What follows belongs to an exercise in optimizing a design on an open flow for small area and a short achievable clock period; a production flow would make more cautious choices. In this exercise RTL edits were held to simulation tests only and were not proved equivalent to the original. The series may have gaps, and a smaller design here may also do less where the tests do not look. Power and IR drop assume default switching activity.

## config.mk

```make
export PLATFORM = sky130hd
export DESIGN_NAME = PIPELINE
export DESIGN_NICKNAME = PIPELINE
export VERILOG_FILES = /design/flow/design.v
export SDC_FILE = /design/flow/constraint.sdc
export NUM_CORES = 4
export LEC_CHECK = 0
export CAP_MARGIN = 20
export CORE_MARGIN = 2
export CORE_UTILIZATION = 40
export SLEW_MARGIN = 20
```

## run.sh

```bash
#!/bin/bash
# synth_recipe.tcl (not shown) runs the flow's synth.tcl, then flattens the netlist and writes it again
# the make line also repeats each setting of config.mk as NAME=value (left out here)
make -C /OpenROAD-flow-scripts/flow DESIGN_CONFIG=/design/flow/config.mk WORK_HOME=/design/flow/orfs CLKGATE_MAP_FILE= SYNTH_SCRIPT=/design/flow/synth_recipe.tcl finish
```

## design.v

```verilog
`timescale 1ns / 1ps
module MUX(input [31:0] a,
           input [31:0] b, 
           input sel, 
           output [31:0] y);
	assign y = sel ? a : b;
endmodule
`timescale 1ns / 1ps
module INCR(input [31:0] pcin, 
            output [31:0] pcout);
	assign pcout = pcin + 1;
endmodule
`timescale 1ns / 1ps
module PC(input clk,
          input rst, 
          input enable,
          input halt,
          input stall,
          input PCSrc,
          input [31:0] target,
          input [31:0] npc, 
          output reg [31:0] PC);
	reg        br_pend;
	reg [31:0] br_tgt;
	wire       take  = PCSrc | br_pend;
	wire [31:0] dest = PCSrc ? target : br_tgt;
	always @ (posedge clk)
	if(rst)
	begin
	   PC <= {32{1'b0}};
	   br_pend <= 1'b0;
	   br_tgt <= {32{1'b0}};
    end
    else
	begin
	if (enable)
	   begin
	       if (stall)
	       begin
	           if (PCSrc)
	           begin
	               br_pend <= 1'b1;
	               br_tgt <= target;
	           end
	       end
	       else
	       begin
	           br_pend <= 1'b0;
	           if (take)
	               PC <= dest;
	           else if (!halt)
	               PC <= npc;
	       end
	   end
	end
endmodule
`timescale 1ns / 1ps
module IF_ID(input clk,
             input rst,
             input enable,
             input stall,
             input [31:0] npc,
             input [31:0] instr,
             output reg [31:0] rs,
             output reg [31:0] rt,
             output reg [31:0] instrout,
             output reg [31:0] npcout);
	always @ (posedge clk)
        if(rst)
            begin
                npcout <= 0;
                instrout <= 0;
                rs <= 0;
                rt <= 0;
			end
        else if (enable && !stall)
        begin
            npcout <= npc;
			instrout <= instr;
			rs <= instr[25:21];
			rt <= instr[20:16];
		end
endmodule
`timescale 1ns / 1ps
module I_FETCH(
    input clk,
    input enable,
    input PCSrc,
    input rst,
    input stall,
    input wire [31:0] EX_MEM_NPC, 
    input wire [31:0] imem_data,
    output wire [31:0] imem_addr,
    output wire [31:0] IF_ID_IR, 
    output wire [31:0] IF_ID_NPC,
    output wire [31:0] IF_ID_rs,
    output wire [31:0] IF_ID_rt
    );
	wire [31:0] npc_wire;
    wire [31:0] pc_wire;
	wire halt_wire;
	assign halt_wire = (imem_data[31:26] == 6'b111111);
	PC pc(
	   .clk(clk),
	   .halt(halt_wire),
	   .rst(rst),
	   .enable(enable),
	   .stall(stall),
	   .PCSrc(PCSrc),
	   .target(EX_MEM_NPC),
	   .npc(npc_wire),
	   .PC(pc_wire));
	assign imem_addr = pc_wire;
	INCR incr(
	   .pcin(pc_wire), 
	   .pcout(npc_wire));
	IF_ID if_id(
	   .clk(clk),
	   .rst(rst),
	   .stall(stall),
	   .enable(enable),
	   .npc(npc_wire),
	   .instr(imem_data),
	   .instrout(IF_ID_IR),
	   .npcout(IF_ID_NPC),
	   .rs(IF_ID_rs),
	   .rt(IF_ID_rt));
endmodule
`timescale 1ns / 1ps
    module CONTROL(input [5:0] opcode,
                   output reg [1:0] WB,
                   output reg [2:0] M,
                   output reg [3:0] EX);
	always @ *
	begin
		case (opcode)
			6'b000000:   
				begin
					WB = 2'b10;
					M  = 3'b000;
					EX = 4'b1100;
				end					
			6'b100011:   
				begin
					WB = 2'b11;
					M  = 3'b010;
					EX = 4'b0001;
				end					
			6'b101011:  
				begin
					WB = 2'b00;
					M  = 3'b001;
					EX = 4'b0001;
				end					
			6'b000100:   
				begin
					WB = 2'b00;
					M  = 3'b100;
					EX = 4'b0010;
				end			
            6'b100000:	 
				begin
					WB = 2'b00;
					M  = 3'b000;
					EX = 4'b0000;
				end
            6'b111111:	 
				begin
					WB = 2'b00;
					M  = 3'b000;
					EX = 4'b0000;
				end
			default:
			 begin
			    WB = 2'b00;
				M  = 3'b000;
				EX = 4'b0000;
			 end
		endcase
	end
endmodule
`timescale 1ns / 1ps
module REG(input clk,
           input regwrite,
           input enable,
           input [4:0] rs,
           input [4:0] rt,
           input [4:0] rd,
           input [31:0] writedata,
	       output reg [31:0] A, B);
	reg [31:0] GP_REG [31:1];
	always @ *
	begin
		if (rs == 5'd0)
			A = 32'h00000000;
		else if (regwrite && (rd == rs))
			A = writedata;
		else
			A = GP_REG[rs];
		if (rt == 5'd0)
			B = 32'h00000000;
		else if (regwrite && (rd == rt))
			B = writedata;
		else
			B = GP_REG[rt];
	end
	always @ (posedge clk)
	begin
	   if (enable && regwrite && (rd != 5'd0))
	   begin
		  GP_REG[rd] <= writedata;
       end
	end
endmodule
`timescale 1ns / 1ps
module S_EXTEND
#(
    parameter   IN_SIZE = 16,
    parameter   OUT_SIZE = 32
)
(   input   [(IN_SIZE - 1):0]   din,
    output  [(OUT_SIZE - 1):0]  dout);
	assign dout[(OUT_SIZE - 1):0] = { { IN_SIZE{din[(IN_SIZE - 1)]} }, din[(IN_SIZE - 1):0] };
endmodule
`timescale 1ns / 1ps
module ID_EX(input clk,
        	 input rst,
	         input enable,
	         input stall,
	         input [1:0]  ctlwb_out, 
	         input [2:0]  ctlm_out, 
	         input [3:0]  ctlex_out,
	         input [31:0] npc, 
	         input [31:0] readdat1, 
	         input [31:0] readdat2, 
	         input [31:0] signext_out, 
	         input [4:0]  instr_2016, 
	         input [4:0]  instr_1511, 
	         output reg [1:0]  wb_ctlout,
	         output reg [2:0]  m_ctlout,
	         output reg [3:0]  ex_ctlout,
	         output reg [31:0] npcout,
	         output reg [31:0] rdata1out, 
	         output reg [31:0] rdata2out,
	         output reg [31:0] s_extendout,
	         output reg [4:0]  instrout_2016, 
	         output reg [4:0]  instrout_1511,
             input      [4:0]  instr_2521,
             output reg [4:0]  instrout_2521
            );
	always @ (posedge clk)
        if(rst)
            begin
            wb_ctlout     <= 2'b00;
			m_ctlout      <= 3'b000;
			ex_ctlout     <= 4'b0000;
			npcout        <= {32{1'b0}};
			rdata1out     <= {32{1'b0}};
			rdata2out     <= {32{1'b0}};
			s_extendout   <= {32{1'b0}};
			instrout_2016 <= 5'b00000;
			instrout_1511 <= 5'b00000;
			instrout_2521 <= 5'b00000;
			end
        else if (enable)
            begin
            wb_ctlout     <= stall ? 2'b00 : ctlwb_out;
			m_ctlout      <= stall ? 3'b000 : ctlm_out;
			ex_ctlout     <= ctlex_out;
			npcout        <= npc;
			rdata1out     <= readdat1;
			rdata2out     <= readdat2;
			s_extendout   <= signext_out;
			instrout_2016 <= instr_2016;
			instrout_1511 <= instr_1511;
			instrout_2521 <= instr_2521;
			end
endmodule
`timescale 1ns / 1ps
module I_DECODE(
	input  clk, 
	input  rst, 
	input  enable, 
	input  stall,
	input  RegWrite,
	input  [31:0] IF_ID_Instr, 
	input  [31:0] IF_ID_NPC, 
	input  [4:0]  MEM_WB_Writereg,
    input  [31:0] MEM_WB_Writedata,
	output [1:0]  WB,
	output [2:0]  M,
	output [3:0]  EX,
	output [31:0] NPC,
	output [31:0] rdata1out,
	output [31:0] rdata2out,
	output [31:0] IR,
	output [4:0]  instrout_2016,
	output [4:0]  instrout_1511,
	output [4:0]  instrout_2521
	);
	wire [1:0]  CTL_WB_wire;
	wire [2:0]  CTL_M_wire;
	wire [3:0]  CTL_EX_wire;
	wire [31:0] REG_A_wire;
	wire [31:0] REG_B_wire; 
	wire [31:0] EXT_OUT_wire;
	CONTROL ctl(.opcode(IF_ID_Instr[31:26]),
	            .WB(CTL_WB_wire), 
	            .M(CTL_M_wire),
	            .EX(CTL_EX_wire));
	REG gp_reg(.clk(clk), 
	           .enable(enable),
	           .regwrite(RegWrite), 
	           .rs(IF_ID_Instr[25:21]), 
		       .rt(IF_ID_Instr[20:16]), 
		       .rd(MEM_WB_Writereg),
		       .writedata(MEM_WB_Writedata), 
		       .A(REG_A_wire),
		       .B(REG_B_wire));
	S_EXTEND #(.OUT_SIZE(32), 
	           .IN_SIZE(16)) s_ex(.din(IF_ID_Instr[15:0]), 
		       .dout(EXT_OUT_wire));
	ID_EX id_ex(.clk(clk), 
	            .rst(rst), 
	            .enable(enable),
	            .stall(stall),
	            .ctlwb_out(CTL_WB_wire), 
	            .ctlm_out(CTL_M_wire), 
		        .ctlex_out(CTL_EX_wire), 
		        .npc(IF_ID_NPC), 
		        .readdat1(REG_A_wire), 
		        .readdat2(REG_B_wire), 
		        .signext_out(EXT_OUT_wire), 
		        .instr_2016(IF_ID_Instr[20:16]), 
		        .instr_1511(IF_ID_Instr[15:11]), 
		        .instr_2521(IF_ID_Instr[25:21]),
		        .wb_ctlout(WB), 
		        .m_ctlout(M),
		        .ex_ctlout(EX), 
		        .npcout(NPC), 
		        .rdata1out(rdata1out), 
		        .rdata2out(rdata2out), 
		        .s_extendout(IR), 
		        .instrout_2016(instrout_2016),
		        .instrout_1511(instrout_1511), 
		        .instrout_2521(instrout_2521));
endmodule
`timescale 1ns / 1ps
module ADDER(
    input [31:0] add_in1, 
    input [31:0] add_in2, 
    output [31:0] add_out);
	assign add_out = add_in1 + add_in2;
endmodule
`timescale 1ns / 1ps
module ALU_MUX(
    input [31:0] a,
    input [31:0] b,
    input sel,
    output [31:0] y);
	assign y = sel ? a : b;
endmodule
`timescale 1ns / 1ps
module ALU(
    input [31:0] A, 
    input [31:0] B, 
    input [2:0] control, 
    output reg zero, 
	output reg [31:0] result);
	always @ *
	begin
		case (control)
			3'b000:
				result = A & B;
			3'b001:
				result = A | B;
			3'b010:
				result = A + B;
			3'b110:
				result = A - B;
			3'b111:
				result = (A < B) ? 1 : 0;
			default:
				result = 32'h00000000;
		endcase
		zero = (result == 32'h00000000);
	end
endmodule
`timescale 1ns / 1ps
module ALU_CONTROL(
    input [5:0] funct, 
    input [1:0] alu_op, 
    output reg [2:0] select);
    always @ * 
    begin
        case (alu_op) 
			2'b00: 
				begin
					select = 3'b010;             
				end
			2'b01: 
				begin
					select = 3'b110;             
				end
			2'b10: 
				begin
					case (funct) 
						6'b100000: 
							begin
								select = 3'b010;    
							end
                        6'b100001:
							begin
								select = 3'b010;    
							end
						6'b100010: 
							begin
								select = 3'b110;    
							end
                        6'b100011: 
							begin
								select = 3'b110;    
							end
						6'b100100: 
							begin
								select = 3'b000;    
							end
						6'b100101: 
							begin
								select = 3'b001;    
							end
						6'b101010: 
							begin
								select = 3'b111;    
							end
						default:
						    begin
                                select = 3'b011;    
						    end
					endcase
				end
			2'b11:
				begin
					select = 3'b011;             
				end
		endcase
	end
endmodule
`timescale 1ns / 1ps
module BOTTOM_MUX(
    input [4:0] a,
    input [4:0] b,
    input sel,
    output [4:0] y);
	assign y = sel ? a : b;
endmodule
`timescale 1ns / 1ps
module THREE_ONE_MUX(
    input [31:0] a,
    input [31:0] b,
    input [31:0] c,
    input [1:0] sel,
    output reg [31:0] y);
	always @ *
		case (sel)
			2'b00: y = c;
			2'b01: y = b;
			2'b10: y = a;
			default: y = 0;
		endcase
endmodule
`timescale 1ns / 1ps
module EX_MEM(
    input clk, 
    input rst, 
    input enable,
    input [1:0]  ctlwb_out,
    input [2:0]  ctlm_out,
    input [31:0] adder_out,
    input        aluzero,
    input [31:0] aluout,
    input [31:0] readdat2,
    input [4:0]  muxout,
    output reg [1:0]  wb_ctlout,
    output reg [2:0]  m_ctlout,
    output reg [31:0] add_result,
    output reg        zero,
    output reg [31:0] alu_result,
    output reg [31:0] rdata2out,
    output reg [4:0]  five_bit_muxout);
	always @ (posedge clk)
        if(rst)
        begin
            wb_ctlout <= 0;
            m_ctlout <= 0;
            add_result <= 0;
            zero <= 0;
            alu_result <= 0;
            rdata2out <= 0;
            five_bit_muxout  <= 0;	
        end
        else if (enable)
		begin
			wb_ctlout <= ctlwb_out;
			m_ctlout <= ctlm_out;
			add_result <= adder_out;
			zero <= aluzero;
			alu_result <= aluout;
			rdata2out <= readdat2;
			five_bit_muxout  <= muxout;
		end
endmodule
`timescale 1ns / 1ps
module I_EXECUTE(
	input  clk, 
	input  rst, 
	input  enable,
    input  [1:0]  WB,
	input  [2:0]  M,
	input  [3:0]  EX,
	input  [31:0] NPC,
	input  [31:0] rdata1in,
	input  [31:0] rdata2in,
	input  [31:0] IR,
	input  [4:0]  instrout_2016,
	input  [4:0]  instrout_1511,	
	input  [1:0]  forward_a_sel,
	input  [1:0]  forward_b_sel,
	input  [31:0] wb_data,
	input  [31:0] mem_alu_result,
	output [1:0]  wb_ctlout,
	output [2:0]  m_ctlout,
	output [31:0] add_result,
	output        zero,
	output [31:0] alu_result,
	output [31:0] rdata2out,
	output [4:0]  five_bit_muxout
	);
	wire [31:0] add_out_wire;
	wire [31:0] alu_mux_out_wire;
	wire [2:0]  alu_control_out_wire;
	wire        alu_zero_wire;
	wire [31:0] alu_result_wire;
	wire [4:0]  bottom_mux_out_wire;
	wire [31:0] forward_mux_b_out_wire;
	wire [31:0] forward_mux_a_out_wire;
	ADDER adder(
		.add_in1(NPC), 
		.add_in2(IR), 
		.add_out(add_out_wire));	
	ALU_MUX alu_mux(
		.a(IR), 
		.b(forward_mux_b_out_wire), 
		.sel(EX[0]), 
		.y(alu_mux_out_wire));
	ALU alu(
		.A(forward_mux_a_out_wire), 
		.B(alu_mux_out_wire), 
		.control(alu_control_out_wire), 
		.zero(alu_zero_wire), 
		.result(alu_result_wire));	
	ALU_CONTROL alu_control(
		.funct(IR[5:0]), 
		.alu_op(EX[2:1]), 
		.select(alu_control_out_wire));	
	BOTTOM_MUX bottom_mux(
		.a(instrout_1511), 
		.b(instrout_2016), 
		.sel(EX[3]), 
		.y(bottom_mux_out_wire));			
	EX_MEM ex_mem(
		.clk(clk), 
		.rst(rst),
		.enable(enable),
		.ctlwb_out(WB), 
		.ctlm_out(M), 
		.adder_out(add_out_wire), 
		.aluzero(alu_zero_wire), 
		.aluout(alu_result_wire), 
		.readdat2(forward_mux_b_out_wire), 
		.muxout(bottom_mux_out_wire), 
		.wb_ctlout(wb_ctlout), 
		.m_ctlout(m_ctlout), 
		.add_result(add_result), 
		.zero(zero), 
		.alu_result(alu_result), 
		.rdata2out(rdata2out), 
		.five_bit_muxout(five_bit_muxout));
	THREE_ONE_MUX FORWARD_MUX_A(
		.a(mem_alu_result), 
		.b(wb_data), 
		.c(rdata1in), 
		.sel(forward_a_sel), 
		.y(forward_mux_a_out_wire));
	THREE_ONE_MUX FORWARD_MUX_B(
		.a(mem_alu_result), 
		.b(wb_data), 
		.c(rdata2in), 
		.sel(forward_b_sel), 
		.y(forward_mux_b_out_wire));
endmodule
`timescale 1ns / 1ps
module MEM_WB(
	input  clk, 
	input  rst,
	input  enable,
	input  [1:0]  control_wb_in,
	input  [31:0] Read_data_in,
	input  [31:0] ALU_result_in,
	input  [4:0]  Write_reg_in,
	output reg [1:0]  mem_control_wb,
	output reg [31:0] Read_data,
	output reg [31:0] mem_ALU_result,
	output reg [4:0]  mem_Write_reg);
	always @ (posedge clk)
        if(rst)
        begin
            mem_control_wb <= 0;
            Read_data      <= 0;
            mem_ALU_result <= 0;
            mem_Write_reg  <= 0;
        end
        else if (enable)
		begin
			mem_control_wb <= control_wb_in;
			Read_data      <= Read_data_in;
			mem_ALU_result <= ALU_result_in;
			mem_Write_reg  <= Write_reg_in;
		end
endmodule
`timescale 1ns / 1ps
module AND_Gate(
    input m_ctlout,
    input zero,
    output PCSrc);
	assign PCSrc = zero && m_ctlout;
endmodule
`timescale 1ns / 1ps
module MEM(
	input         clk, 
	input         rst, 
	input         enable,
	input         m_ctlout,
	input         zero,
	input  [31:0] dmem_rdata,
	input  [1:0]  control_wb_in,
	input  [31:0] ALU_result_in,
	input  [4:0]  Write_reg_in,
	output        PCSrc,
	output [1:0]  mem_control_wb,
	output [31:0] Read_data,
	output [31:0] mem_ALU_result,
	output [4:0]  mem_Write_reg);
	MEM_WB mem_wb(.clk(clk),
	              .rst(rst),
	              .enable(enable),
	              .control_wb_in(control_wb_in), 
	              .Read_data_in(dmem_rdata), 
		          .ALU_result_in(ALU_result_in), 
		          .Write_reg_in(Write_reg_in),
		          .mem_control_wb(mem_control_wb), 
		          .Read_data(Read_data),
		          .mem_ALU_result(mem_ALU_result), 
		          .mem_Write_reg(mem_Write_reg));
	AND_Gate and_gate(.m_ctlout(m_ctlout), 
	                  .zero(zero), 
	                  .PCSrc(PCSrc));
endmodule
`timescale 1ns / 1ps
module WB(
    input  MemtoReg, 
    input  [31:0] ReadData, 
    input  [31:0] ALUResult, 
	output [31:0] WriteData);
	MUX mux(.a(ReadData),
	        .b(ALUResult),
	        .sel(MemtoReg),
	        .y(WriteData));
endmodule
`timescale 1ns / 1ps
module FORWARDING_UNIT(
	input  [4:0] IdExRegisterRs,
	input  [4:0] IdExRegisterRt, 
	input  [4:0] ExMemRegisterRd, 
	input  [1:0] ExMemRegWrite, 
	input  [4:0] MemWbRegRd,
	input  [1:0] MemWbRegWrite, 
	output reg [1:0] forward_a_sel,
	output reg [1:0] forward_b_sel);
	always @ *
	begin
		forward_a_sel = 2'b00;
		forward_b_sel = 2'b00;
		if (ExMemRegWrite[1] && 
		    (ExMemRegisterRd != 0) && (ExMemRegisterRd == IdExRegisterRs)) 
			begin
				forward_a_sel = 2'b10;
			end
		if (ExMemRegWrite[1] && 
		    (ExMemRegisterRd != 0) && (ExMemRegisterRd == IdExRegisterRt)) 
			begin
				forward_b_sel = 2'b10;
			end
		if (MemWbRegWrite[1] && (MemWbRegRd != 0) && 
		    !(ExMemRegWrite[1] && (ExMemRegisterRd != 0) && (ExMemRegisterRd == IdExRegisterRs)) && 
			 (MemWbRegRd == IdExRegisterRs)) 
			begin
				forward_a_sel = 2'b01;
			end
		if (MemWbRegWrite[1] && (MemWbRegRd != 0) && 
		    !(ExMemRegWrite[1] && (ExMemRegisterRd != 0) && 
		    (ExMemRegisterRd == IdExRegisterRt)) && 
			 (MemWbRegRd == IdExRegisterRt)) 
			begin
				forward_b_sel = 2'b01;
			end
	end						  
endmodule
`timescale 1ns / 1ps
module HAZARD_DETECTION_UNIT(
    input IdExMemRead,
    input [4:0] IdExRegisterRt,
    input [4:0] IfIdRegisterRs,
    input [4:0] IfIdRegisterRt,
    output reg stall);
    always @ *
	begin
        if(IdExMemRead &&
        ((IdExRegisterRt == IfIdRegisterRs) ||
        (IdExRegisterRt == IfIdRegisterRt)))
        begin
            stall = 1'b1;
        end
        else
        begin
            stall = 1'b0;
        end
	end					
endmodule
`timescale 1ns / 1ps
module DEBUG_UNIT(
    input clk,
    input rst,
    input on,
    input btn,
    output enable);
assign enable = !rst && (!on || btn);
endmodule
`timescale 1ns / 1ps
module PIPELINE(input clk,
                input rst,
                input btn,
                input on,
                output [31:0] imem_addr,
                input  [31:0] imem_data,
                output [31:0] dmem_addr,
                output [31:0] dmem_wdata,
                output        dmem_we,
                output        dmem_re,
                input  [31:0] dmem_rdata,
                output        wb_we,
                output [4:0]  wb_reg,
                output [31:0] wb_data);
	wire [31:0] IF_ID_IR_wire;
	wire [31:0] IF_ID_NPC_wire;
	wire [31:0] IF_ID_rs_wire;
	wire [31:0] IF_ID_rt_wire;
	wire [1:0]  ID_EX_WB_wire;
	wire [2:0]  ID_EX_M_wire;
	wire [3:0]  ID_EX_EX_wire;
	wire [31:0] ID_EX_NPC_wire;
	wire [31:0] ID_EX_rdata1out_wire;
	wire [31:0] ID_EX_rdata2out_wire;
	wire [31:0] ID_EX_IR_wire;
	wire [4:0]  ID_EX_instrout_2016_wire;
	wire [4:0]  ID_EX_instrout_1511_wire;
	wire [4:0]  ID_EX_instrout_2521_wire;
	wire [1:0]  EX_MEM_wb_ctlout_wire;
	wire [2:0]  EX_MEM_m_ctlout_wire;
	wire [31:0] EX_MEM_add_result_wire;
	wire        EX_MEM_zero_wire;
	wire [31:0] EX_MEM_alu_result_wire;
	wire [31:0] EX_MEM_rdata2out_wire;
	wire [4:0]  EX_MEM_five_bit_muxout_wire;
	wire        PCSrc_wire;
	wire [4:0]  mem_Write_reg_wire;
	wire [1:0]  mem_control_wb_wire;
	wire [31:0] Read_data_wire;
	wire [31:0] mem_ALU_result_wire;
	wire [31:0] wb_data_wire;
	wire [1:0]  forward_a_sel_wire;
	wire [1:0]  forward_b_sel_wire;
	wire enable_wire;
	wire stall_wire;
	I_FETCH FETCH(
	   .clk(clk),
	   .rst(rst),
	   .stall(stall_wire),
	   .enable(enable_wire),
	   .PCSrc(PCSrc_wire), 
	   .EX_MEM_NPC(EX_MEM_add_result_wire),
	   .imem_data(imem_data),
	   .imem_addr(imem_addr),
	   .IF_ID_IR(IF_ID_IR_wire),
	   .IF_ID_NPC(IF_ID_NPC_wire),
	   .IF_ID_rs(IF_ID_rs_wire),
	   .IF_ID_rt(IF_ID_rt_wire));
	I_DECODE DECODE(
		.clk(clk),
        .rst(rst), 
        .enable(enable_wire),
        .stall(stall_wire),
		.RegWrite(mem_control_wb_wire[1]), 
		.IF_ID_Instr(IF_ID_IR_wire), 
		.IF_ID_NPC(IF_ID_NPC_wire), 
		.MEM_WB_Writereg(mem_Write_reg_wire), 
		.MEM_WB_Writedata(wb_data_wire), 
		.WB(ID_EX_WB_wire), 
		.M(ID_EX_M_wire), 
		.EX(ID_EX_EX_wire), 
		.NPC(ID_EX_NPC_wire), 
		.rdata1out(ID_EX_rdata1out_wire), 
		.rdata2out(ID_EX_rdata2out_wire), 
		.IR(ID_EX_IR_wire), 
		.instrout_2016(ID_EX_instrout_2016_wire), 
		.instrout_1511(ID_EX_instrout_1511_wire),
		.instrout_2521(ID_EX_instrout_2521_wire));
	I_EXECUTE EXECUTE(
		.clk(clk), 
		.rst(rst),
		.enable(enable_wire),
		.WB(ID_EX_WB_wire), 
		.M(ID_EX_M_wire), 
		.EX(ID_EX_EX_wire), 
		.NPC(ID_EX_NPC_wire), 
		.rdata1in(ID_EX_rdata1out_wire), 
		.rdata2in(ID_EX_rdata2out_wire), 
		.IR(ID_EX_IR_wire), 
		.instrout_2016(ID_EX_instrout_2016_wire), 
		.instrout_1511(ID_EX_instrout_1511_wire), 
		.wb_ctlout(EX_MEM_wb_ctlout_wire), 
		.m_ctlout(EX_MEM_m_ctlout_wire), 
		.add_result(EX_MEM_add_result_wire), 
		.zero(EX_MEM_zero_wire), 
		.alu_result(EX_MEM_alu_result_wire), 
		.rdata2out(EX_MEM_rdata2out_wire),
		.five_bit_muxout(EX_MEM_five_bit_muxout_wire),
		.forward_a_sel(forward_a_sel_wire), 
		.forward_b_sel(forward_b_sel_wire), 
		.wb_data(wb_data_wire), 
		.mem_alu_result(EX_MEM_alu_result_wire)
		);
	MEM MEMORY(
		.clk(clk),
		.rst(rst),
		.enable(enable_wire),
		.m_ctlout(EX_MEM_m_ctlout_wire[2]), 
		.zero(EX_MEM_zero_wire), 
		.dmem_rdata(dmem_rdata),
		.control_wb_in(EX_MEM_wb_ctlout_wire), 
		.ALU_result_in(EX_MEM_alu_result_wire), 
		.Write_reg_in(EX_MEM_five_bit_muxout_wire),
		.PCSrc(PCSrc_wire),
		.mem_control_wb(mem_control_wb_wire), 
		.Read_data(Read_data_wire),
		.mem_ALU_result(mem_ALU_result_wire), 
		.mem_Write_reg(mem_Write_reg_wire));
	assign dmem_addr  = EX_MEM_alu_result_wire;
	assign dmem_wdata = EX_MEM_rdata2out_wire;
	assign dmem_we    = EX_MEM_m_ctlout_wire[0] & enable_wire;
	assign dmem_re    = EX_MEM_m_ctlout_wire[1] & enable_wire;
	WB WRITEBACK(
		.MemtoReg(mem_control_wb_wire[0]), 
		.ReadData(Read_data_wire), 
		.ALUResult(mem_ALU_result_wire), 
		.WriteData(wb_data_wire));
	FORWARDING_UNIT FU(
		.IdExRegisterRs(ID_EX_instrout_2521_wire), 
		.IdExRegisterRt(ID_EX_instrout_2016_wire), 
		.ExMemRegisterRd(EX_MEM_five_bit_muxout_wire), 
		.ExMemRegWrite(EX_MEM_wb_ctlout_wire), 
		.MemWbRegRd(mem_Write_reg_wire), 
		.MemWbRegWrite(mem_control_wb_wire), 
		.forward_a_sel(forward_a_sel_wire), 
		.forward_b_sel(forward_b_sel_wire));
	HAZARD_DETECTION_UNIT HDU(
        .IdExMemRead(ID_EX_M_wire[1]),
        .IdExRegisterRt(ID_EX_instrout_2016_wire),
        .IfIdRegisterRs(IF_ID_rs_wire[4:0]),
        .IfIdRegisterRt(IF_ID_rt_wire[4:0]),
        .stall(stall_wire));
	DEBUG_UNIT DU(
	   .clk(clk),
	   .rst(rst),
	   .btn(btn),
	   .on(on),
	   .enable(enable_wire));
	assign wb_we   = mem_control_wb_wire[1] & enable_wire;
	assign wb_reg  = mem_Write_reg_wire;
	assign wb_data = wb_data_wire;
endmodule
```

## constraint.sdc

```tcl
create_clock -name core_clock -period 6.5 [get_ports {clk}]
set_input_delay 1.3000 -clock core_clock [delete_from_list [all_inputs] [get_ports {clk}]]
set_output_delay 1.3000 -clock core_clock [all_outputs]
set_load 0.01 [all_outputs]
```

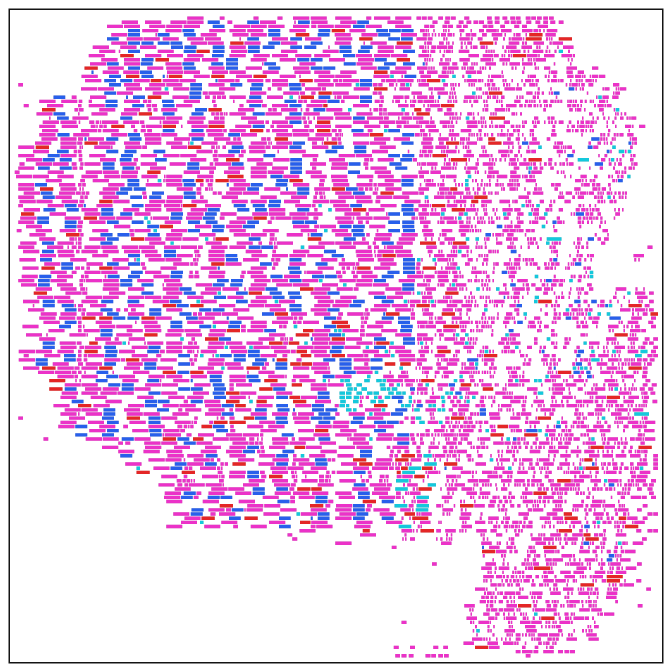
(run_1/sizes.png)
- red: _6 and larger (cells 216; share 3.7%; most used clkbuf_16)
- blue: _2 cells (cells 589; share 10%; most used mux4_2)
- magenta: _0 and _1 cells (cells 4789; share 82%; most used edfxtp_1)
- cyan: _3 and _4 cells (cells 223; share 3.8%; most used buf_4)

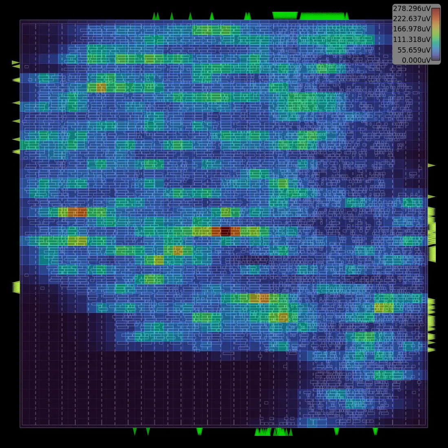
(run_1/ir_drop.png)
P_int: 16.5 mW
Psw: 6.18 mW
Overall Power: 22.7 mW
Power Dens Cells: 277 mW/mm2

==> impl_metrics.json, run 1 <==
{
  "outcome": "finished clean",
  "synth_edf_count": 992,
  "num_rows": 154,
  "synth_area_mm2": 0.0711,
  "drv_cap": 0,
  "grt_usage_pct": 24.7,
  "grt-ovfl-total": 0,
  "yosysSeqAreaShare_pct": 54.5,
  "ant_nets": 0,
  "worst_pin_slew_ns": 1.09,
  "synthCells": 5567,
  "gp_congestion": 0.923,
  "slowest_delay_ns": 0.51,
  "synth_warnings": 12,
  "die_h_um": 426,
  "largest_reg_flops": 992,
  "tns_ns": 0,
  "critPathRequiredTime_ns": 7.18,
  "cts_buffers": 158,
  "post_cts_buffers": 0,
  "hold_path_class": "reg -> reg",
  "wl_um": 228000,
  "async_flop_share_pct": 0,
  "grt_setup_unrepaired": "no",
  "critPathCaptureType": "flop",
  "layout_commonest_cell": "edfxtp_1",
  "maxSlewViolCount": 0,
  "cpMostUsedCell": "o21ai_0",
  "ios": 204,
  "drive_gt1_share_pct": 17.7,
  "grt_antenna_before_repair": 4,
  "dieArea_mm2": 0.181,
  "cp-start-kind": "flop",
  "yosys_register_bits": 1439,
  "synth_fp_nets": 5766,
  "period_needed_ns": 6.12,
  "setup_viol": 0,
  "path_class": "reg -> reg",
  "root_buffer": "clkbuf_16",
  "cp_cell_sequence": "or3_1 -> o31ai_1 -> nor4_2 -> buf_12 -> nand2_1 -> o21ai_0 -> o21ai_0 -> buf_4 -> nor2_1 -> a21o_1 -> ha_1 -> and2b_1 -> o21ai_0 -> a31oi_2 -> a31oi_2 -> o31ai_4 -> a2111o_1 -> o211ai_1 -> o31ai_1 -> xnor2_1 -> a2111o_1 -> or4_1 -> o31ai_2",
  "leakage_nw": 27.3,
  "synth_cell_type_count": 85,
  "clock-sinks": 1439,
  "path_clk_slew_ns": 0.06,
  "vias_per_cell": 6.05,
  "route.detailed.drc": 0,
  "regMostFlops": "DECODE.gp_reg.GP_REG",
  "dp_cells": 7870,
  "crit_slowest_cell": "or4_1",
  "ctsHtreeMaxLevel": 4,
  "syn_area_per_cell_um2": 12.8,
  "first_pass_iters": 6,
  "skew_ns": 0.0726,
  "critPathArrivalTime_ns": 6.80,
  "grt_pass1_vias": 47900,
  "ys.flop_type": "edfxtp_1",
  "cts_resized": 0,
  "post-route-period-util_pct": 94.2,
  "drtIter0Drc": 5838
}
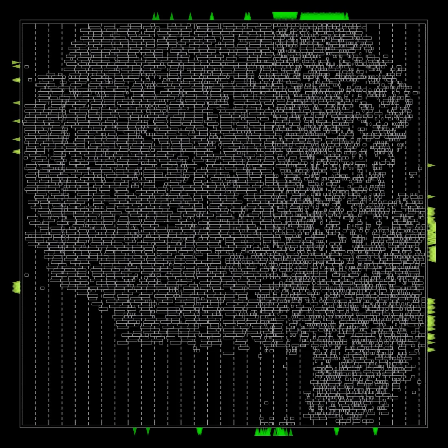
(run_1/placement.png)
Layout Cells excl Fill: 8158
final core utilization: 46.3%
core box area: 0.176 mm2
Fillers: 15700

run 1: cell type report:
cell class	count	area, um2	area share [%]
Clock inverter	72	763	0.934
Tap cell	2340	2930	3.58
Multi-Input combinational cell	3542	30500	37.4
Sequential cell	1439	38800	47.5
Inverter	157	589	0.721
Antenna cell	1	2.50	0.00306
Timing Repair Buffer	394	3800	4.65
Clock buffer	213	4290	5.26
run 1: routing by layer:
metal,wire length (um),GRT usage (%)
met4,8270,8.98
met1,94700,34.6
met5,34,0
met3,19900,4.61
met2,105000,38.4
run 1: power by group:
part | switching (mW) | leakage (nW) | internal (mW)
Sequential | 0.289 | 12.8 | 10.0
Combinational | 2.07 | 12.0 | 1.43
Clock | 3.82 | 2.44 | 5.02
run 1: cells by family (layout without fill, tap and decap cells):
logic type | Yosys count | in the layout | synth area share, %
fa+ha+maj | 131 | 131 | 2.34
compound gates | 1179 | 1179 | 11.1
mux | 732 | 732 | 19.4
buf+inv | 586 | 836 | 3.10
flops | 1439 | 1439 | 54.5
simple gates | 1392 | 1392 | 8.32
other cells | 0 | 1 | 0
xor+xnor | 108 | 108 | 1.33
run 1: path summary, 6_finish.rpt:
check / cells past startpoint / endpoint / start
worst min register to register: 2 / DECODE.id_ex.npcout[11] / FETCH.if_id.npcout[11]
worst max-delay path: 23 / EXECUTE.ex_mem.zero / MEMORY.mem_wb.mem_Write_reg[4]
worst max register to register: 23 / EXECUTE.ex_mem.zero / MEMORY.mem_wb.mem_Write_reg[4]
worst min-delay path: 2 / DECODE.id_ex.npcout[11] / FETCH.if_id.npcout[11]
run 1: through the flow:
stage               setup WS (ns)  instance area [um2]  total power [mW]  hold WS [ns]
finish                      0.378                81700              22.7         0.442
floorplan                   0.497                71100              12.6         0.426
global placement            0.322                76600              13.9         0.438
detailed placement          0.333                76600              13.9         0.444
global route               0.0149                81700              23.4         0.466
CTS                         0.233                81600              22.7         0.445
run 1: tightest hold or removal path, stage by stage, from the launching register on:
cell and delay [ns]:
dfxtp_1 0.31, nand2_1 0.05, a21oi_1 0.06
run 1: Yosys cell counts (67+ instances only):
master	n	area share, %
mux2i_1	204	2.9
o21ai_0	266	1.9
a211o_1	67	0.83
dfxtp_1	447	13
nand2_1	747	3.9
mux4_2	512	16
a21oi_1	271	1.9
nor3_1	74	0.52
ha_1	128	2.3
buf_1	81	0.43
inv_1	156	0.82
edfxtp_1	992	42
clkbuf_1	345	1.8
nor2_1	350	1.8
a211oi_1	265	2.8
==> run 2: a larger rewrite; changed files in full <==
==> design.v <==
`timescale 1ns / 1ps
module PIPELINE(input clk,
                input rst,
                input btn,
                input on,
                output [31:0] imem_addr,
                input  [31:0] imem_data,
                output [31:0] dmem_addr,
                output [31:0] dmem_wdata,
                output        dmem_we,
                output        dmem_re,
                input  [31:0] dmem_rdata,
                output        wb_we,
                output [4:0]  wb_reg,
                output [31:0] wb_data);
	wire enable = !rst && (!on || btn);
	reg [31:0] pc;
	reg        br_pend;
	reg [31:0] d_ir;
	reg [31:0] d_npc;
	reg        e_rw, e_ld, e_st, e_br;    
	reg        e_fa, e_fb;                
	reg [31:0] e_a, e_b;                  
	reg [31:0] e_x;                       
	reg [4:0]  e_rt;
	reg        m_rw, m_ld, m_st, m_tk;
	reg [31:0] m_res;                     
	reg [31:0] m_wd;
	reg [4:0]  m_rd;
	reg        w_rw;
	reg [31:0] w_data;
	reg [4:0]  w_rd;
	reg [31:0] rf [1:31];
	wire [5:0] d_op = d_ir[31:26];
	wire [4:0] d_rs = d_ir[25:21];
	wire [4:0] d_rt = d_ir[20:16];
	wire d_isR  = (d_op == 6'b000000);
	wire d_isLW = (d_op == 6'b100011);
	wire d_isSW = (d_op == 6'b101011);
	wire d_isBR = (d_op == 6'b000100);
	wire stall = e_ld && ((e_rt == d_rs) || (e_rt == d_rt));
	wire [4:0] e_rd = e_ld ? e_rt : e_x[15:11];
	reg [31:0] rf_a, rf_b;
	integer i;
	always @* begin
		rf_a = 32'h00000000;
		rf_b = 32'h00000000;
		for (i = 1; i < 32; i = i + 1) begin
			rf_a = rf_a | (rf[i] & {32{d_rs == i}});
			rf_b = rf_b | (rf[i] & {32{d_rt == i}});
		end
	end
	wire wbyp_a = w_rw && (w_rd == d_rs) && (d_rs != 5'd0);
	wire wbyp_b = w_rw && (w_rd == d_rt) && (d_rt != 5'd0);
	wire [31:0] m_val = m_ld ? dmem_rdata : m_res;
	wire mhit_a = m_rw && (m_rd != 5'd0) && (m_rd == d_rs);
	wire mhit_b = m_rw && (m_rd != 5'd0) && (m_rd == d_rt);
	wire [31:0] d_a = mhit_a ? m_val : wbyp_a ? w_data : rf_a;
	wire [31:0] d_b = mhit_b ? m_val : wbyp_b ? w_data : rf_b;
	wire ehit_a = e_rw && (e_rd != 5'd0) && (e_rd == d_rs);
	wire ehit_b = e_rw && (e_rd != 5'd0) && (e_rd == d_rt);
	wire [31:0] d_sext = {{16{d_ir[15]}}, d_ir[15:0]};
	wire [31:0] d_tgt  = d_npc + d_sext;
	wire [31:0] x_a  = e_fa ? m_res : e_a;
	wire [31:0] x_bf = e_fb ? m_res : e_b;
	wire        e_isR  = e_rw && !e_ld;
	wire        e_mem  = e_ld || e_st;
	wire [5:0]  e_fn   = e_x[5:0];
	wire        f_add  = e_isR && (e_fn[5:1] == 5'b10000);
	wire        f_sub  = e_isR && (e_fn[5:1] == 5'b10001);
	wire        f_and  = e_isR && (e_fn == 6'b100100);
	wire        f_or   = e_isR && (e_fn == 6'b100101);
	wire        f_slt  = e_isR && (e_fn == 6'b101010);
	wire        sub    = !e_mem && e_fn[1];
	wire [31:0] x_b    = e_mem ? e_x : x_bf;
	wire [32:0] sum    = {1'b0, x_a} + {1'b0, x_b ^ {32{sub}}} + {32'd0, sub};
	wire        ltu    = !sum[32];
	wire [31:0] x_res  = ({32{f_add | f_sub | e_mem}} & sum[31:0])
	                   | ({32{f_and}} & (x_a & x_b))
	                   | ({32{f_or}}  & (x_a | x_b))
	                   | {31'd0, f_slt & ltu}
	                   | ({32{e_br}}  & e_x);
	wire        x_eq   = (x_a == x_bf);
	wire PCSrc = m_tk;
	assign dmem_addr  = m_res;
	assign dmem_wdata = m_wd;
	assign dmem_we    = m_st & enable;
	assign dmem_re    = m_ld & enable;
	assign wb_we   = w_rw & enable;
	assign wb_reg  = w_rd;
	assign wb_data = w_data;
	wire halt = (imem_data[31:26] == 6'b111111);
	wire [31:0] pc_inc = pc + 32'd1;
	assign imem_addr = pc;
	always @(posedge clk)
		if (rst) begin
			pc      <= 32'd0;
			br_pend <= 1'b0;
		end else if (enable) begin
			if (stall)
				br_pend <= PCSrc;
			else begin
				br_pend <= 1'b0;
				if (PCSrc)
					pc <= m_res;
				else if (br_pend)
					pc <= e_x;
				else if (!halt)
					pc <= pc_inc;
			end
		end
	always @(posedge clk)
		if (rst) begin
			d_ir[31:26] <= 6'd0;
			d_ir[15:11] <= 5'd0;
			d_ir[5:0]   <= 6'd0;
		end else if (enable && !stall) begin
			d_ir[31:26] <= imem_data[31:26];
			d_ir[15:11] <= imem_data[15:11];
			d_ir[5:0]   <= imem_data[5:0];
		end
	always @(posedge clk)
		if (enable && !stall) begin
			d_ir[25:16] <= imem_data[25:16];
			d_ir[10:6]  <= imem_data[10:6];
			d_npc       <= pc_inc;
		end
	always @(posedge clk)
		if (rst) begin
			e_rw <= 1'b0;
			e_ld <= 1'b0;
			e_st <= 1'b0;
			e_br <= 1'b0;
		end else if (enable) begin
			e_rw <= !stall && (d_isR || d_isLW);
			e_ld <= !stall && d_isLW;
			e_st <= !stall && d_isSW;
			e_br <= !stall && d_isBR;
		end
	always @(posedge clk)
		if (enable) begin
			e_fa <= ehit_a;
			e_fb <= ehit_b;
			e_a  <= d_a;
			e_b  <= d_b;
			e_x  <= stall ? m_res : (d_isBR ? d_tgt : d_sext);
			e_rt <= d_rt;
		end
	always @(posedge clk)
		if (rst) begin
			m_rw <= 1'b0;
			m_ld <= 1'b0;
			m_st <= 1'b0;
			m_tk <= 1'b0;
		end else if (enable) begin
			m_rw <= e_rw;
			m_ld <= e_ld;
			m_st <= e_st;
			m_tk <= e_br && x_eq;
		end
	always @(posedge clk)
		if (enable) begin
			m_res <= x_res;
			m_wd  <= x_bf;
			m_rd  <= e_rd;
		end
	always @(posedge clk)
		if (rst)
			w_rw <= 1'b0;
		else if (enable)
			w_rw <= m_rw;
	always @(posedge clk)
		if (enable) begin
			w_data <= m_val;
			w_rd   <= m_rd;
		end
	always @(posedge clk)
		if (enable && w_rw && (w_rd != 5'd0))
			rf[w_rd] <= w_data;
endmodule
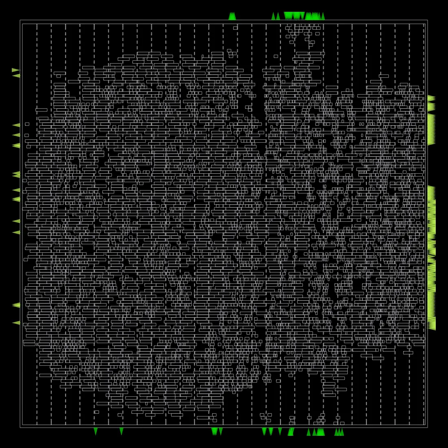
(run_2/placement.png)
Well Taps: 2016
Seq/total area: 54.6%

==> run 2 against run 1 <==
  * Critical path depth decreased by 10
  * Maximum frequency is 22% higher
  * Critical endpoint is now m_res[30]
  * Setup slack improved by 1.1 ns
  * Routed wire length up 21%
  * Worst hold slack improved by 0.045 ns
  * Clock skew is 0.013 ns lower
  * Sequential power down 7%
  * Count of clock-buffer cells in the layout shrank 52
  * First-iteration DRC count grew 90%
  * Synthesized cell count shrank 18%
  * Power down 13%
  * Via count is 0.67% higher
  * Still clean on timing, DRC and antenna
==> impl_metrics.json, run 2 <==
{
  "regMostFlops": "rf",
  "post-route-period-util_pct": 77.1,
  "synth_cell_type_count": 86,
  "path_class": "reg -> reg",
  "fin_cells": 6920,
  "period_needed_ns": 5.01,
  "critPathArrivalTime_ns": 5.52,
  "utilization_pct": 47.3,
  "fin_ws_ns": 1.49,
  "synth_most_common_cell": "edfxtp_1",
  "dieArea_mm2": 0.154,
  "synth.largest_area_cell": "edfxtp_1",
  "syn_area_per_cell_um2": 13.2,
  "first_pass_iters": 13,
  "wl_um": 276000,
  "outcome": "finished clean",
  "ios": 204,
  "yosys_register_bits": 1307,
  "grt_setup_unrepaired": "no",
  "wl_met3_um": 44600,
  "dr_wl_met2_um": 116000,
  "leakage_nw": 23.0,
  "synth_fp_nets": 4708,
  "synth_area_leaders": "edfxtp_1 62%, a22oi_1 5.2%, a221oi_1 3.7%, a22o_1 3.7%, dfxtp_1 2.0%",
  "critPathRequiredTime_ns": 7.01,
  "worst_pin_slew_ns": 1.33,
  "r2r-start": "e_ld",
  "gp_congestion": 0.989,
  "synth_top_area_share_pct": 62.0,
  "power.total_mw": 19.8,
  "num_rows": 142,
  "power_density_mw_per_mm2": 279,
  "synth_common_cells": "1248 x edfxtp_1, 417 x a22oi_1, 256 x a221oi_1, 255 x a22o_1, 226 x nand2_1",
  "drv_cap": 0,
  "largest_reg_flops": 992,
  "drive_gt1_share_pct": 11.9,
  "hold_path_depth": 2,
  "post_cts_buffers": 0,
  "pre_cts_slack_ns": 1.63,
  "cp.depth": 13,
  "ys.flop_type": "edfxtp_1",
  "grt-ovfl-total": 0,
  "async_flop_share_pct": 0,
  "cts_buffers": 138,
  "path_clk_slew_ns": 0.06,
  "clock-sinks": 1307,
  "ant_nets": 0,
  "vias_per_cell": 7.18,
  "synth_warnings": 1,
  "critPathCaptureType": "flop",
  "setup_viol": 0
}
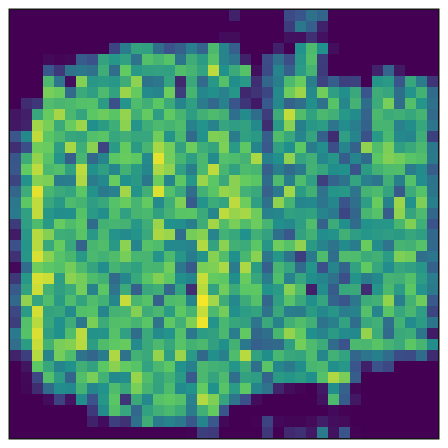
(run_2/cell_density.png)
39 x 39 tiles, from dark purple (low) to yellow (high), 0 to 100% covered.
- tiles over 75% full: 12%
- mean over tiles: 44%
- fullest tile: 99%
effective utilization at floorplan: 40.3%
core box area: 0.150 mm2

-- run 2: cell types whose count changed in the layout (fill, tap and decap cells not counted), sizes merged, moves of 137 or more --
cell	change
a221oi	+251
a211oi	-234
mux4	-512
nand2	-521
a22oi	+399
edfxtp	+256
nand4	+137
a22o	+254
dfxtp	-388
-- run 2: report_power, final --
group | switching (mW) | total, mW | internal (mW)
combinational | 1.38 | 2.14 | 0.764
clock | 3.61 | 8.03 | 4.42
sequential | 0.187 | 9.60 | 9.41
-- run 2: area by class of cell --
class	instances	area (um2)	area share [%]
antenna	9	22.5	0.0318
clock inverter	87	937	1.32
clock buffer	161	3560	5.02
timing repair buffer	393	3870	5.46
inverter	88	330	0.466
sequential	1307	38700	54.6
multi-input combinational	2859	21000	29.6
tap	2016	2520	3.56
-- run 2: per-layer routing --
metal | GRT usage, % | vias up
li1 | - | 19200
met3 | 14.7 | 1416
met5 | 0.766 | -
met2 | 51.2 | 5108
met1 | 42.9 | 24000
met4 | 20.2 | 14
-- run 2: logic make-up after synthesis --
kind of cell,Yosys count,share of synthesized area [%]
compound gates,1548,19.2
flops,1307,64.0
buf+inv,409,2.77
mux,143,2.45
fa+ha+maj,95,1.87
xor+xnor,171,2.48
simple gates,902,7.23
-- run 2: how the worst max path moves through the flow --
stage / startpoint / to / slack [ns]
floorplan: on / d_ir[10] / 0.006
global placement: btn / rf[9][21] / 1.60
detailed placement: btn / rf[9][21] / 1.63
CTS: e_ld / m_res[30] / 1.57
global route: e_ld / m_res[30] / 1.13
finish: e_ld / m_res[30] / 1.49
-- run 2: worst reg2reg max path, cell delays in order, from the launching register on --
cell,delay [ns]
dfxtp_1,0.72
or2_2,0.59
buf_4,0.57
o21ai_0,0.24
ha_1,0.48
a21o_1,0.23
a21oi_1,0.13
o21ai_0,0.11
o41ai_1,0.47
nor3b_1,0.30
a21oi_1,0.20
a31oi_1,0.37
mux2i_1,0.24
nand3_1,0.09
==> run_2/ir_drop.png <==
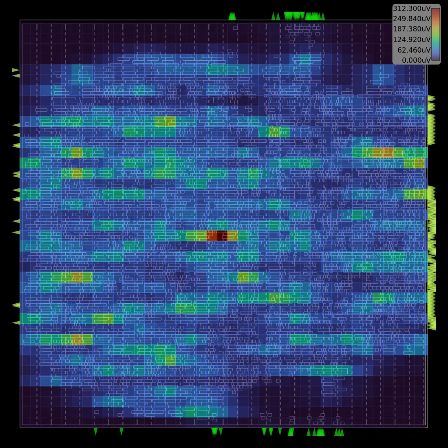

==> run 3: a larger rewrite; changed files in full <==
removed: run.sh
==> design.v <==
`timescale 1ns / 1ps
module ADDER(input [31:0] a, input [31:0] b, input cin, output [32:0] s);
	wire [32:0] g0 = {a & b, cin};
	wire [32:0] p0 = {a ^ b, 1'b0};
	wire [32:0] g1 = g0 | (p0 & {g0[31:0], 1'b0});
	wire [32:0] p1 = p0 & {p0[31:0], 1'b0};
	wire [32:0] g2 = g1 | (p1 & {g1[30:0], 2'b0});
	wire [32:0] p2 = p1 & {p1[30:0], 2'b0};
	wire [32:0] g3 = g2 | (p2 & {g2[28:0], 4'b0});
	wire [32:0] p3 = p2 & {p2[28:0], 4'b0};
	wire [32:0] g4 = g3 | (p3 & {g3[24:0], 8'b0});
	wire [32:0] p4 = p3 & {p3[24:0], 8'b0};
	wire [32:0] g5 = g4 | (p4 & {g4[16:0], 16'b0});
	wire [32:0] p5 = p4 & {p4[16:0], 16'b0};
	wire [32:0] g6 = g5 | (p5 & {g5[0:0], 32'b0});
	assign s = {g6[32], p0[32:1] ^ g6[31:0]};
endmodule
`timescale 1ns / 1ps
module PIPELINE(input clk,
                input rst,
                input btn,
                input on,
                output [31:0] imem_addr,
                input  [31:0] imem_data,
                output [31:0] dmem_addr,
                output [31:0] dmem_wdata,
                output        dmem_we,
                output        dmem_re,
                input  [31:0] dmem_rdata,
                output        wb_we,
                output [4:0]  wb_reg,
                output [31:0] wb_data);
	wire enable = !rst && (!on || btn);
	reg [31:0] pc;
	reg        br_pend;
	reg [31:0] d_ir;
	reg [31:0] d_npc;
	reg        e_rw, e_ld, e_st, e_br;    
	reg        e_fa, e_fb;                
	reg [31:0] e_a, e_b;                  
	reg [31:0] e_x;                       
	reg [4:0]  e_rt;
	reg        e_bm, e_bmn, e_bb, e_bbn, e_bx;  
	reg        e_sub;                     
	reg        e_rsum, e_rand, e_ror, e_rslt;  
	reg        m_rw, m_ld, m_st, m_tk;
	reg [31:0] m_res;                     
	reg [31:0] m_wd;
	reg [4:0]  m_rd;
	reg        w_rw;
	reg [31:0] w_data;
	reg [4:0]  w_rd;
	reg [31:0] rf [1:31];
	wire [5:0] d_op = d_ir[31:26];
	wire [4:0] d_rs = d_ir[25:21];
	wire [4:0] d_rt = d_ir[20:16];
	wire d_isR  = (d_op == 6'b000000);
	wire d_isLW = (d_op == 6'b100011);
	wire d_isSW = (d_op == 6'b101011);
	wire d_isBR = (d_op == 6'b000100);
	wire stall = e_ld && ((e_rt == d_rs) || (e_rt == d_rt));
	wire [4:0] e_rd = e_ld ? e_rt : e_x[15:11];
	reg [31:0] rf_a, rf_b;
	integer i;
	always @* begin
		rf_a = 32'h00000000;
		rf_b = 32'h00000000;
		for (i = 1; i < 32; i = i + 1) begin
			rf_a = rf_a | (rf[i] & {32{d_rs == i}});
			rf_b = rf_b | (rf[i] & {32{d_rt == i}});
		end
	end
	wire [31:0] m_val = m_ld ? dmem_rdata : m_res;
	wire mhit_a = m_rw && (m_rd != 5'd0) && (m_rd == d_rs);
	wire mhit_b = m_rw && (m_rd != 5'd0) && (m_rd == d_rt);
	wire wbyp_a = w_rw && (w_rd == d_rs) && (d_rs != 5'd0);
	wire wbyp_b = w_rw && (w_rd == d_rt) && (d_rt != 5'd0);
	wire [31:0] d_a = mhit_a ? m_val : wbyp_a ? w_data : rf_a;
	wire [31:0] d_b = mhit_b ? m_val : wbyp_b ? w_data : rf_b;
	wire ehit_a = e_rw && (e_rd != 5'd0) && (e_rd == d_rs);
	wire ehit_b = e_rw && (e_rd != 5'd0) && (e_rd == d_rt);
	wire [5:0] d_fn  = d_ir[5:0];
	wire d_mem  = d_isLW || d_isSW;
	wire d_add  = d_isR && (d_fn[5:1] == 5'b10000);
	wire d_sub  = d_isR && (d_fn[5:1] == 5'b10001);
	wire d_and  = d_isR && (d_fn == 6'b100100);
	wire d_or   = d_isR && (d_fn == 6'b100101);
	wire d_slt  = d_isR && (d_fn == 6'b101010);
	wire [31:0] d_sext = {{16{d_ir[15]}}, d_ir[15:0]};
	wire [31:0] d_tgt  = d_npc + d_sext;
	wire [31:0] x_a  = e_fa ? m_res : e_a;
	wire [31:0] x_bf = e_fb ? m_res : e_b;
	wire [31:0] x_b    = ({32{e_bm}} & m_res) | ({32{e_bmn}} & ~m_res) | ({32{e_bb}} & e_b) | ({32{e_bbn}} & ~e_b)
	                   | ({32{e_bx}} & e_x);
	wire [32:0] sum;
	ADDER alu_add(.a(x_a), .b(x_b), .cin(e_sub), .s(sum));
	wire        ltu    = !sum[32];
	wire [31:0] x_res  = ({32{e_rsum}} & sum[31:0])
	                   | ({32{e_rand}} & (x_a & x_b))
	                   | ({32{e_ror}}  & (x_a | x_b))
	                   | {31'd0, e_rslt & ltu}
	                   | ({32{e_br}}   & e_x);
	wire        x_eq   = ~|(x_a ^ x_b);
	wire PCSrc = m_tk;
	assign dmem_addr  = m_res;
	assign dmem_wdata = m_wd;
	assign dmem_we    = m_st & enable;
	assign dmem_re    = m_ld & enable;
	assign wb_we   = w_rw & enable;
	assign wb_reg  = w_rd;
	assign wb_data = w_data;
	wire halt = (imem_data[31:26] == 6'b111111);
	wire [31:0] pc_inc = pc + 32'd1;
	assign imem_addr = pc;
	always @(posedge clk)
		if (rst) begin
			pc      <= 32'd0;
			br_pend <= 1'b0;
		end else if (enable) begin
			if (stall)
				br_pend <= PCSrc;
			else begin
				br_pend <= 1'b0;
				if (PCSrc)
					pc <= m_res;
				else if (br_pend)
					pc <= e_x;
				else if (!halt)
					pc <= pc_inc;
			end
		end
	always @(posedge clk)
		if (rst) begin
			d_ir[31:26] <= 6'd0;
			d_ir[15:11] <= 5'd0;
			d_ir[5:0]   <= 6'd0;
		end else if (enable && !stall) begin
			d_ir[31:26] <= imem_data[31:26];
			d_ir[15:11] <= imem_data[15:11];
			d_ir[5:0]   <= imem_data[5:0];
		end
	always @(posedge clk)
		if (enable && !stall) begin
			d_ir[25:16] <= imem_data[25:16];
			d_ir[10:6]  <= imem_data[10:6];
			d_npc       <= pc_inc;
		end
	always @(posedge clk)
		if (rst) begin
			e_rw <= 1'b0;
			e_ld <= 1'b0;
			e_st <= 1'b0;
			e_br <= 1'b0;
		end else if (enable) begin
			e_rw <= !stall && (d_isR || d_isLW);
			e_ld <= !stall && d_isLW;
			e_st <= !stall && d_isSW;
			e_br <= !stall && d_isBR;
		end
	always @(posedge clk)
		if (enable) begin
			e_fa <= ehit_a;
			e_fb <= ehit_b;
			e_a  <= d_a;
			e_b  <= d_b;
			e_x  <= stall ? m_res : (d_isBR ? d_tgt : d_sext);
			e_rt <= d_rt;
			e_bx   <= d_mem;
			e_bm   <= !d_mem && ehit_b && !(d_sub || d_slt);
			e_bmn  <= !d_mem && ehit_b && (d_sub || d_slt);
			e_bb   <= !d_mem && !ehit_b && !(d_sub || d_slt);
			e_bbn  <= !d_mem && !ehit_b && (d_sub || d_slt);
			e_sub  <= d_sub || d_slt;
			e_rsum <= d_add || d_sub || d_mem;
			e_rand <= d_and;
			e_ror  <= d_or;
			e_rslt <= d_slt;
		end
	always @(posedge clk)
		if (rst) begin
			m_rw <= 1'b0;
			m_ld <= 1'b0;
			m_st <= 1'b0;
			m_tk <= 1'b0;
		end else if (enable) begin
			m_rw <= e_rw;
			m_ld <= e_ld;
			m_st <= e_st;
			m_tk <= e_br && x_eq;
		end
	always @(posedge clk)
		if (enable) begin
			m_res <= x_res;
			m_wd  <= x_bf;
			m_rd  <= e_rd;
		end
	always @(posedge clk)
		if (rst)
			w_rw <= 1'b0;
		else if (enable)
			w_rw <= m_rw;
	always @(posedge clk)
		if (enable) begin
			w_data <= m_val;
			w_rd   <= m_rd;
		end
	always @(posedge clk)
		if (enable && w_rw && (w_rd != 5'd0))
			rf[w_rd] <= w_data;
endmodule
==> flow/run.sh <==
#!/bin/bash
# The standard layout (standard.sh, unchanged synthesis and steps), with
# the port buffers that buffer_ports inserts made of buf_2 cells instead of
# the delay buffers it picks by default. make's full output goes to
# flow_make.log here; ORFS keeps each step's log under orfs/logs/.
set -euo pipefail
export BUFFER_PORTS_ARGS="-buffer_cell sky130_fd_sc_hd__buf_2"
bash standard.sh finish > flow_make.log 2>&1
==> standard.sh <==
#!/bin/bash
# synth_recipe.tcl (not shown) runs the flow's synth.tcl, then flattens the netlist and writes it again
# the make line also repeats each setting of config.mk as NAME=value (left out here)
make -C /OpenROAD-flow-scripts/flow DESIGN_CONFIG=/design/flow/config.mk WORK_HOME=/design/flow/orfs CLKGATE_MAP_FILE= SYNTH_SCRIPT=/design/flow/synth_recipe.tcl "${@:-finish}"
==> config.mk <==
export PLATFORM = sky130hd
export DESIGN_NAME = PIPELINE
export DESIGN_NICKNAME = PIPELINE
export VERILOG_FILES = /design/flow/design.v
export SDC_FILE = /design/flow/constraint.sdc
export NUM_CORES = 4
export LEC_CHECK = 0
export CAP_MARGIN = 20
export CELL_PAD_IN_SITES_DETAIL_PLACEMENT = 1
export CELL_PAD_IN_SITES_GLOBAL_PLACEMENT = 1
export CORE_MARGIN = 2
export CORE_UTILIZATION = 40
export CTS_BUF_LIST = sky130_fd_sc_hd__clkbuf_8
export CTS_CLUSTER_DIAMETER = 70
export CTS_CLUSTER_SIZE = 14
export PLACE_DENSITY = 0.55
export SETUP_SLACK_MARGIN = 2.8
export SLEW_MARGIN = 20
export SYNTH_HIERARCHICAL = 1
export TNS_END_PERCENT = 5
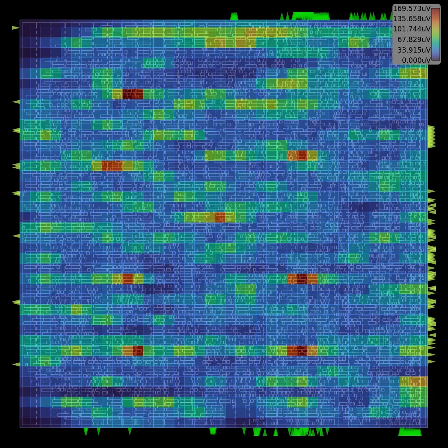
(run_3/ir_drop.png)
P_int: 12.6 mW
Overall Power: 18.1 mW

==> run 3 against run 2 <==
  * Maximum frequency increased by 32%
  * Die area increased by 2.2%
  * Worst hold slack worse by 0.039 ns
  * Final cell count rose by 3.3%
  * Synthesized cell count is 3.3% higher
  * Power is 8.3% lower
  * Critical path type unchanged
==> impl_metrics.json, run 3 <==
{
  "outcome": "finished clean",
  "critPathArrivalTime_ns": 4.46,
  "syn_area_per_cell_um2": 13.1,
  "power_frac_comb_pct": 17.2,
  "dieArea_mm2": 0.158,
  "ios": 204,
  "grt-ovfl-total": 0,
  "hold_path_depth": 2,
  "async_flop_share_pct": 0,
  "vias_per_cell": 7.13,
  "switching_share_pct": 30.3,
  "gp_congestion": 0.941,
  "path_clk_slew_ns": 0.10,
  "utilization_pct": 45.9,
  "cp.depth": 10,
  "ant_nets": 0,
  "synth_top_area_share_pct": 61.2,
  "initial_core_util_pct": 40.2,
  "synth_most_common_cell": "edfxtp_1",
  "clock-sinks": 1317,
  "synth_fp_nets": 4925,
  "power.switching_mw": 5.49,
  "top_usage_layer": "met2",
  "regMostFlops": "rf",
  "pre_cts_slack_ns": 1.85,
  "post-route-period-util_pct": 58.6,
  "critPathCaptureType": "flop",
  "leakage_nw": 23.6,
  "core_area_mm2": 0.154,
  "synth_cell_type_count": 92,
  "p_clk_share_pct": 28.4,
  "synth.largest_area_cell": "edfxtp_1",
  "synth_area_leaders": "edfxtp_1 61%, a22oi_1 4.7%, a221oi_1 3.6%, a22o_1 3.6%, ha_1 2.6%",
  "num_rows": 144,
  "drive_gt1_share_pct": 18.5,
  "largest_reg_flops": 992,
  "first_pass_iters": 11,
  "globalRouteMet3Util_pct": 10.7,
  "cts_buffers": 120,
  "drv_cap": 0
}
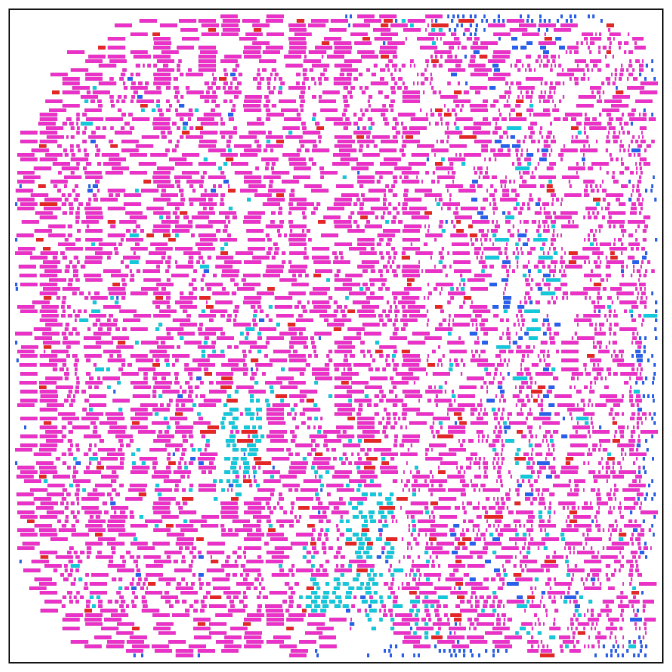
(run_3/sizes.png)
- magenta: _0 and _1 cells (cells 4155; share 82%; most used edfxtp_1)
- red: _6 and larger (cells 182; share 3.6%; most used clkbuf_8)
- blue: _2 cells (cells 335; share 6.6%; most used buf_2)
- cyan: _3 and _4 cells (cells 424; share 8.3%; most used buf_4)

==> run 3: area by class of cell <==
type | instances | area (um2)
Antenna cell | 7 | 17.5
Clock buffer | 125 | 1720
Clock inverter | 57 | 499
Fill cell | 15600 | 83200
Inverter | 130 | 488
Multi-Input combinational cell | 2954 | 22400
Sequential cell | 1317 | 39000
Tap cell | 2044 | 2560
Timing Repair Buffer | 513 | 3810
==> run 3: final timing paths <==
path                   to  slack (ns)
setup / recovery  e_a[18]        2.69
hold / removal       m_st        0.45
hold reg to reg      m_st        0.45
setup reg to reg  e_a[18]        2.69
==> run 3: metrics by stage <==
stage / TNS (ns) / std cells / area, um2
after floorplan: -323.90 / 4727 / 61900
after global placement: 0 / 6874 / 66700
after detailed placement: 0 / 6879 / 66800
after CTS: 0 / 7079 / 69400
after global routing: 0 / 7142 / 70500
final: 0 / 7147 / 70500
==> run 3: cells by family (layout without fill, tap and decap cells) <==
family	count (synthesis)	in the layout	synth area share [%]
AO/OA/AOI/OAI	1514	1514	18.9
flip-flops	1317	1317	63.1
AND/OR/NAND/NOR	1036	1036	8.23
buffers and inverters	456	825	2.90
multiplexers	157	157	2.61
adder cells (fa/ha/maj)	130	130	2.66
XOR/XNOR	117	117	1.66
other	0	7	0
==> run 3: what timing repair did <==
item	in CTS	in global routing
pin swaps	5	21
gates cloned	1	2
endpoints found under the setup margin	89	221
gates resized for setup	37	79
setup buffers	17	51
==> run 3: worst register-to-register path, delay by kind of cell (launching register included) <==
kind                   cells  cell delay [ns]
DFF                        1             0.56
AOI/OAI and AO/OA          4             0.75
buffers and inverters      1             0.64
and+or+nand+nor            5             1.67
==> run 3: per-module statistics from Yosys, one instance, submodules excluded <==
module,flip-flops and latches,cells,area [um2],times used
PIPELINE,1317,4470,59900,1
ADDER,0,257,1890,1
==> run 3: power groups by stage <==
stage | combinational (mW) | sequential, mW | clock [mW]
after floorplan | 1.55 | 10.0 | 0
after global placement | 2.75 | 10.1 | 0
after detailed placement | 2.76 | 10.1 | 0
after CTS | 2.83 | 9.90 | 5.19
after global routing | 3.29 | 9.89 | 5.45
final | 3.11 | 9.87 | 5.15
==> run 3: routing by layer <==
layer  vias up  share of wire, %  routed length (um)
li1      19800                 -                   -
met1     25800                36              113000
met2      4130                45              140000
met3      1172                12               36800
met4         8               7.1               22000
met5         -             0.015                  47
==> run_3/cell_density.png <==
40 x 40 tiles, from dark purple (low) to yellow (high), 0 to 100% covered.
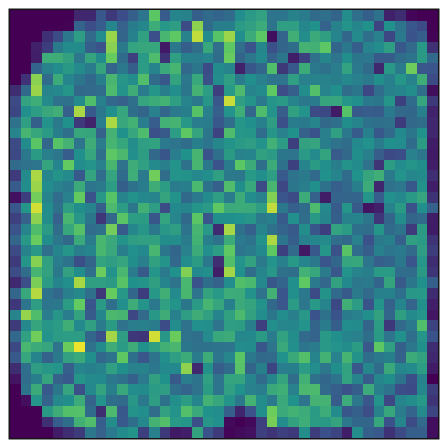

==> run 3 -> run 4 <==
==> run.sh (new file) <==
#!/bin/bash
# synth_recipe.tcl (not shown) runs the flow's synth.tcl, then flattens the netlist and writes it again
# the make line also repeats each setting of config.mk as NAME=value (left out here)
make -C /OpenROAD-flow-scripts/flow DESIGN_CONFIG=/design/flow/config.mk WORK_HOME=/design/flow/orfs CLKGATE_MAP_FILE= SYNTH_SCRIPT=/design/flow/synth_recipe.tcl finish
removed: flow/run.sh
removed: standard.sh
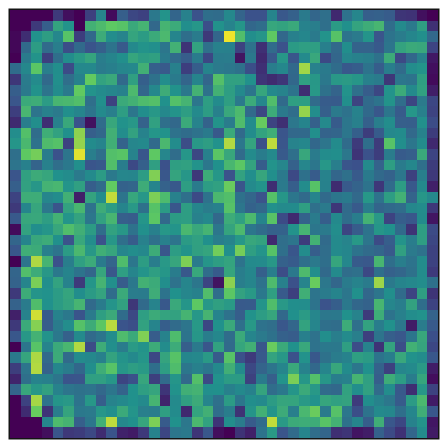
(run_4/cell_density.png)
40 x 40 tiles, from dark purple (low) to yellow (high), 0 to 100% covered.
- nearly empty tiles: 1.4%
- fullest tile: 98%
- mean over tiles: 43%
- tiles over 75% full: 2.5%
final core utilization: 46.1%
effective utilization at floorplan: 40.2%
core box area: 0.154 mm2

==> run 4 against run 3 <==
  * Still clean
  * Setup slack worse by 0.16 ns
  * Power down 0.27%
  * Via count shrank 1.0%
  * Routed wire length is essentially flat
  * Combinational power is 2% higher
  * First-iteration DRC count decreased by 1.6%
  * Sequential cell count unchanged
  * Maximum frequency decreased by 4.1%
  * Design area grew 0.55%
  * Clock skew is 0.0070 ns lower
  * Synthesized cell count did not move
  * Critical path type unchanged
  * Largest power group unchanged
==> impl_metrics.json, run 4 <==
{
  "regMostFlops": "rf",
  "async_flop_share_pct": 0,
  "critPathArrivalTime_ns": 4.56,
  "largest_reg_flops": 992,
  "critPathCapture": "e_a[29]",
  "muxShareOfSynthArea_pct": 2.61,
  "cp.depth": 11,
  "synth_fp_nets": 4925,
  "outcome": "finished clean",
  "synth_area_leaders": "edfxtp_1 61%, a22oi_1 4.7%, a221oi_1 3.6%, a22o_1 3.6%, ha_1 2.6%",
  "synth_adder_area_share_pct": 2.66,
  "pre_cts_slack_ns": 1.53,
  "synth_top_area_share_pct": 61.2,
  "synth_most_common_cell": "edfxtp_1",
  "tns_ns": 0,
  "skew_ns": 0.0618,
  "num_rows": 144,
  "post-route-period-util_pct": 61.1,
  "rrSetupSlack_ns": 2.53,
  "drv_cap": 0,
  "path_clk_slew_ns": 0.09,
  "grt-ovfl-total": 0,
  "r2r_end": "e_a[29]",
  "synth_cell_type_count": 92,
  "synth_compound_area_share_pct": 18.9,
  "syn_area_per_cell_um2": 13.1,
  "dp_cells": 6873,
  "clock-sinks": 1317,
  "ios": 204,
  "ant_nets": 0,
  "placed_area_mm2": 0.0678,
  "synth_simple_gate_area_share_pct": 8.23,
  "cts_buffers": 118,
  "dieArea_mm2": 0.158,
  "first_pass_iters": 9,
  "synth_xor_area_share_pct": 1.66,
  "critPathCaptureType": "flop"
}
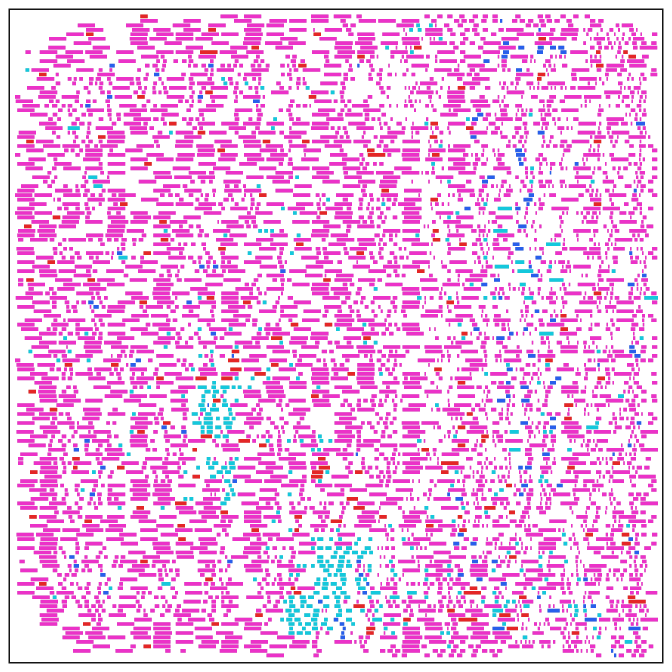
(run_4/sizes.png)
- cyan: _3 and _4 cells (cells 391; share 7.7%; most used buf_4)
- red: _6 and larger (cells 165; share 3.3%; most used clkbuf_8)
- magenta: _0 and _1 cells (cells 4366; share 86%; most used edfxtp_1)
- blue: _2 cells (cells 140; share 2.8%; most used mux2_2)

## run 4: cell counts after synthesis
Identical to the previous run, type by type.
## run 4: kinds of logic (layout without fill, tap and decap cells)
kind of cell,Yosys count,after routing
muxes,157,157
DFF,1317,1317
other,0,4
and+or+nand+nor,1036,1036
buffers and inverters,456,791
xor gates and xnor gates,117,117
AOI/OAI and AO/OA,1514,1514
adders and majority gates,130,130
## run 4: modules after synthesis (local to each module, per instance)
module / area (um2) / copies in the design / flip-flops and latches
ADDER: 1890 / 1 / 0
PIPELINE: 59900 / 1 / 1317
## run 4: worst register-to-register path: stages, from the launching register on
cell	delay [ns]
edfxtp_1	0.72
nand3b_1	0.44
nor2_4	0.07
buf_4	0.26
buf_4	0.46
a22o_1	0.27
a221oi_1	0.34
nand4_1	0.16
nor3_1	0.60
nand2_1	0.12
o211ai_1	0.16
o21ai_0	0.13
## run 4: per-layer routing
metal | wire (um) | vias to the layer above | GRT usage [%] | part of all wire [%]
met2 | 141000 | 3850 | 61.0 | 45
met4 | 21500 | 22 | 22.5 | 6.9
met3 | 36100 | 1145 | 10.7 | 12
met5 | 149 | - | 0 | 0.048
li1 | - | 19800 | - | -
met1 | 114000 | 25700 | 47.7 | 36
## run 4: layout make-up
class | count | area, um2
clock inverter | 58 | 499
fill | 15500 | 82800
timing repair buffer | 482 | 4390
multi-input combinational | 2954 | 22300
tap | 2044 | 2560
sequential | 1317 | 39000
clock buffer | 121 | 1670
antenna | 4 | 10.0
inverter | 130 | 490
## run 4: worst min path at each step
stage	from	slack, ns	cells after the start	endpoint
after detailed placement	m_st	0.45	2	m_st
after global routing	m_st	0.50	2	m_st
after global placement	e_st	0.44	2	e_st
after CTS	m_st	0.47	2	m_st
after floorplan	d_ir[16]	0.42	0	e_rt[0]
final	m_st	0.46	2	m_st
## run 4: power breakdown
part | internal [mW] | switching [mW]
Clock | 1.95 | 3.11
Sequential | 9.59 | 0.270
Combinational | 1.11 | 2.04
Total | 12.7 | 5.43
## run 4: through the flow
stage | util, % | hold slack (ns) | total power, mW
detailed placement | 44.1 | 0.448 | 13.0
global placement | 44.1 | 0.444 | 13.0
CTS | 45.9 | 0.466 | 18.0
floorplan | - | 0.421 | 11.6
global route | 46.1 | 0.505 | 18.6
finish | 46.1 | 0.458 | 18.1
## run 4: repair_timing
action                     in CTS  in global routing
resized for setup              91                 22
setup endpoints to repair     374                163
setup buffers                  34                 19
gates cloned                    1                  0
pin swaps                      11                  2
==> run_4/layer_met2.png <==
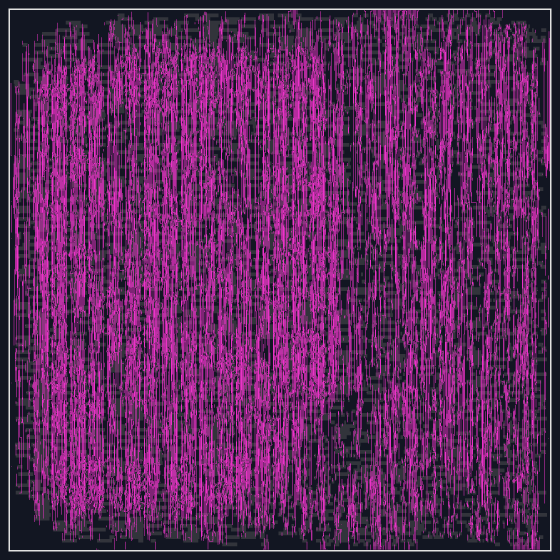

==> run 4 -> run 5 <==
--- a/design.v
+++ b/design.v
@@ -1,3 +1,7 @@
+`timescale 1ns / 1ps
+module AO222N(input a0, input s0, input a1, input s1, input a2, input s2, output y);
+	assign y = ~((a0 & s0) | (a1 & s1) | (a2 & s2));
+endmodule
 `timescale 1ns / 1ps
 module ADDER(input [31:0] a, input [31:0] b, input cin, output [32:0] s);
 	wire [32:0] g0 = {a & b, cin};
@@ -60,23 +64,43 @@
 	wire d_isBR = (d_op == 6'b000100);
 	wire stall = e_ld && ((e_rt == d_rs) || (e_rt == d_rt));
 	wire [4:0] e_rd = e_ld ? e_rt : e_x[15:11];
-	reg [31:0] rf_a, rf_b;
-	integer i;
-	always @* begin
-		rf_a = 32'h00000000;
-		rf_b = 32'h00000000;
-		for (i = 1; i < 32; i = i + 1) begin
-			rf_a = rf_a | (rf[i] & {32{d_rs == i}});
-			rf_b = rf_b | (rf[i] & {32{d_rt == i}});
-		end
-	end
 	wire [31:0] m_val = m_ld ? dmem_rdata : m_res;
 	wire mhit_a = m_rw && (m_rd != 5'd0) && (m_rd == d_rs);
 	wire mhit_b = m_rw && (m_rd != 5'd0) && (m_rd == d_rt);
-	wire wbyp_a = w_rw && (w_rd == d_rs) && (d_rs != 5'd0);
-	wire wbyp_b = w_rw && (w_rd == d_rt) && (d_rt != 5'd0);
-	wire [31:0] d_a = mhit_a ? m_val : wbyp_a ? w_data : rf_a;
-	wire [31:0] d_b = mhit_b ? m_val : wbyp_b ? w_data : rf_b;
+	wire wbyp_a = !mhit_a && w_rw && (w_rd == d_rs) && (d_rs != 5'd0);
+	wire wbyp_b = !mhit_b && w_rw && (w_rd == d_rt) && (d_rt != 5'd0);
+	wire [32:0] sel_a, sel_b;                  
+	genvar gi, gb;
+	generate
+		for (gi = 0; gi < 31; gi = gi + 1) begin : g_sel
+			assign sel_a[gi] = (d_rs == gi + 1) && !mhit_a && !wbyp_a;
+			assign sel_b[gi] = (d_rt == gi + 1) && !mhit_b && !wbyp_b;
+		end
+	endgenerate
+	assign sel_a[31] = wbyp_a;
+	assign sel_a[32] = mhit_a;
+	assign sel_b[31] = wbyp_b;
+	assign sel_b[32] = mhit_b;
+	wire [31:0] d_a, d_b;
+	generate
+		for (gb = 0; gb < 32; gb = gb + 1) begin : g_rd
+			wire [32:0] in;
+			wire [10:0] ta, tb;
+			for (gi = 0; gi < 31; gi = gi + 1) begin : g_in
+				assign in[gi] = rf[gi + 1][gb];
+			end
+			assign in[31] = w_data[gb];
+			assign in[32] = m_val[gb];
+			for (gi = 0; gi < 11; gi = gi + 1) begin : g_grp
+				AO222N ga(.a0(in[3*gi]), .s0(sel_a[3*gi]), .a1(in[3*gi+1]), .s1(sel_a[3*gi+1]),
+				          .a2(in[3*gi+2]), .s2(sel_a[3*gi+2]), .y(ta[gi]));
+				AO222N gb2(.a0(in[3*gi]), .s0(sel_b[3*gi]), .a1(in[3*gi+1]), .s1(sel_b[3*gi+1]),
+				           .a2(in[3*gi+2]), .s2(sel_b[3*gi+2]), .y(tb[gi]));
+			end
+			assign d_a[gb] = ~&ta;
+			assign d_b[gb] = ~&tb;
+		end
+	endgenerate
 	wire ehit_a = e_rw && (e_rd != 5'd0) && (e_rd == d_rs);
 	wire ehit_b = e_rw && (e_rd != 5'd0) && (e_rd == d_rt);
 	wire [5:0] d_fn  = d_ir[5:0];
==> flow/run.sh (new file) <==
#!/bin/bash
# The standard layout (standard.sh, unchanged synthesis and steps), with
# the port buffers that buffer_ports inserts made of buf_2 cells instead of
# the delay buffers it picks by default. make's full output goes to
# flow_make.log here; ORFS keeps each step's log under orfs/logs/.
set -euo pipefail
export BUFFER_PORTS_ARGS="-buffer_cell sky130_fd_sc_hd__buf_2"
bash standard.sh finish > flow_make.log 2>&1
==> standard.sh (new file) <==
#!/bin/bash
# synth_recipe.tcl (not shown) runs the flow's synth.tcl, then flattens the netlist and writes it again
# the make line also repeats each setting of config.mk as NAME=value (left out here)
make -C /OpenROAD-flow-scripts/flow DESIGN_CONFIG=/design/flow/config.mk WORK_HOME=/design/flow/orfs CLKGATE_MAP_FILE= SYNTH_SCRIPT=/design/flow/synth_recipe.tcl "${@:-finish}"
removed: run.sh
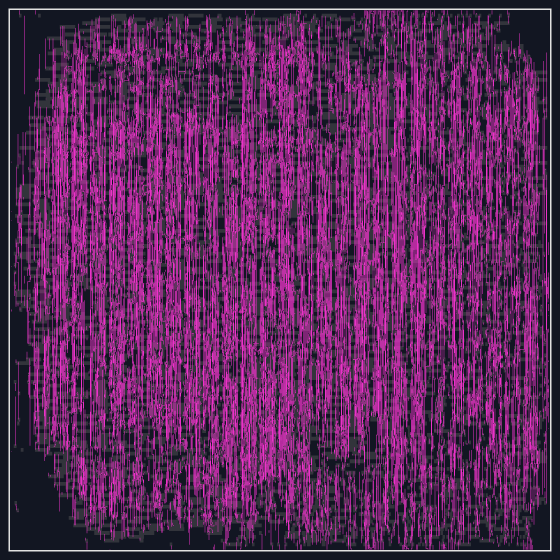
(run_5/layer_met2.png)
- share of all routed wire: 45%
- nets with wire on the layer: 4387

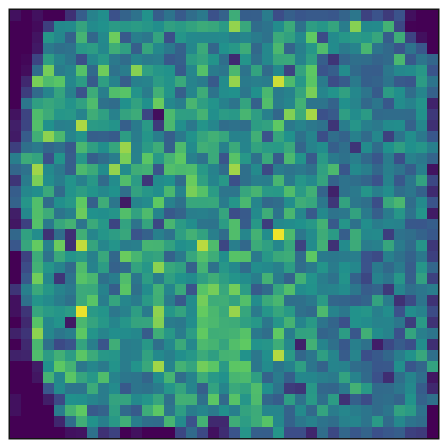
(run_5/cell_density.png)
39 x 39 tiles, from dark purple (low) to yellow (high), 0 to 100% covered.
- mean over tiles: 44%
- nearly empty tiles: 3.6%
- tiles over 75% full: 3.2%

==> run 5 against run 4 <==
  * Register-to-register slack worse by 0.06 ns
  * Worst hold slack worse by 0.0054 ns
  * Critical endpoint is now e_a[30]
  * Global-route usage down 2.5 points
  * Largest cell class unchanged
  * First-iteration DRC count up 17%
  * Final cell count down 6.8%
  * Combinational power down 8.2%
  * Sequential share of layout area up 1.8 points
  * Synthesized cell count down 13%
  * Clock power down 4.1%
==> impl_metrics.json, run 5 <==
{
  "num_rows": 141,
  "skew_ns": 0.0672,
  "synth_most_common_cell": "edfxtp_1",
  "p_clk_share_pct": 27.4,
  "ios": 204,
  "power.switching_mw": 5.26,
  "synth_simple_gate_area_share_pct": 8.40,
  "first_pass_iters": 15,
  "dieArea_mm2": 0.151,
  "critPathCaptureType": "flop",
  "synth_fp_nets": 4294,
  "ant_nets": 0,
  "synth_compound_area_share_pct": 16.7,
  "yosysSeqAreaShare_pct": 65.7,
  "largest_reg_flops": 992,
  "path_clk_slew_ns": 0.09,
  "clock-sinks": 1317,
  "muxShareOfSynthArea_pct": 2.82,
  "outcome": "finished clean",
  "post-route-period-util_pct": 62.0,
  "dp_cells": 6292,
  "regMostFlops": "rf",
  "critPathArrivalTime_ns": 4.62,
  "switching_share_pct": 29.7,
  "drv_cap": 0,
  "initial_core_util_pct": 40.2,
  "synth_xor_area_share_pct": 1.76,
  "cts_buffers": 114,
  "seqPwrFrac_pct": 56.2
}
run 5: cell count changes after synthesis, sizes merged, moves of 73 or more:
cell / delta
a221oi: -255
a222oi: +640
a22o: -255
a22oi: -380
clkbuf: -174
nand3: -74
nand4: +73
run 5: final cells by class:
| type | count | area (um2) | area share [%] |
|---|---|---|---|
| flip-flops and latches | 1317 | 39000 | 56.8 |
| multi-input cells | 2540 | 20300 | 29.6 |
| repair buffers | 575 | 4550 | 6.64 |
| well taps | 1930 | 2410 | 3.52 |
| clock buffers | 117 | 1610 | 2.35 |
| clock inverters | 43 | 393 | 0.573 |
| inverters | 90 | 338 | 0.493 |
| diodes | 12 | 30.0 | 0.0438 |
run 5: final timing paths:
path	startpoint	slack (ns)	cells after the start	endpoint
max	m_rd[1]	2.47	14	e_a[30]
min	m_st	0.45	2	m_st
max reg2reg	m_rd[1]	2.47	14	e_a[30]
min reg2reg	m_st	0.45	2	m_st
run 5: worst max-delay path: stages (launching register included):
cell and delay [ns]:
edfxtp_1 0.41, or4_4 0.55, o21ai_4 0.20, buf_4 0.14, nor3_2 0.04, buf_8 0.20, nand2b_4 0.22, nand3b_1 0.17
buf_4 0.20, nor2_2 0.05, buf_6 0.27, a222oi_1 0.60, nand4_1 0.19, nor2_1 0.31, nand4_1 0.14
run 5: logic make-up after synthesis:
kind of cell / Yosys count
AOI/OAI and AO/OA: 1127
xor gates and xnor gates: 119
and+or+nand+nor: 1003
DFF: 1317
buffers and inverters: 241
adders and majority gates: 130
muxes: 159
run 5: per-module statistics from Yosys, one instance, submodules excluded:
module    copies in the design  area, um2  flops+latches  cells
AO222N                     704       10.0              0      1
ADDER                        1       1890              0    257
PIPELINE                     1      50300           1317   3135
run 5: through the flow:
step | instance area, um2 | power [mW] | hold WS, ns | setup WS (ns) | utilization (%)
global route | 68600 | 18.2 | 0.475 | 2.50 | 46.5
global placement | 64200 | 12.7 | 0.441 | 1.84 | 43.6
floorplan | 59600 | 11.4 | 0.421 | 0.00187 | -
finish | 68600 | 17.7 | 0.452 | 2.47 | 46.5
detailed placement | 64300 | 12.7 | 0.441 | 1.78 | 43.6
CTS | 67600 | 17.6 | 0.454 | 2.69 | 45.8
run 5: repair_timing:
item / in CTS / in global routing
hold buffers: 0 / 0
setup buffers: 87 / 61
hold endpoints to repair: 0 / 0
endpoints found under the setup margin: 89 / 99
gates cloned: 4 / 6
pin swaps: 41 / 35
gates resized for setup: 101 / 62
run 5: metal layers:
metal  GRT usage [%]  up-vias  part of all wire, %
met5               0        -               0.0042
met4            18.2        2                  6.3
met3            7.54      672                   11
met2            57.5     3355                   45
met1            47.1    24600                   38
li1                -    18900                    -
run 5: power groups by stage:
stage,clock [mW],combinational (mW),sequential [mW]
detailed placement,0,2.52,10.2
finish,4.86,2.90,9.96
floorplan,0,1.44,10.0
global placement,0,2.50,10.2
global route,5.16,3.06,9.96
CTS,4.91,2.74,9.95
==> run 5 -> run 6 <==
--- a/config.mk
+++ b/config.mk
@@ -14,7 +14,7 @@
 export CTS_CLUSTER_DIAMETER = 70
 export CTS_CLUSTER_SIZE = 14
 export PLACE_DENSITY = 0.55
-export SETUP_SLACK_MARGIN = 2.8
+export SETUP_SLACK_MARGIN = 3.2
 export SLEW_MARGIN = 20
 export SYNTH_HIERARCHICAL = 1
 export TNS_END_PERCENT = 5
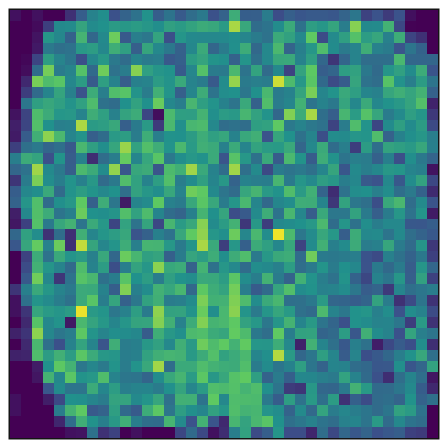
(run_6/cell_density.png)
39 x 39 tiles, from dark purple (low) to yellow (high), 0 to 100% covered.
- fullest tile: 98%
- tiles over 75% full: 3.6%
- nearly empty tiles: 3.6%
- mean over tiles: 45%
final core utilization: 47.8%
effective utilization at floorplan: 40.2%

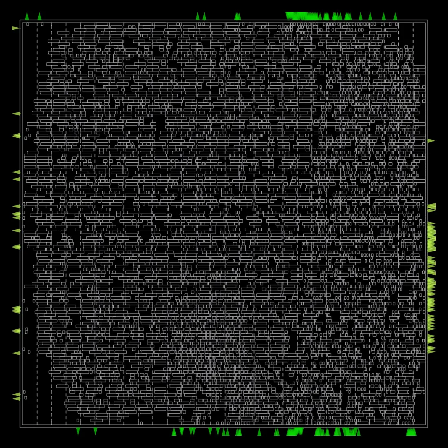
(run_6/placement.png)
core box area: 0.147 mm2
Seq/total area: 55.2%
Well Taps: 1930
Layout Cells excl Fill: 6756

==> run 6 against run 5 <==
  * Critical path depth unchanged
  * Clock skew shrank 0.0049 ns
  * Register-to-register slack better by 0.32 ns
  * Global-route usage rose by 1.4 points
  * Largest cell class unchanged
  * Combinational power increased by 12%
==> impl_metrics.json, run 6 <==
{
  "num_rows": 141,
  "synth_warnings": 7,
  "ys.flop_type": "edfxtp_1",
  "cp_cell_sequence": "or4_4 -> o21ai_4 -> nor3_4 -> buf_12 -> nand2b_4 -> nand3b_1 -> buf_6 -> buf_4 -> nor2_4 -> buf_6 -> a222oi_1 -> nand4_1 -> nor2_2 -> nand4_1",
  "ios": 204,
  "cts_buffers": 114,
  "slowest_delay_ns": 0.55,
  "min-delay-start": "m_st",
  "synth_compound_area_share_pct": 16.7,
  "insertion_delay_ns": 0.91,
  "synth_fp_nets": 4294,
  "r2r-start": "m_rd[0]",
  "cts_hold_buf": 0,
  "first_pass_iters": 13,
  "grt_start_max_net_pins": 109,
  "regMostFlops": "rf",
  "path_clk_slew_ns": 0.10,
  "drv_cap": 0,
  "synth_top_family_by_area": "compound AO/OA/AOI/OAI gates",
  "synth_xor_area_share_pct": 1.76,
  "tns_ns": 0,
  "dp_hpwl_um": 181000,
  "critPathRequiredTime_ns": 7.13,
  "muxShareOfSynthArea_pct": 2.82,
  "clock-sinks": 1317,
  "dieArea_mm2": 0.151,
  "drtIter0Drc": 9729,
  "synth_simple_gate_area_share_pct": 8.40,
  "synth_top_area_share_pct": 63.7,
  "die_h_um": 389,
  "critPathArrivalTime_ns": 4.34,
  "placed_area_mm2": 0.0643,
  "post-route-period-util_pct": 57.1,
  "crit_slowest_cell": "or4_4",
  "pre_cts_slack_ns": 1.78,
  "fin_ws_ns": 2.79,
  "grt_setup_unrepaired": "yes",
  "synth_most_common_cell": "edfxtp_1",
  "largest_reg_flops": 992,
  "cp-startpoint": "m_rd[0]",
  "mostFrequentLayoutCells": "1258 x edfxtp_1, 705 x a222oi_1, 384 x buf_4",
  "ant_nets": 0,
  "grt_antenna_before_repair": 16,
  "multi_input_area_mm2": 0.0207,
  "skew_ns": 0.0623,
  "hold_path_class": "reg -> reg",
  "root_buffer": "clkbuf_8",
  "syn_area_per_cell_um2": 14.5,
  "num_vias": 48300,
  "ctsHtreeMaxLevel": 3,
  "critPathCaptureType": "flop",
  "wl_per_cell_um": 43.3,
  "async_flop_share_pct": 0,
  "outcome": "finished clean",
  "stdcell_area_mm2": 0.0706,
  "power_density_mw_per_mm2": 256,
  "ir_drop_v": 0.000175,
  "yosysSeqAreaShare_pct": 65.7,
  "ff_latch_area_mm2": 0.0390,
  "leakage_nw": 23.8
}
[run 6: cell count changes in the layout (fill, tap and decap cells not counted), sizes merged]
cell,change
diode,+2
clkbuf,-4
bufbuf,+9
buf,+125
[run 6: final cells by class]
type	instances	area share (%)
multi-input combinational	2540	29.3
timing repair buffer	705	8.68
clock buffer	117	2.28
sequential	1317	55.2
tap	1930	3.42
inverter	90	0.479
antenna	14	0.0496
clock inverter	43	0.557
[run 6: kinds of logic (layout without fill, tap and decap cells)]
kind of cell,Yosys count,after routing
AO/OA/AOI/OAI,1127,1127
XOR/XNOR,119,119
adder cells (fa/ha/maj),130,130
buffers and inverters,241,955
flip-flops,1317,1317
multiplexers,159,159
other,0,14
AND/OR/NAND/NOR,1003,1005
[run 6: worst max-delay path, delay by kind of cell (launching register included)]
family                 cells  cell delay (ns)
AOI/OAI and AO/OA          2             0.70
buffers and inverters      4             0.60
DFF                        1             0.41
and+or+nand+nor            8             1.73
[run 6: final timing paths]
path,to,slack [ns],cells after the start
min reg2reg,m_st,0.45,2
max,e_b[21],2.79,14
min,m_st,0.45,2
max reg2reg,e_b[21],2.79,14
[run 6: where the power goes]
| group | leakage [nW] | switching, mW | internal, mW |
|---|---|---|---|
| logic | 10.8 | 2.03 | 1.21 |
| clock network | 1.07 | 3.03 | 1.84 |
| registers | 12.0 | 0.330 | 9.59 |
[run 6: Yosys stat by module (local to each module, per instance)]
module	times used	area, um2
ADDER	1	1890
AO222N	704	10.0
PIPELINE	1	50300
[run 6: routing by layer]
layer | part of all wire, % | GRT usage, % | vias up
li1 | - | - | 19200
met1 | 37 | 47.6 | 24900
met2 | 45 | 59.2 | 3469
met3 | 11 | 8.94 | 769
met4 | 6.8 | 21.3 | 6
met5 | 0.014 | 0 | -
[run 6: timing repair]
| action | CTS | global route |
|---|---|---|
| setup buffers | 210 | 59 |
| pin swaps | 118 | 83 |
| setup endpoints to repair | 174 | 356 |
| gates cloned | 18 | 1 |
| resized for setup | 215 | 60 |
[run 6: stage by stage]
step / hold WS (ns) / power (mW) / utilization [%] / cells
floorplan: 0.421 / 11.4 / - / 4096
global placement: 0.441 / 12.7 / 43.6 / 6291
detailed placement: 0.441 / 12.7 / 43.6 / 6292
CTS: 0.454 / 17.9 / 47.2 / 6680
global route: 0.475 / 18.5 / 47.8 / 6747
finish: 0.452 / 18.0 / 47.8 / 6756
==> run 6 -> run 7 <==
--- a/design.v
+++ b/design.v
@@ -2,8 +2,12 @@
 module AO222N(input a0, input s0, input a1, input s1, input a2, input s2, output y);
 	assign y = ~((a0 & s0) | (a1 & s1) | (a2 & s2));
 endmodule
+module NAND11(input [10:0] t, output y);
+	assign y = ~&t;
+endmodule
 `timescale 1ns / 1ps
-module ADDER(input [31:0] a, input [31:0] b, input cin, output [32:0] s);
+module ADDER(input [31:0] a, input [31:0] b, input cin, output [32:0] s,
+             output [31:0] and_ab, output [31:0] xor_ab);
 	wire [32:0] g0 = {a & b, cin};
 	wire [32:0] p0 = {a ^ b, 1'b0};
 	wire [32:0] g1 = g0 | (p0 & {g0[31:0], 1'b0});
@@ -18,6 +22,8 @@
 	wire [32:0] p5 = p4 & {p4[16:0], 16'b0};
 	wire [32:0] g6 = g5 | (p5 & {g5[0:0], 32'b0});
 	assign s = {g6[32], p0[32:1] ^ g6[31:0]};
+	assign and_ab = g0[32:1];
+	assign xor_ab = p0[32:1];
 endmodule
 `timescale 1ns / 1ps
 module PIPELINE(input clk,
@@ -69,36 +75,40 @@
 	wire mhit_b = m_rw && (m_rd != 5'd0) && (m_rd == d_rt);
 	wire wbyp_a = !mhit_a && w_rw && (w_rd == d_rs) && (d_rs != 5'd0);
 	wire wbyp_b = !mhit_b && w_rw && (w_rd == d_rt) && (d_rt != 5'd0);
+	wire rfsel_a = !mhit_a && !wbyp_a;
+	wire rfsel_b = !mhit_b && !wbyp_b;
 	wire [32:0] sel_a, sel_b;                  
 	genvar gi, gb;
 	generate
 		for (gi = 0; gi < 31; gi = gi + 1) begin : g_sel
-			assign sel_a[gi] = (d_rs == gi + 1) && !mhit_a && !wbyp_a;
-			assign sel_b[gi] = (d_rt == gi + 1) && !mhit_b && !wbyp_b;
+			assign sel_a[gi] = (d_rs == gi + 1);
+			assign sel_b[gi] = (d_rt == gi + 1);
 		end
 	endgenerate
-	assign sel_a[31] = wbyp_a;
-	assign sel_a[32] = mhit_a;
-	assign sel_b[31] = wbyp_b;
-	assign sel_b[32] = mhit_b;
+	assign sel_a[32:31] = 2'b00;
+	assign sel_b[32:31] = 2'b00;
 	wire [31:0] d_a, d_b;
 	generate
 		for (gb = 0; gb < 32; gb = gb + 1) begin : g_rd
 			wire [32:0] in;
 			wire [10:0] ta, tb;
+			wire ra, rb;
 			for (gi = 0; gi < 31; gi = gi + 1) begin : g_in
 				assign in[gi] = rf[gi + 1][gb];
 			end
-			assign in[31] = w_data[gb];
-			assign in[32] = m_val[gb];
-			for (gi = 0; gi < 11; gi = gi + 1) begin : g_grp
+			assign in[32:31] = 2'b00;
+			for (gi = 0; gi < 10; gi = gi + 1) begin : g_grp
 				AO222N ga(.a0(in[3*gi]), .s0(sel_a[3*gi]), .a1(in[3*gi+1]), .s1(sel_a[3*gi+1]),
 				          .a2(in[3*gi+2]), .s2(sel_a[3*gi+2]), .y(ta[gi]));
 				AO222N gb2(.a0(in[3*gi]), .s0(sel_b[3*gi]), .a1(in[3*gi+1]), .s1(sel_b[3*gi+1]),
 				           .a2(in[3*gi+2]), .s2(sel_b[3*gi+2]), .y(tb[gi]));
 			end
-			assign d_a[gb] = ~&ta;
-			assign d_b[gb] = ~&tb;
+			assign ta[10] = ~(in[30] & sel_a[30]);
+			assign tb[10] = ~(in[30] & sel_b[30]);
+			NAND11 na(.t(ta), .y(ra));
+			NAND11 nb(.t(tb), .y(rb));
+			assign d_a[gb] = (mhit_a & m_val[gb]) | (wbyp_a & w_data[gb]) | (rfsel_a & ra);
+			assign d_b[gb] = (mhit_b & m_val[gb]) | (wbyp_b & w_data[gb]) | (rfsel_b & rb);
 		end
 	endgenerate
 	wire ehit_a = e_rw && (e_rd != 5'd0) && (e_rd == d_rs);
@@ -117,14 +127,15 @@
 	wire [31:0] x_b    = ({32{e_bm}} & m_res) | ({32{e_bmn}} & ~m_res) | ({32{e_bb}} & e_b) | ({32{e_bbn}} & ~e_b)
 	                   | ({32{e_bx}} & e_x);
 	wire [32:0] sum;
-	ADDER alu_add(.a(x_a), .b(x_b), .cin(e_sub), .s(sum));
+	wire [31:0] x_and, x_xor;
+	ADDER alu_add(.a(x_a), .b(x_b), .cin(e_sub), .s(sum), .and_ab(x_and), .xor_ab(x_xor));
 	wire        ltu    = !sum[32];
 	wire [31:0] x_res  = ({32{e_rsum}} & sum[31:0])
-	                   | ({32{e_rand}} & (x_a & x_b))
-	                   | ({32{e_ror}}  & (x_a | x_b))
+	                   | ({32{e_rand}} & x_and)
+	                   | ({32{e_ror}}  & (x_and | x_xor))
 	                   | {31'd0, e_rslt & ltu}
 	                   | ({32{e_br}}   & e_x);
-	wire        x_eq   = ~|(x_a ^ x_b);
+	wire        x_eq   = ~|x_xor;
 	wire PCSrc = m_tk;
 	assign dmem_addr  = m_res;
 	assign dmem_wdata = m_wd;
--- a/config.mk
+++ b/config.mk
@@ -9,7 +9,7 @@
 export CELL_PAD_IN_SITES_DETAIL_PLACEMENT = 1
 export CELL_PAD_IN_SITES_GLOBAL_PLACEMENT = 1
 export CORE_MARGIN = 2
-export CORE_UTILIZATION = 40
+export CORE_UTILIZATION = 50
 export CTS_BUF_LIST = sky130_fd_sc_hd__clkbuf_8
 export CTS_CLUSTER_DIAMETER = 70
 export CTS_CLUSTER_SIZE = 14
==> run 7 against run 6 <==
  * Still clean on timing, DRC and antenna
  * First-iteration DRC count fell by 6.5%
  * Area after synthesis fell by 0.57%
  * Sequential cell count did not move
  * Via count fell by 6.0%
  * Critical path depth fell by 4
  * Maximum frequency rose by 4.6%
  * Final cell count fell by 9.0%
  * Register-to-register slack improved by 0.16 ns
  * Critical endpoint is now e_b[1]
==> impl_metrics.json, run 7 <==
{
  "slowest_delay_ns": 0.70,
  "outcome": "finished clean",
  "ys.flop_type": "edfxtp_1",
  "num_vias": 45400,
  "dieArea_mm2": 0.121,
  "dp_hpwl_um": 146000,
  "path_class": "reg -> reg",
  "crit_family": "simple AND/OR/NAND/NOR gates",
  "cts_buffers": 110,
  "multi_input_area_mm2": 0.0208,
  "cp.depth": 10,
  "grt_setup_unrepaired": "yes",
  "ant_nets": 0,
  "critPathCaptureType": "flop",
  "crit_slowest_cell": "a222oi_1",
  "synth_most_common_cell": "edfxtp_1",
  "syn_area_per_cell_um2": 14.3,
  "root_buffer": "clkbuf_8",
  "tns_ns": 0,
  "largest_reg_flops": 992,
  "synth_top_area_share_pct": 64.1,
  "utilization_pct": 58.2,
  "ctsHtreeMaxLevel": 3,
  "first_pass_iters": 14,
  "grt_start_max_net_pins": 68,
  "critPathRequiredTime_ns": 7.06,
  "mostFrequentLayoutCells": "1258 x edfxtp_1, 672 x a222oi_1, 251 x nand2_1",
  "power_density_mw_per_mm2": 262,
  "die_h_um": 347,
  "ios": 204,
  "synth_fp_nets": 4265,
  "clock-sinks": 1317,
  "path_clk_slew_ns": 0.10,
  "insertion_delay_ns": 0.87,
  "initial_core_util_pct": 50.6,
  "hold_path_class": "reg -> reg",
  "ir_drop_v": 0.000199,
  "r2r_cells": 10,
  "ff_latch_area_mm2": 0.0390,
  "hold_ws_ns": 0.481,
  "grt_antenna_before_repair": 18,
  "async_flop_share_pct": 0,
  "critPathArrivalTime_ns": 4.11,
  "num_rows": 125,
  "wl_per_cell_um": 37.5,
  "leakage_nw": 22.4
}
## run 7: worst min-delay path: stages (launching register included)
cell and delay, ns:
dfxtp_1 0.33, nand2_1 0.05, o21ai_0 0.06
## run 7: timing repair
item	in CTS	in global routing
gates resized for setup	207	109
pin swaps	130	83
gates cloned	10	8
setup endpoints to repair	491	309
buffers inserted	100	48
hold buffers	0	0
hold endpoints to repair	0	0
## run 7: final cells by class
class	instances	share of cell area, %
diodes	3	0.0111
repair buffers	491	5.96
clock buffers	113	2.29
inverters	59	0.327
clock inverters	33	0.434
well taps	1524	2.81
flip-flops and latches	1317	57.5
multi-input cells	2610	30.7
## run 7: cells by family after synthesis
| group | Yosys count | share of synthesized area, % |
|---|---|---|
| compound gates | 1202 | 17.1 |
| xor+xnor | 125 | 1.88 |
| fa+ha+maj | 66 | 1.43 |
| buf+inv | 215 | 1.54 |
| flops | 1317 | 66.1 |
| mux | 185 | 3.28 |
| simple gates | 1021 | 8.64 |
## run 7: metal layers
| layer | vias to the layer above | wire, um | track usage (%) |
|---|---|---|---|
| met1 | 23300 | 85500 | 48.9 |
| met3 | 476 | 24800 | 7.41 |
| met2 | 2889 | 110000 | 60.1 |
| met5 | - | 39 | 0 |
| met4 | 6 | 9900 | 12.4 |
| li1 | 18800 | - | - |
## run 7: path summary, 6_finish.rpt
check,start,end,slack [ns]
setup / recovery,d_ir[17],e_b[1],2.95
hold reg to reg,d_ir[26],d_ir[26],0.48
hold / removal,d_ir[26],d_ir[26],0.48
setup reg to reg,d_ir[17],e_b[1],2.95
## run 7: through the flow
| stage | instance area, um2 | worst slack (ns) | total power [mW] |
|---|---|---|---|
| floorplan | 59000 | 1.34 | 11.6 |
| global placement | 62800 | 2.07 | 12.7 |
| detailed placement | 63000 | 1.98 | 12.8 |
| CTS | 66800 | 3.12 | 17.5 |
| global route | 67800 | 2.95 | 18.3 |
| finish | 67800 | 2.95 | 17.8 |
## run 7: per-module statistics from Yosys (local to each module, per instance)
module	cell area [um2]	cells inside	flip-flops and latches
NAND11	23.8	4	0
PIPELINE	49200	2994	1317
ADDER	1780	241	0
AO222N	10.0	1	0
## run 7: power by group
| part | switching (mW) | total, mW | internal [mW] |
|---|---|---|---|
| registers | 0.256 | 9.88 | 9.62 |
| logic | 2.06 | 3.32 | 1.26 |
| clock network | 2.85 | 4.57 | 1.72 |
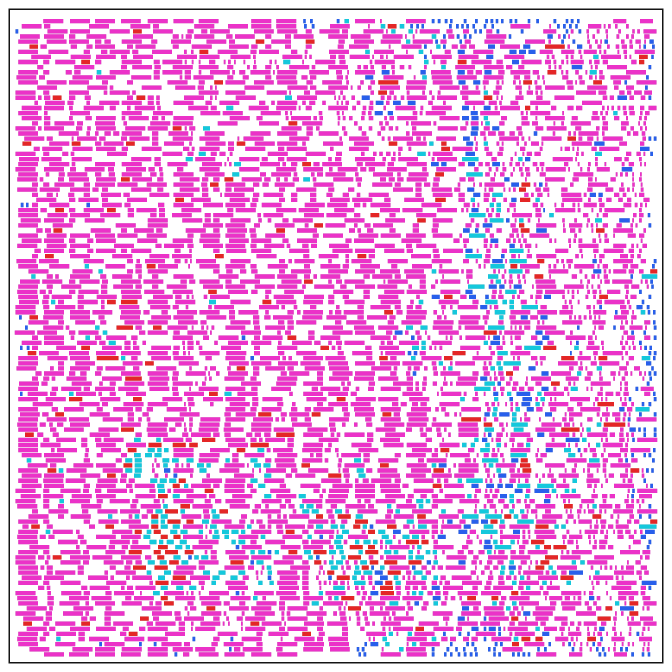
(run_7/sizes.png)
- blue: _2 cells (cells 382; share 8.3%; most used buf_2)
- magenta: _0 and _1 cells (cells 3650; share 79%; most used edfxtp_1)
- red: _6 and larger (cells 217; share 4.7%; most used clkbuf_8)
- cyan: _3 and _4 cells (cells 374; share 8.1%; most used buf_4)

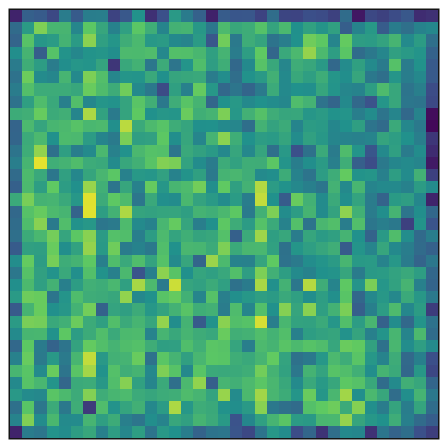
(run_7/cell_density.png)
35 x 35 tiles, from dark purple (low) to yellow (high), 0 to 100% covered.
- mean over tiles: 55%
- fullest tile: 96%
- tiles over 75% full: 7.9%

==> run 7 -> run 8 <==
--- a/config.mk
+++ b/config.mk
@@ -9,12 +9,12 @@
 export CELL_PAD_IN_SITES_DETAIL_PLACEMENT = 1
 export CELL_PAD_IN_SITES_GLOBAL_PLACEMENT = 1
 export CORE_MARGIN = 2
-export CORE_UTILIZATION = 50
+export CORE_UTILIZATION = 40
 export CTS_BUF_LIST = sky130_fd_sc_hd__clkbuf_8
-export CTS_CLUSTER_DIAMETER = 70
-export CTS_CLUSTER_SIZE = 14
+export CTS_CLUSTER_DIAMETER = 80
+export CTS_CLUSTER_SIZE = 16
 export PLACE_DENSITY = 0.55
-export SETUP_SLACK_MARGIN = 3.2
+export SETUP_SLACK_MARGIN = 3.0
 export SLEW_MARGIN = 20
 export SYNTH_HIERARCHICAL = 1
 export TNS_END_PERCENT = 5
==> run 8 against run 7 <==
  * Count of clock-buffer cells in the layout fell by 14
  * Design area fell by 0.87%
  * Global-route usage decreased by 6.2 points
  * Worst hold slack improved by 0.012 ns
  * Power decreased by 0.89%
  * Setup slack got worse by 0.069 ns
  * First-iteration DRC count is 18% lower
  * Utilization decreased by 12 points
  * Die area rose by 25%
  * Routed wire length up 3.6%
  * Clock skew is 0.021 ns lower
  * Critical endpoint is now e_b[10]
  * Largest cell class unchanged
  * Largest power group unchanged
  * Highest routed layer unchanged
==> impl_metrics.json, run 8 <==
{
  "outcome": "finished clean",
  "power_density_mw_per_mm2": 262,
  "grt_util_met1_pct": 41.5,
  "initial_core_util_pct": 40.4,
  "num_vias": 44400,
  "grt_antenna_before_repair": 26,
  "cts_hold_buf": 0,
  "grt_use_met2_pct": 49.2,
  "largest_reg_flops": 992,
  "first_pass_iters": 13,
  "tns_ns": 0,
  "ant_nets": 0,
  "synth_most_common_cell": "edfxtp_1",
  "async_flop_share_pct": 0,
  "multi_input_area_mm2": 0.0206,
  "leakage_nw": 22.0,
  "wl_per_cell_um": 36.7,
  "cp-startpoint": "d_ir[17]",
  "root_buffer": "clkbuf_8",
  "utilization_pct": 46.1,
  "critPathArrivalTime_ns": 4.21,
  "grt_start_max_net_pins": 106,
  "dieArea_mm2": 0.150,
  "synth_top_area_share_pct": 64.1,
  "syn_area_per_cell_um2": 14.3,
  "die_h_um": 388
}
## run 8: worst max-delay path, cell delays in order (launching register included)
cell and delay [ns]:
edfxtp_1 0.53, buf_4 0.20, nand2b_4 0.20, buf_4 0.17, nor2_4 0.03, buf_4 0.29, a222oi_1 0.48, nand4_1 0.39
or3_4 0.55, nor2b_1 0.15, a211oi_1 0.23, a21oi_1 0.07
## run 8: modules after synthesis (local to each module, per instance)
module    times used  cells  cell area [um2]  flops+latches
ADDER              1    241             1780              0
NAND11            64      4             23.8              0
PIPELINE           1   2994            49200           1317
AO222N           640      1             10.0              0
## run 8: cells by family (layout without fill, tap and decap cells)
logic type / after synthesis / in the layout / share of synthesized area [%]
other cells: 0 / 5 / 0
compound gates: 1202 / 1202 / 17.1
flops: 1317 / 1317 / 66.1
mux: 185 / 185 / 3.28
fa+ha+maj: 66 / 66 / 1.43
buf+inv: 215 / 648 / 1.54
xor+xnor: 125 / 125 / 1.88
simple gates: 1021 / 1033 / 8.64
## run 8: layer usage
layer  wire (um)  share of wire, %  up-vias
met5          40             0.017        -
met4        7420               3.1        6
met3       21500               9.0      341
met2      113000                47     2288
met1       96700                41    23100
li1            -                 -    18700
## run 8: final timing paths
path	end	slack [ns]	depth (start not counted)
worst max-delay path	e_b[10]	2.88	11
worst min-delay path	e_st	0.49	1
worst max register to register	e_b[10]	2.88	11
worst min register to register	e_st	0.49	1
## run 8: repair_timing
item                                    in CTS  in global routing
pin swaps                                   30                 41
resized for setup                          100                 72
endpoints found under the setup margin     167                140
setup buffers                               42                 46
gates cloned                                 7                  7
## run 8: where the power goes
group | total (mW) | switching [mW] | internal (mW) | leakage (nW)
Sequential | 9.88 | 0.259 | 9.62 | 12.0
Clock | 4.57 | 2.96 | 1.61 | 0.992
Combinational | 3.16 | 2.02 | 1.14 | 9.04
## run 8: stage by stage
stage / cell area [um2] / worst slack (ns)
6_report: 67200 / 2.88
3_3_place_gp: 63300 / 1.95
2_1_floorplan: 59000 / 1.34
4_1_cts: 66300 / 2.88
3_5_place_dp: 63500 / 1.93
5_1_grt: 67200 / 2.87
## run 8: cell type report
type / count / area share (%)
Antenna cell: 5 / 0.0186
Sequential cell: 1317 / 58.0
Timing Repair Buffer: 435 / 4.88
Clock inverter: 55 / 0.618
Tap cell: 1917 / 3.57
Clock buffer: 99 / 2.03
Inverter: 59 / 0.329
Multi-Input combinational cell: 2611 / 30.6
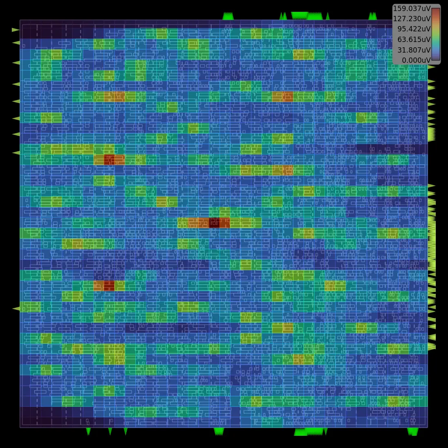
(run_8/ir_drop.png)
Overall Power: 17.6 mW
P_int: 12.4 mW

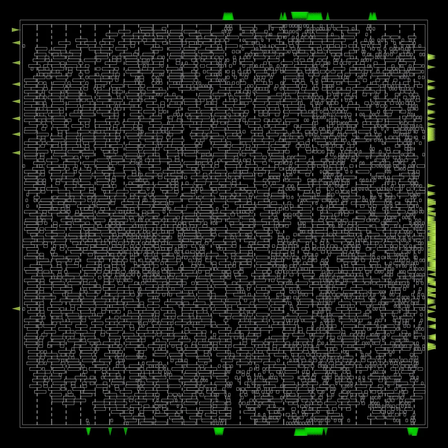
(run_8/placement.png)
Seq/total area: 58.0%
Layout Cells excl Fill: 6498
Seq Cell Count: 1317
FP Rows: 140

==> run 8 -> run 9 <==
--- a/design.v
+++ b/design.v
@@ -4,6 +4,12 @@
 endmodule
 module NAND11(input [10:0] t, output y);
 	assign y = ~&t;
+endmodule
+module RDTAIL(input [10:0] t, input rfsel, input m, input mh, input w, input wb, output y);
+	assign y = (mh & m) | (wb & w) | (rfsel & ~&t);
+endmodule
+module AO21(input a, input b, input c, output y);
+	assign y = (a & b) | c;
 endmodule
 `timescale 1ns / 1ps
 module ADDER(input [31:0] a, input [31:0] b, input cin, output [32:0] s,
@@ -92,7 +98,6 @@
 		for (gb = 0; gb < 32; gb = gb + 1) begin : g_rd
 			wire [32:0] in;
 			wire [10:0] ta, tb;
-			wire ra, rb;
 			for (gi = 0; gi < 31; gi = gi + 1) begin : g_in
 				assign in[gi] = rf[gi + 1][gb];
 			end
@@ -105,10 +110,8 @@
 			end
 			assign ta[10] = ~(in[30] & sel_a[30]);
 			assign tb[10] = ~(in[30] & sel_b[30]);
-			NAND11 na(.t(ta), .y(ra));
-			NAND11 nb(.t(tb), .y(rb));
-			assign d_a[gb] = (mhit_a & m_val[gb]) | (wbyp_a & w_data[gb]) | (rfsel_a & ra);
-			assign d_b[gb] = (mhit_b & m_val[gb]) | (wbyp_b & w_data[gb]) | (rfsel_b & rb);
+			RDTAIL na(.t(ta), .rfsel(rfsel_a), .m(m_val[gb]), .mh(mhit_a), .w(w_data[gb]), .wb(wbyp_a), .y(d_a[gb]));
+			RDTAIL nb(.t(tb), .rfsel(rfsel_b), .m(m_val[gb]), .mh(mhit_b), .w(w_data[gb]), .wb(wbyp_b), .y(d_b[gb]));
 		end
 	endgenerate
 	wire ehit_a = e_rw && (e_rd != 5'd0) && (e_rd == d_rs);
@@ -130,11 +133,17 @@
 	wire [31:0] x_and, x_xor;
 	ADDER alu_add(.a(x_a), .b(x_b), .cin(e_sub), .s(sum), .and_ab(x_and), .xor_ab(x_xor));
 	wire        ltu    = !sum[32];
-	wire [31:0] x_res  = ({32{e_rsum}} & sum[31:0])
-	                   | ({32{e_rand}} & x_and)
+	wire [31:0] x_oth  = ({32{e_rand}} & x_and)
 	                   | ({32{e_ror}}  & (x_and | x_xor))
 	                   | {31'd0, e_rslt & ltu}
 	                   | ({32{e_br}}   & e_x);
+	wire [31:0] x_res;
+	genvar gr;
+	generate
+		for (gr = 0; gr < 32; gr = gr + 1) begin : g_res
+			AO21 ro(.a(e_rsum), .b(sum[gr]), .c(x_oth[gr]), .y(x_res[gr]));
+		end
+	endgenerate
 	wire        x_eq   = ~|x_xor;
 	wire PCSrc = m_tk;
 	assign dmem_addr  = m_res;
--- a/config.mk
+++ b/config.mk
@@ -9,12 +9,12 @@
 export CELL_PAD_IN_SITES_DETAIL_PLACEMENT = 1
 export CELL_PAD_IN_SITES_GLOBAL_PLACEMENT = 1
 export CORE_MARGIN = 2
-export CORE_UTILIZATION = 40
+export CORE_UTILIZATION = 50
 export CTS_BUF_LIST = sky130_fd_sc_hd__clkbuf_8
-export CTS_CLUSTER_DIAMETER = 80
-export CTS_CLUSTER_SIZE = 16
+export CTS_CLUSTER_DIAMETER = 70
+export CTS_CLUSTER_SIZE = 14
 export PLACE_DENSITY = 0.55
-export SETUP_SLACK_MARGIN = 3.0
+export SETUP_SLACK_MARGIN = 3.2
 export SLEW_MARGIN = 20
 export SYNTH_HIERARCHICAL = 1
 export TNS_END_PERCENT = 5
==> run 9 against run 8 <==
  * Worst hold slack lost 0.037 ns
  * Largest cell class unchanged
  * Global-route usage up 8.2 points
  * Critical path depth fell by 4
  * Final cell count is 6.6% lower
  * Synthesized cell count is 1.7% lower
  * Sequential share of layout area rose by 1.2 points
==> impl_metrics.json, run 9 <==
{
  "initial_core_util_pct": 50.4,
  "top_usage_layer": "met2",
  "leakage_nw": 21.8,
  "power.total_mw": 17.0,
  "wl_per_cell_um": 39.1,
  "fin_ws_ns": 2.90,
  "critPathArrivalTime_ns": 4.17,
  "tns_ns": 0,
  "fmax_mhz": 278,
  "grt_start_max_net_pins": 169,
  "synth_top_area_share_pct": 64.6,
  "grt_util_met1_pct": 49.4,
  "grt_antenna_before_repair": 14,
  "slowest_delay_ns": 0.70,
  "synth_most_common_cell": "edfxtp_1",
  "cp_cell_sequence": "or2_4 -> nor2_2 -> buf_4 -> a222oi_1 -> nand4_1 -> o31ai_1 -> nand2_1",
  "async_flop_share_pct": 0,
  "pre_cts_slack_ns": 1.98,
  "grt_setup_unrepaired": "yes",
  "dieArea_mm2": 0.120,
  "hold_path_depth": 2,
  "setup_viol": 0,
  "nets": 4634,
  "first_pass_iters": 15,
  "cts_hold_buf": 0,
  "ant_nets": 0,
  "outcome": "finished clean",
  "grt_use_met2_pct": 64.2,
  "multi_input_area_mm2": 0.0199,
  "syn_area_per_cell_um2": 14.4,
  "die_h_um": 346,
  "num_vias": 44900,
  "crit_slowest_cell": "edfxtp_1",
  "placed_area_mm2": 0.0628,
  "synth_area_mm2": 0.0585,
  "root_buffer": "clkbuf_8",
  "largest_reg_flops": 992,
  "r2r_cells": 7,
  "die_w_um": 346,
  "worst_pin_slew_ns": 1.05,
  "yosysSeqAreaShare_pct": 66.6,
  "stdcell_area_mm2": 0.0659
}
==> run 9: changes by cell type after synthesis, moves of 57 or more <==
cell,previous run,this run
a22oi_1,6,69
nand2_1,258,350
nor2b_1,71,14
or3_1,69,5
o31ai_1,3,67
a211oi_1,85,22
==> run 9: kinds of logic after synthesis <==
logic type | share of synthesized area [%]
DFF | 66.6
AOI/OAI and AO/OA | 17.5
and+or+nand+nor | 8.10
muxes | 3.51
buffers and inverters | 1.02
xor gates and xnor gates | 1.86
adders and majority gates | 1.44
==> run 9: per-layer routing <==
layer  wire (um)  share of wire (%)
met1       86200                 36
met2      114000                 48
met3       24800                 10
met4       12600                5.3
met5          91              0.038
==> run 9: worst max-delay path: cells and delay by family (launching register included) <==
kind	cells	cell delay, ns
AND/OR/NAND/NOR	4	1.02
buffers and inverters	1	0.28
flip-flops	1	0.70
AO/OA/AOI/OAI	2	1.27
==> run 9: power breakdown <==
| group | internal [mW] | switching [mW] |
|---|---|---|
| registers | 9.59 | 0.250 |
| logic | 0.862 | 1.70 |
| clock network | 1.69 | 2.88 |
==> run 9: cell type report <==
class	count	area share, %
Clock inverter	38	0.486
Tap cell	1524	2.89
Clock buffer	112	2.34
Inverter	25	0.148
Multi-Input combinational cell	2592	30.1
Timing Repair Buffer	455	4.81
Antenna cell	6	0.0228
Sequential cell	1317	59.1
==> run 9: worst paths after layout <==
check / start / slack (ns) / endpoint
worst max-delay path: d_ir[21] / 2.90 / e_a[25]
worst min-delay path: m_st / 0.46 / m_st
worst max register to register: d_ir[21] / 2.90 / e_a[25]
worst min register to register: m_st / 0.46 / m_st
==> run 9: what timing repair did <==
item	4_1_cts	5_1_grt
gates resized for setup	34	65
setup endpoints to repair	157	133
pin swaps	7	21
gates cloned	1	2
buffers inserted	37	46
==> run 9: per-module statistics from Yosys (local to each module, per instance) <==
module	times used	flip-flops and latches
AO21	32	0
ADDER	1	0
RDTAIL	64	0
PIPELINE	1	1317
AO222N	640	0
==> run 9: metrics by stage <==
step	instances	hold WS (ns)	utilization [%]
floorplan	4060	0.421	-
global placement	5816	0.439	53.9
detailed placement	5825	0.444	54.0
CTS	6013	0.457	56.0
global route	6065	0.497	56.7
finish	6069	0.457	56.7
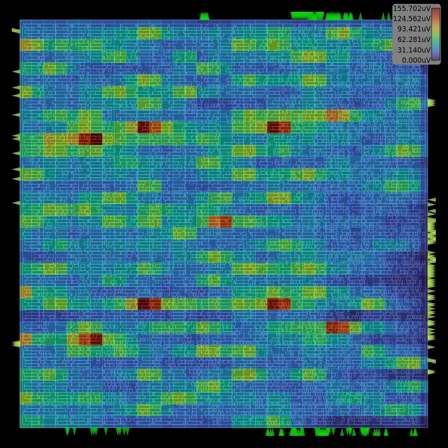
(run_9/ir_drop.png)
Psw: 4.83 mW
P_int: 12.1 mW
Power Dens Cells: 258 mW/mm2

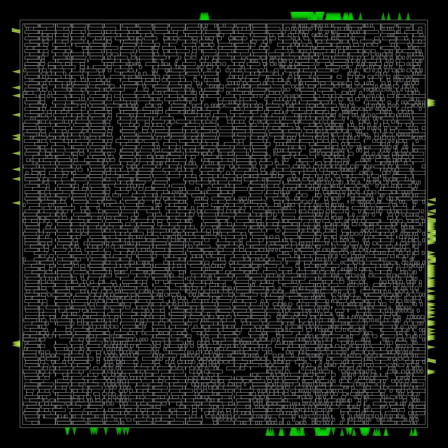
(run_9/placement.png)
FP Rows: 125
Fillers: 11200
Layout Cells excl Fill: 6069
final core utilization: 56.7%
Seq/total area: 59.1%

==> run_9/cell_density.png <==
35 x 35 tiles, from dark purple (low) to yellow (high), 0 to 100% covered.
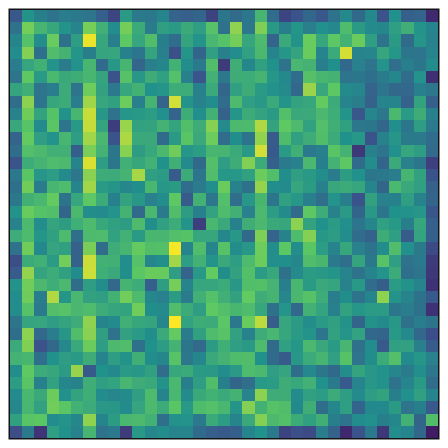

==> run 9 -> run 10 <==
--- a/design.v
+++ b/design.v
@@ -10,6 +10,9 @@
 endmodule
 module AO21(input a, input b, input c, output y);
 	assign y = (a & b) | c;
+endmodule
+module AND2(input a, input b, output y);
+	assign y = a & b;
 endmodule
 `timescale 1ns / 1ps
 module ADDER(input [31:0] a, input [31:0] b, input cin, output [32:0] s,
@@ -66,7 +69,7 @@
 	reg        w_rw;
 	reg [31:0] w_data;
 	reg [4:0]  w_rd;
-	reg [31:0] rf [1:31];
+	reg [32*31-1:0] rf;                    
 	wire [5:0] d_op = d_ir[31:26];
 	wire [4:0] d_rs = d_ir[25:21];
 	wire [4:0] d_rt = d_ir[20:16];
@@ -99,7 +102,7 @@
 			wire [32:0] in;
 			wire [10:0] ta, tb;
 			for (gi = 0; gi < 31; gi = gi + 1) begin : g_in
-				assign in[gi] = rf[gi + 1][gb];
+				assign in[gi] = rf[32*gi + gb];
 			end
 			assign in[32:31] = 2'b00;
 			for (gi = 0; gi < 10; gi = gi + 1) begin : g_grp
@@ -248,7 +251,16 @@
 			w_data <= m_val;
 			w_rd   <= m_rd;
 		end
-	always @(posedge clk)
-		if (enable && w_rw && (w_rd != 5'd0))
-			rf[w_rd] <= w_data;
-endmodule
+	wire [31:1] rf_we;
+	genvar gw;
+	generate
+		for (gw = 1; gw < 32; gw = gw + 1) begin : g_we
+			AND2 wa(.a(w_rw && (w_rd == gw)), .b(enable), .y(rf_we[gw]));
+		end
+	endgenerate
+	integer j;
+	always @(posedge clk)
+		for (j = 1; j < 32; j = j + 1)
+			if (rf_we[j])
+				rf[32*j-1 -: 32] <= w_data;
+endmodule
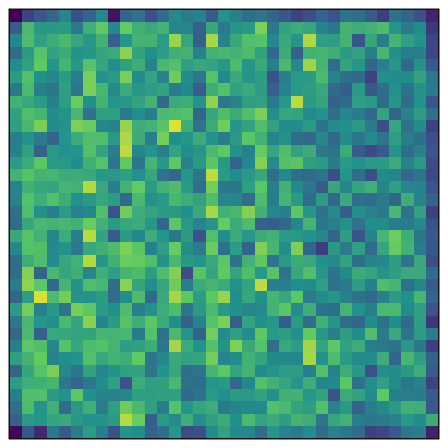
(run_10/cell_density.png)
35 x 35 tiles, from dark purple (low) to yellow (high), 0 to 100% covered.
- fullest tile: 95%
- tiles over 75% full: 6.0%
- mean over tiles: 53%
- nearly empty tiles: 0.20%
effective utilization at floorplan: 50.5%
final core utilization: 55.9%
core box area: 0.116 mm2

==> run 10 against run 9 <==
  * Via count is 1.8% lower
  * Sequential cell count stayed put
  * Setup slack better by 0.037 ns
  * Clock power is 1% higher
  * Utilization is 0.76 points lower
  * Still clean
  * Count of clock-buffer cells in the layout is 2 higher
  * Highest routed layer unchanged
  * Register-to-register slack better by 0.04 ns
  * Combinational power is 11% lower
==> impl_metrics.json, run 10 <==
{
  "critPathArrivalTime_ns": 4.08,
  "leakage_nw": 21.8,
  "yosysSeqAreaShare_pct": 66.4,
  "cp-startpoint": "d_ir[22]",
  "muxShareOfSynthArea_pct": 3.54,
  "dieArea_mm2": 0.120,
  "synth_adder_area_share_pct": 1.43,
  "fin_ws_ns": 2.94,
  "synth_xor_area_share_pct": 1.89,
  "r2r-start": "d_ir[22]",
  "tns_ns": 0,
  "rrSetupSlack_ns": 2.94,
  "outcome": "finished clean",
  "worst_pin_slew_ns": 1.16,
  "r2r_cells": 7,
  "num_rows": 125,
  "synth_compound_area_share_pct": 17.5,
  "setup_viol": 0,
  "first_pass_iters": 12,
  "hold_path_depth": 1,
  "critPathCapture": "e_a[18]",
  "largest_reg_flops": 992,
  "die_w_um": 347,
  "synth_simple_gate_area_share_pct": 8.26,
  "synth_top_area_share_pct": 64.3,
  "synth_top_family_by_area": "compound AO/OA/AOI/OAI gates",
  "syn_area_per_cell_um2": 14.3,
  "fillers": 11200,
  "num_vias": 44100,
  "wl_per_cell_um": 37.2
}
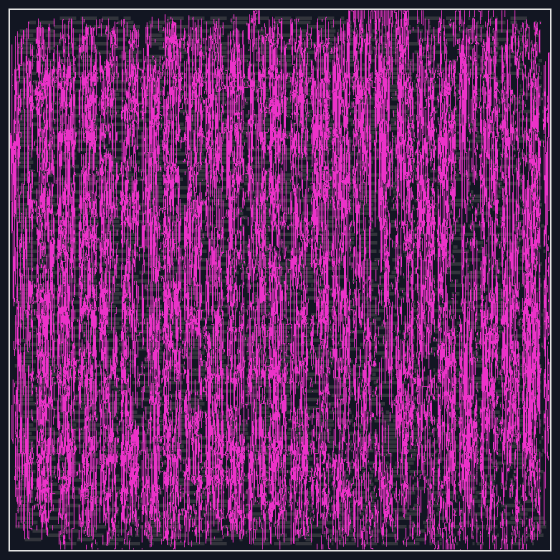
(run_10/layer_met2.png)
- wire length on this layer: 110 mm
- longest straight run: 143 um
- main direction: vertical

[run 10: metal layers]
layer,track usage (%),vias up,wire [um]
li1,-,18500,-
met1,47.5,22600,83500
met2,61.4,2604,110000
met3,6.04,408,22000
met4,14.9,2,9770
met5,0,-,13
[run 10: worst min-delay path by stage]
stage          startpoint  endpoint  slack, ns
6_report             m_st      m_st       0.49
5_1_grt          d_ir[31]  d_ir[31]       0.52
4_1_cts              m_st      m_st       0.49
3_5_place_dp         m_st      m_st       0.46
3_3_place_gp     d_ir[31]  d_ir[31]       0.45
2_1_floorplan    d_ir[16]   e_rt[0]       0.42
[run 10: stage by stage]
stage               instance area (um2)  std cells  total power, mW
floorplan                         58800       4095             11.2
global route                      65100       6040             17.2
global placement                  62400       5823             12.1
finish                            65100       6041             16.7
detailed placement                62400       5823             12.1
CTS                               64600       6004             16.7
[run 10: critical path: stages (launching register included)]
cell and delay [ns]:
edfxtp_1 0.64, or2_2 0.46, nor2_2 0.07, buf_4 0.32
a222oi_1 0.53, nand4_1 0.37, o31ai_1 0.60, nand2_1 0.21
[run 10: layout make-up]
class                           instances  area, um2  area share [%]
Tap cell                             1524       1910            2.93
Sequential cell                      1317      39000            59.9
Inverter                               24        105           0.161
Antenna cell                            2       5.00         0.00769
Multi-Input combinational cell       2621      19600            30.1
Timing Repair Buffer                  387       2550            3.92
Clock buffer                          114       1570            2.41
Clock inverter                         52        370           0.569
[run 10: timing repair]
action                                 CTS  global route
endpoints found under the hold margin    0             0
buffers inserted                        13            33
gates cloned                             2             0
resized for setup                       35            37
setup endpoints to repair              167           113
pin swaps                                5             5
[run 10: logic make-up (layout without fill, tap and decap cells)]
kind of cell | Yosys count | count (layout)
AOI/OAI and AO/OA | 1222 | 1222
buffers and inverters | 158 | 577
DFF | 1317 | 1317
and+or+nand+nor | 1010 | 1011
adders and majority gates | 66 | 66
other | 0 | 2
xor gates and xnor gates | 127 | 127
muxes | 195 | 195
[run 10: where the power goes]
group / switching, mW / internal, mW
clock network: 2.82 / 1.81
logic: 1.50 / 0.767
registers: 0.239 / 9.57
[run 10: per-module statistics from Yosys (local to each module, per instance)]
module    flops+latches  cells inside  area, um2
ADDER                 0           242       1810
AND2                  0             1       6.26
AO21                  0             1       7.51
AO222N                0             1       10.0
PIPELINE           1317          2766      47700
RDTAIL                0             6       36.3
==> run 10 -> run 11 <==
--- a/config.mk
+++ b/config.mk
@@ -17,4 +17,4 @@
 export SETUP_SLACK_MARGIN = 3.2
 export SLEW_MARGIN = 20
 export SYNTH_HIERARCHICAL = 1
-export TNS_END_PERCENT = 5
+export TNS_END_PERCENT = 25
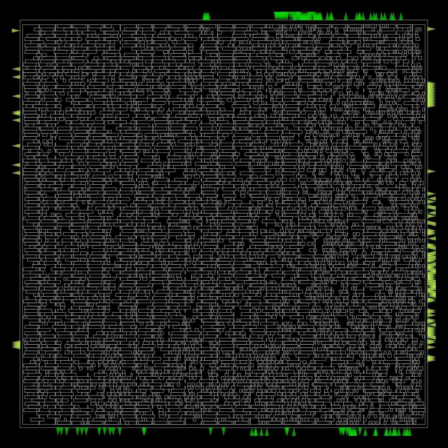
(run_11/placement.png)
final core utilization: 56.2%
Layout Cells excl Fill: 6047
Seq/total area: 59.6%
Well Taps: 1524
Fillers: 11200

==> run 11 against run 10 <==
  * Still clean on timing, DRC and antenna
  * Global-route usage up 0.062 points
  * Register-to-register slack improved by 0.16 ns
  * Power is 0.44% higher
  * Critical path type unchanged
  * Largest cell class unchanged
==> impl_metrics.json, run 11 <==
{
  "outcome": "finished clean",
  "leakage_nw": 21.8,
  "fin_ws_ns": 3.10,
  "globalRouteMet3Util_pct": 6.20,
  "grt_util_met1_pct": 47.4,
  "pre_cts_slack_ns": 2.14,
  "die_w_um": 347,
  "clk_path_buf_depth": 3,
  "synth_top_area_share_pct": 64.3,
  "r2r_cells": 8,
  "skew_ns": 0.0349,
  "stdcell_area_mm2": 0.0654,
  "first_pass_iters": 14,
  "critPathRequiredTime_ns": 7.03,
  "regMostFlops": "rf",
  "dp_hpwl_um": 147000,
  "tns_ns": 0,
  "nets": 4599,
  "insertion_delay_ns": 0.83,
  "hold_path_depth": 1,
  "drtIter0Drc": 8285,
  "gp_congestion": 0.942,
  "maxSlewViolCount": 0,
  "top_usage_layer": "met2",
  "grt-ovfl-total": 0,
  "critPathArrivalTime_ns": 3.94,
  "cts_tree": "yes",
  "synth_common_cells": "1258 x edfxtp_1, 640 x a222oi_1, 320 x nand2_1, 218 x nor2_1, 163 x a21oi_1",
  "synth_warnings": 7,
  "num_rows": 125,
  "wl_per_cell_um": 37.3,
  "ant_nets": 0,
  "dp_cells": 5823,
  "core_area_mm2": 0.116,
  "drv_cap": 0,
  "die_h_um": 347,
  "placed_area_mm2": 0.0624,
  "setup_viol": 0,
  "ys.flop_type": "edfxtp_1",
  "wl_um": 225000,
  "syn_area_per_cell_um2": 14.3,
  "worst_pin_slew_ns": 1.15,
  "areaGrowthSynthToFinish_pct": 11.3,
  "layout_commonest_cell": "edfxtp_1",
  "yosysSeqAreaShare_pct": 66.4,
  "ir_drop_v": 0.000214,
  "grt_use_met2_pct": 61.6,
  "initial_core_util_pct": 50.5,
  "numPortBuffers": 203,
  "num_vias": 44200,
  "largest_reg_flops": 992,
  "dieArea_mm2": 0.120,
  "synth_fp_nets": 4229
}
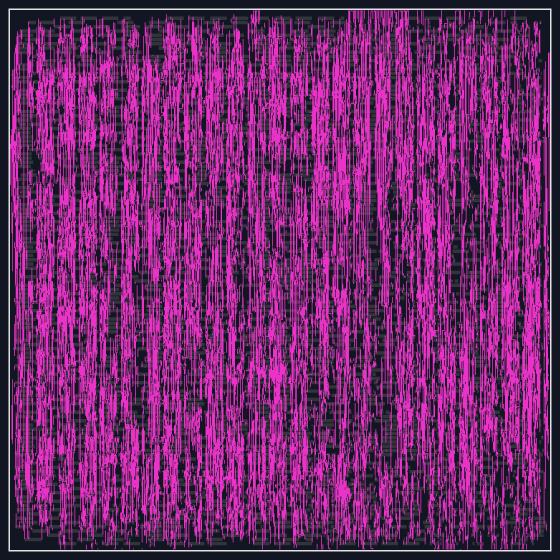
(run_11/layer_met2.png)
- nets with wire on the layer: 4193
- wire length on this layer: 110 mm
- longest straight run: 190 um
- main direction: vertical
- share of all routed wire: 49%

## run 11: timing repair
item | in CTS | in global routing
cloned | 2 | 0
endpoints found under the hold margin | 0 | 0
endpoints found under the setup margin | 167 | 105
pin swaps | 10 | 12
buffers inserted | 29 | 25
gates resized for setup | 56 | 65
## run 11: per-layer routing
layer	wire length, um	share of wire [%]	vias up
li1	-	-	18500
met1	83000	37	22600
met2	110000	49	2701
met3	22600	10	440
met4	10100	4.5	6
met5	29	0.013	-
## run 11: report_power, final
part,switching [mW],internal (mW),leakage (nW)
sequential,0.231,9.57,12.0
combinational,1.53,0.814,8.71
clock,2.83,1.81,1.11
## run 11: cells by family (layout without fill, tap and decap cells)
kind of cell,count (synthesis),count (layout),synth area share [%]
DFF,1317,1317,66.4
AOI/OAI and AO/OA,1222,1222,17.5
and+or+nand+nor,1010,1011,8.26
muxes,195,195,3.54
buffers and inverters,158,583,1.06
xor gates and xnor gates,127,127,1.89
adders and majority gates,66,66,1.43
other,0,2,0
## run 11: modules after synthesis, one instance, submodules excluded
module	cells	area, um2
AND2	1	6.26
AO21	1	7.51
RDTAIL	6	36.3
AO222N	1	10.0
PIPELINE	2766	47700
ADDER	242	1810
## run 11: metrics by stage
step                      power (mW)  util [%]
final                           16.8      56.2
after global routing            17.3      56.2
after CTS                       16.7      55.7
after detailed placement        12.1      53.6
after global placement          12.1      53.6
after floorplan                 11.2         -
## run 11: path summary, 6_finish.rpt
| kind | startpoint | to | slack [ns] |
|---|---|---|---|
| setup / recovery | d_ir[24] | e_a[23] | 3.10 |
| hold / removal | m_st | m_st | 0.48 |
| setup reg to reg | d_ir[24] | e_a[23] | 3.10 |
| hold reg to reg | m_st | m_st | 0.48 |
## run 11: cell type report
cell class | instances | area, um2 | area share (%)
antenna | 2 | 5.00 | 0.00766
timing repair buffer | 393 | 2570 | 3.94
tap | 1524 | 1910 | 2.92
sequential | 1317 | 39000 | 59.6
multi-input combinational | 2621 | 19900 | 30.4
clock buffer | 114 | 1570 | 2.40
clock inverter | 52 | 370 | 0.567
inverter | 24 | 105 | 0.161
## run 11: worst max-delay path, stage by stage, from the launching register on
cell	delay (ns)
edfxtp_1	0.60
nor2_1	0.07
nand2_1	0.35
nor2_2	0.05
buf_4	0.32
a222oi_1	0.52
nand4_1	0.33
o31ai_1	0.64
nand2_1	0.19

[static timing again, ports no longer ideal]
How much do the figures lean on ideal ports? The routed layouts below were timed once more, with nothing changed but the port constraints.
Step 1 (the two cells are an assumption about what drives the block):
set clk [get_ports {clk}]
set_driving_cell -lib_cell sky130_fd_sc_hd__clkbuf_16 $clk
set_driving_cell -lib_cell sky130_fd_sc_hd__buf_2 [delete_from_list [all_inputs] $clk]
Step 2 also shifts input and output timing later by t, the mid clock arrival at the registers, as if the neighbouring blocks saw the same clock.
Three values: no drivers, after step 1, after step 2; two values: the first two.
run	t, ns	setup WS [ns]	hold slack, ns	latest minus earliest clock arrival (ns)	cell pins on the clock port's net
run 1	0.867	0.378 / 0.378 / 0.378	0.442 / 0.442 / 0.442	0.075 / 0.075	1
run 2	0.866	1.492 / 1.492 / 1.492	0.487 / 0.487 / 0.487	0.064 / 0.064	1
run 3	0.964	2.694 / 2.694 / 2.087	0.449 / 0.449 / 0.449	0.072 / 0.073	1
run 4	0.945	2.531 / 2.531 / 1.870	0.458 / 0.458 / 0.458	0.068 / 0.068	1
run 5	0.966	2.471 / 2.471 / 2.187	0.452 / 0.452 / 0.452	0.069 / 0.069	1
run 6	0.969	2.786 / 2.786 / 2.101	0.452 / 0.452 / 0.452	0.063 / 0.063	1
run 7	0.907	2.949 / 2.949 / 2.292	0.481 / 0.481 / 0.481	0.082 / 0.081	1
run 8	0.929	2.880 / 2.880 / 2.093	0.493 / 0.493 / 0.493	0.055 / 0.055	1
run 9	0.935	2.903 / 2.903 / 2.023	0.457 / 0.457 / 0.457	0.093 / 0.093	1
run 10	0.879	2.940 / 2.940 / 2.395	0.486 / 0.486 / 0.486	0.041 / 0.041	1
run 11	0.885	3.095 / 3.085 / 2.407	0.483 / 0.483 / 0.483	0.040 / 0.040	1
After both steps every run listed still meets setup and hold. For run 9, which loses most, drivers alone change the setup slack by 0.000 ns; drivers and shift together by -0.880 ns.
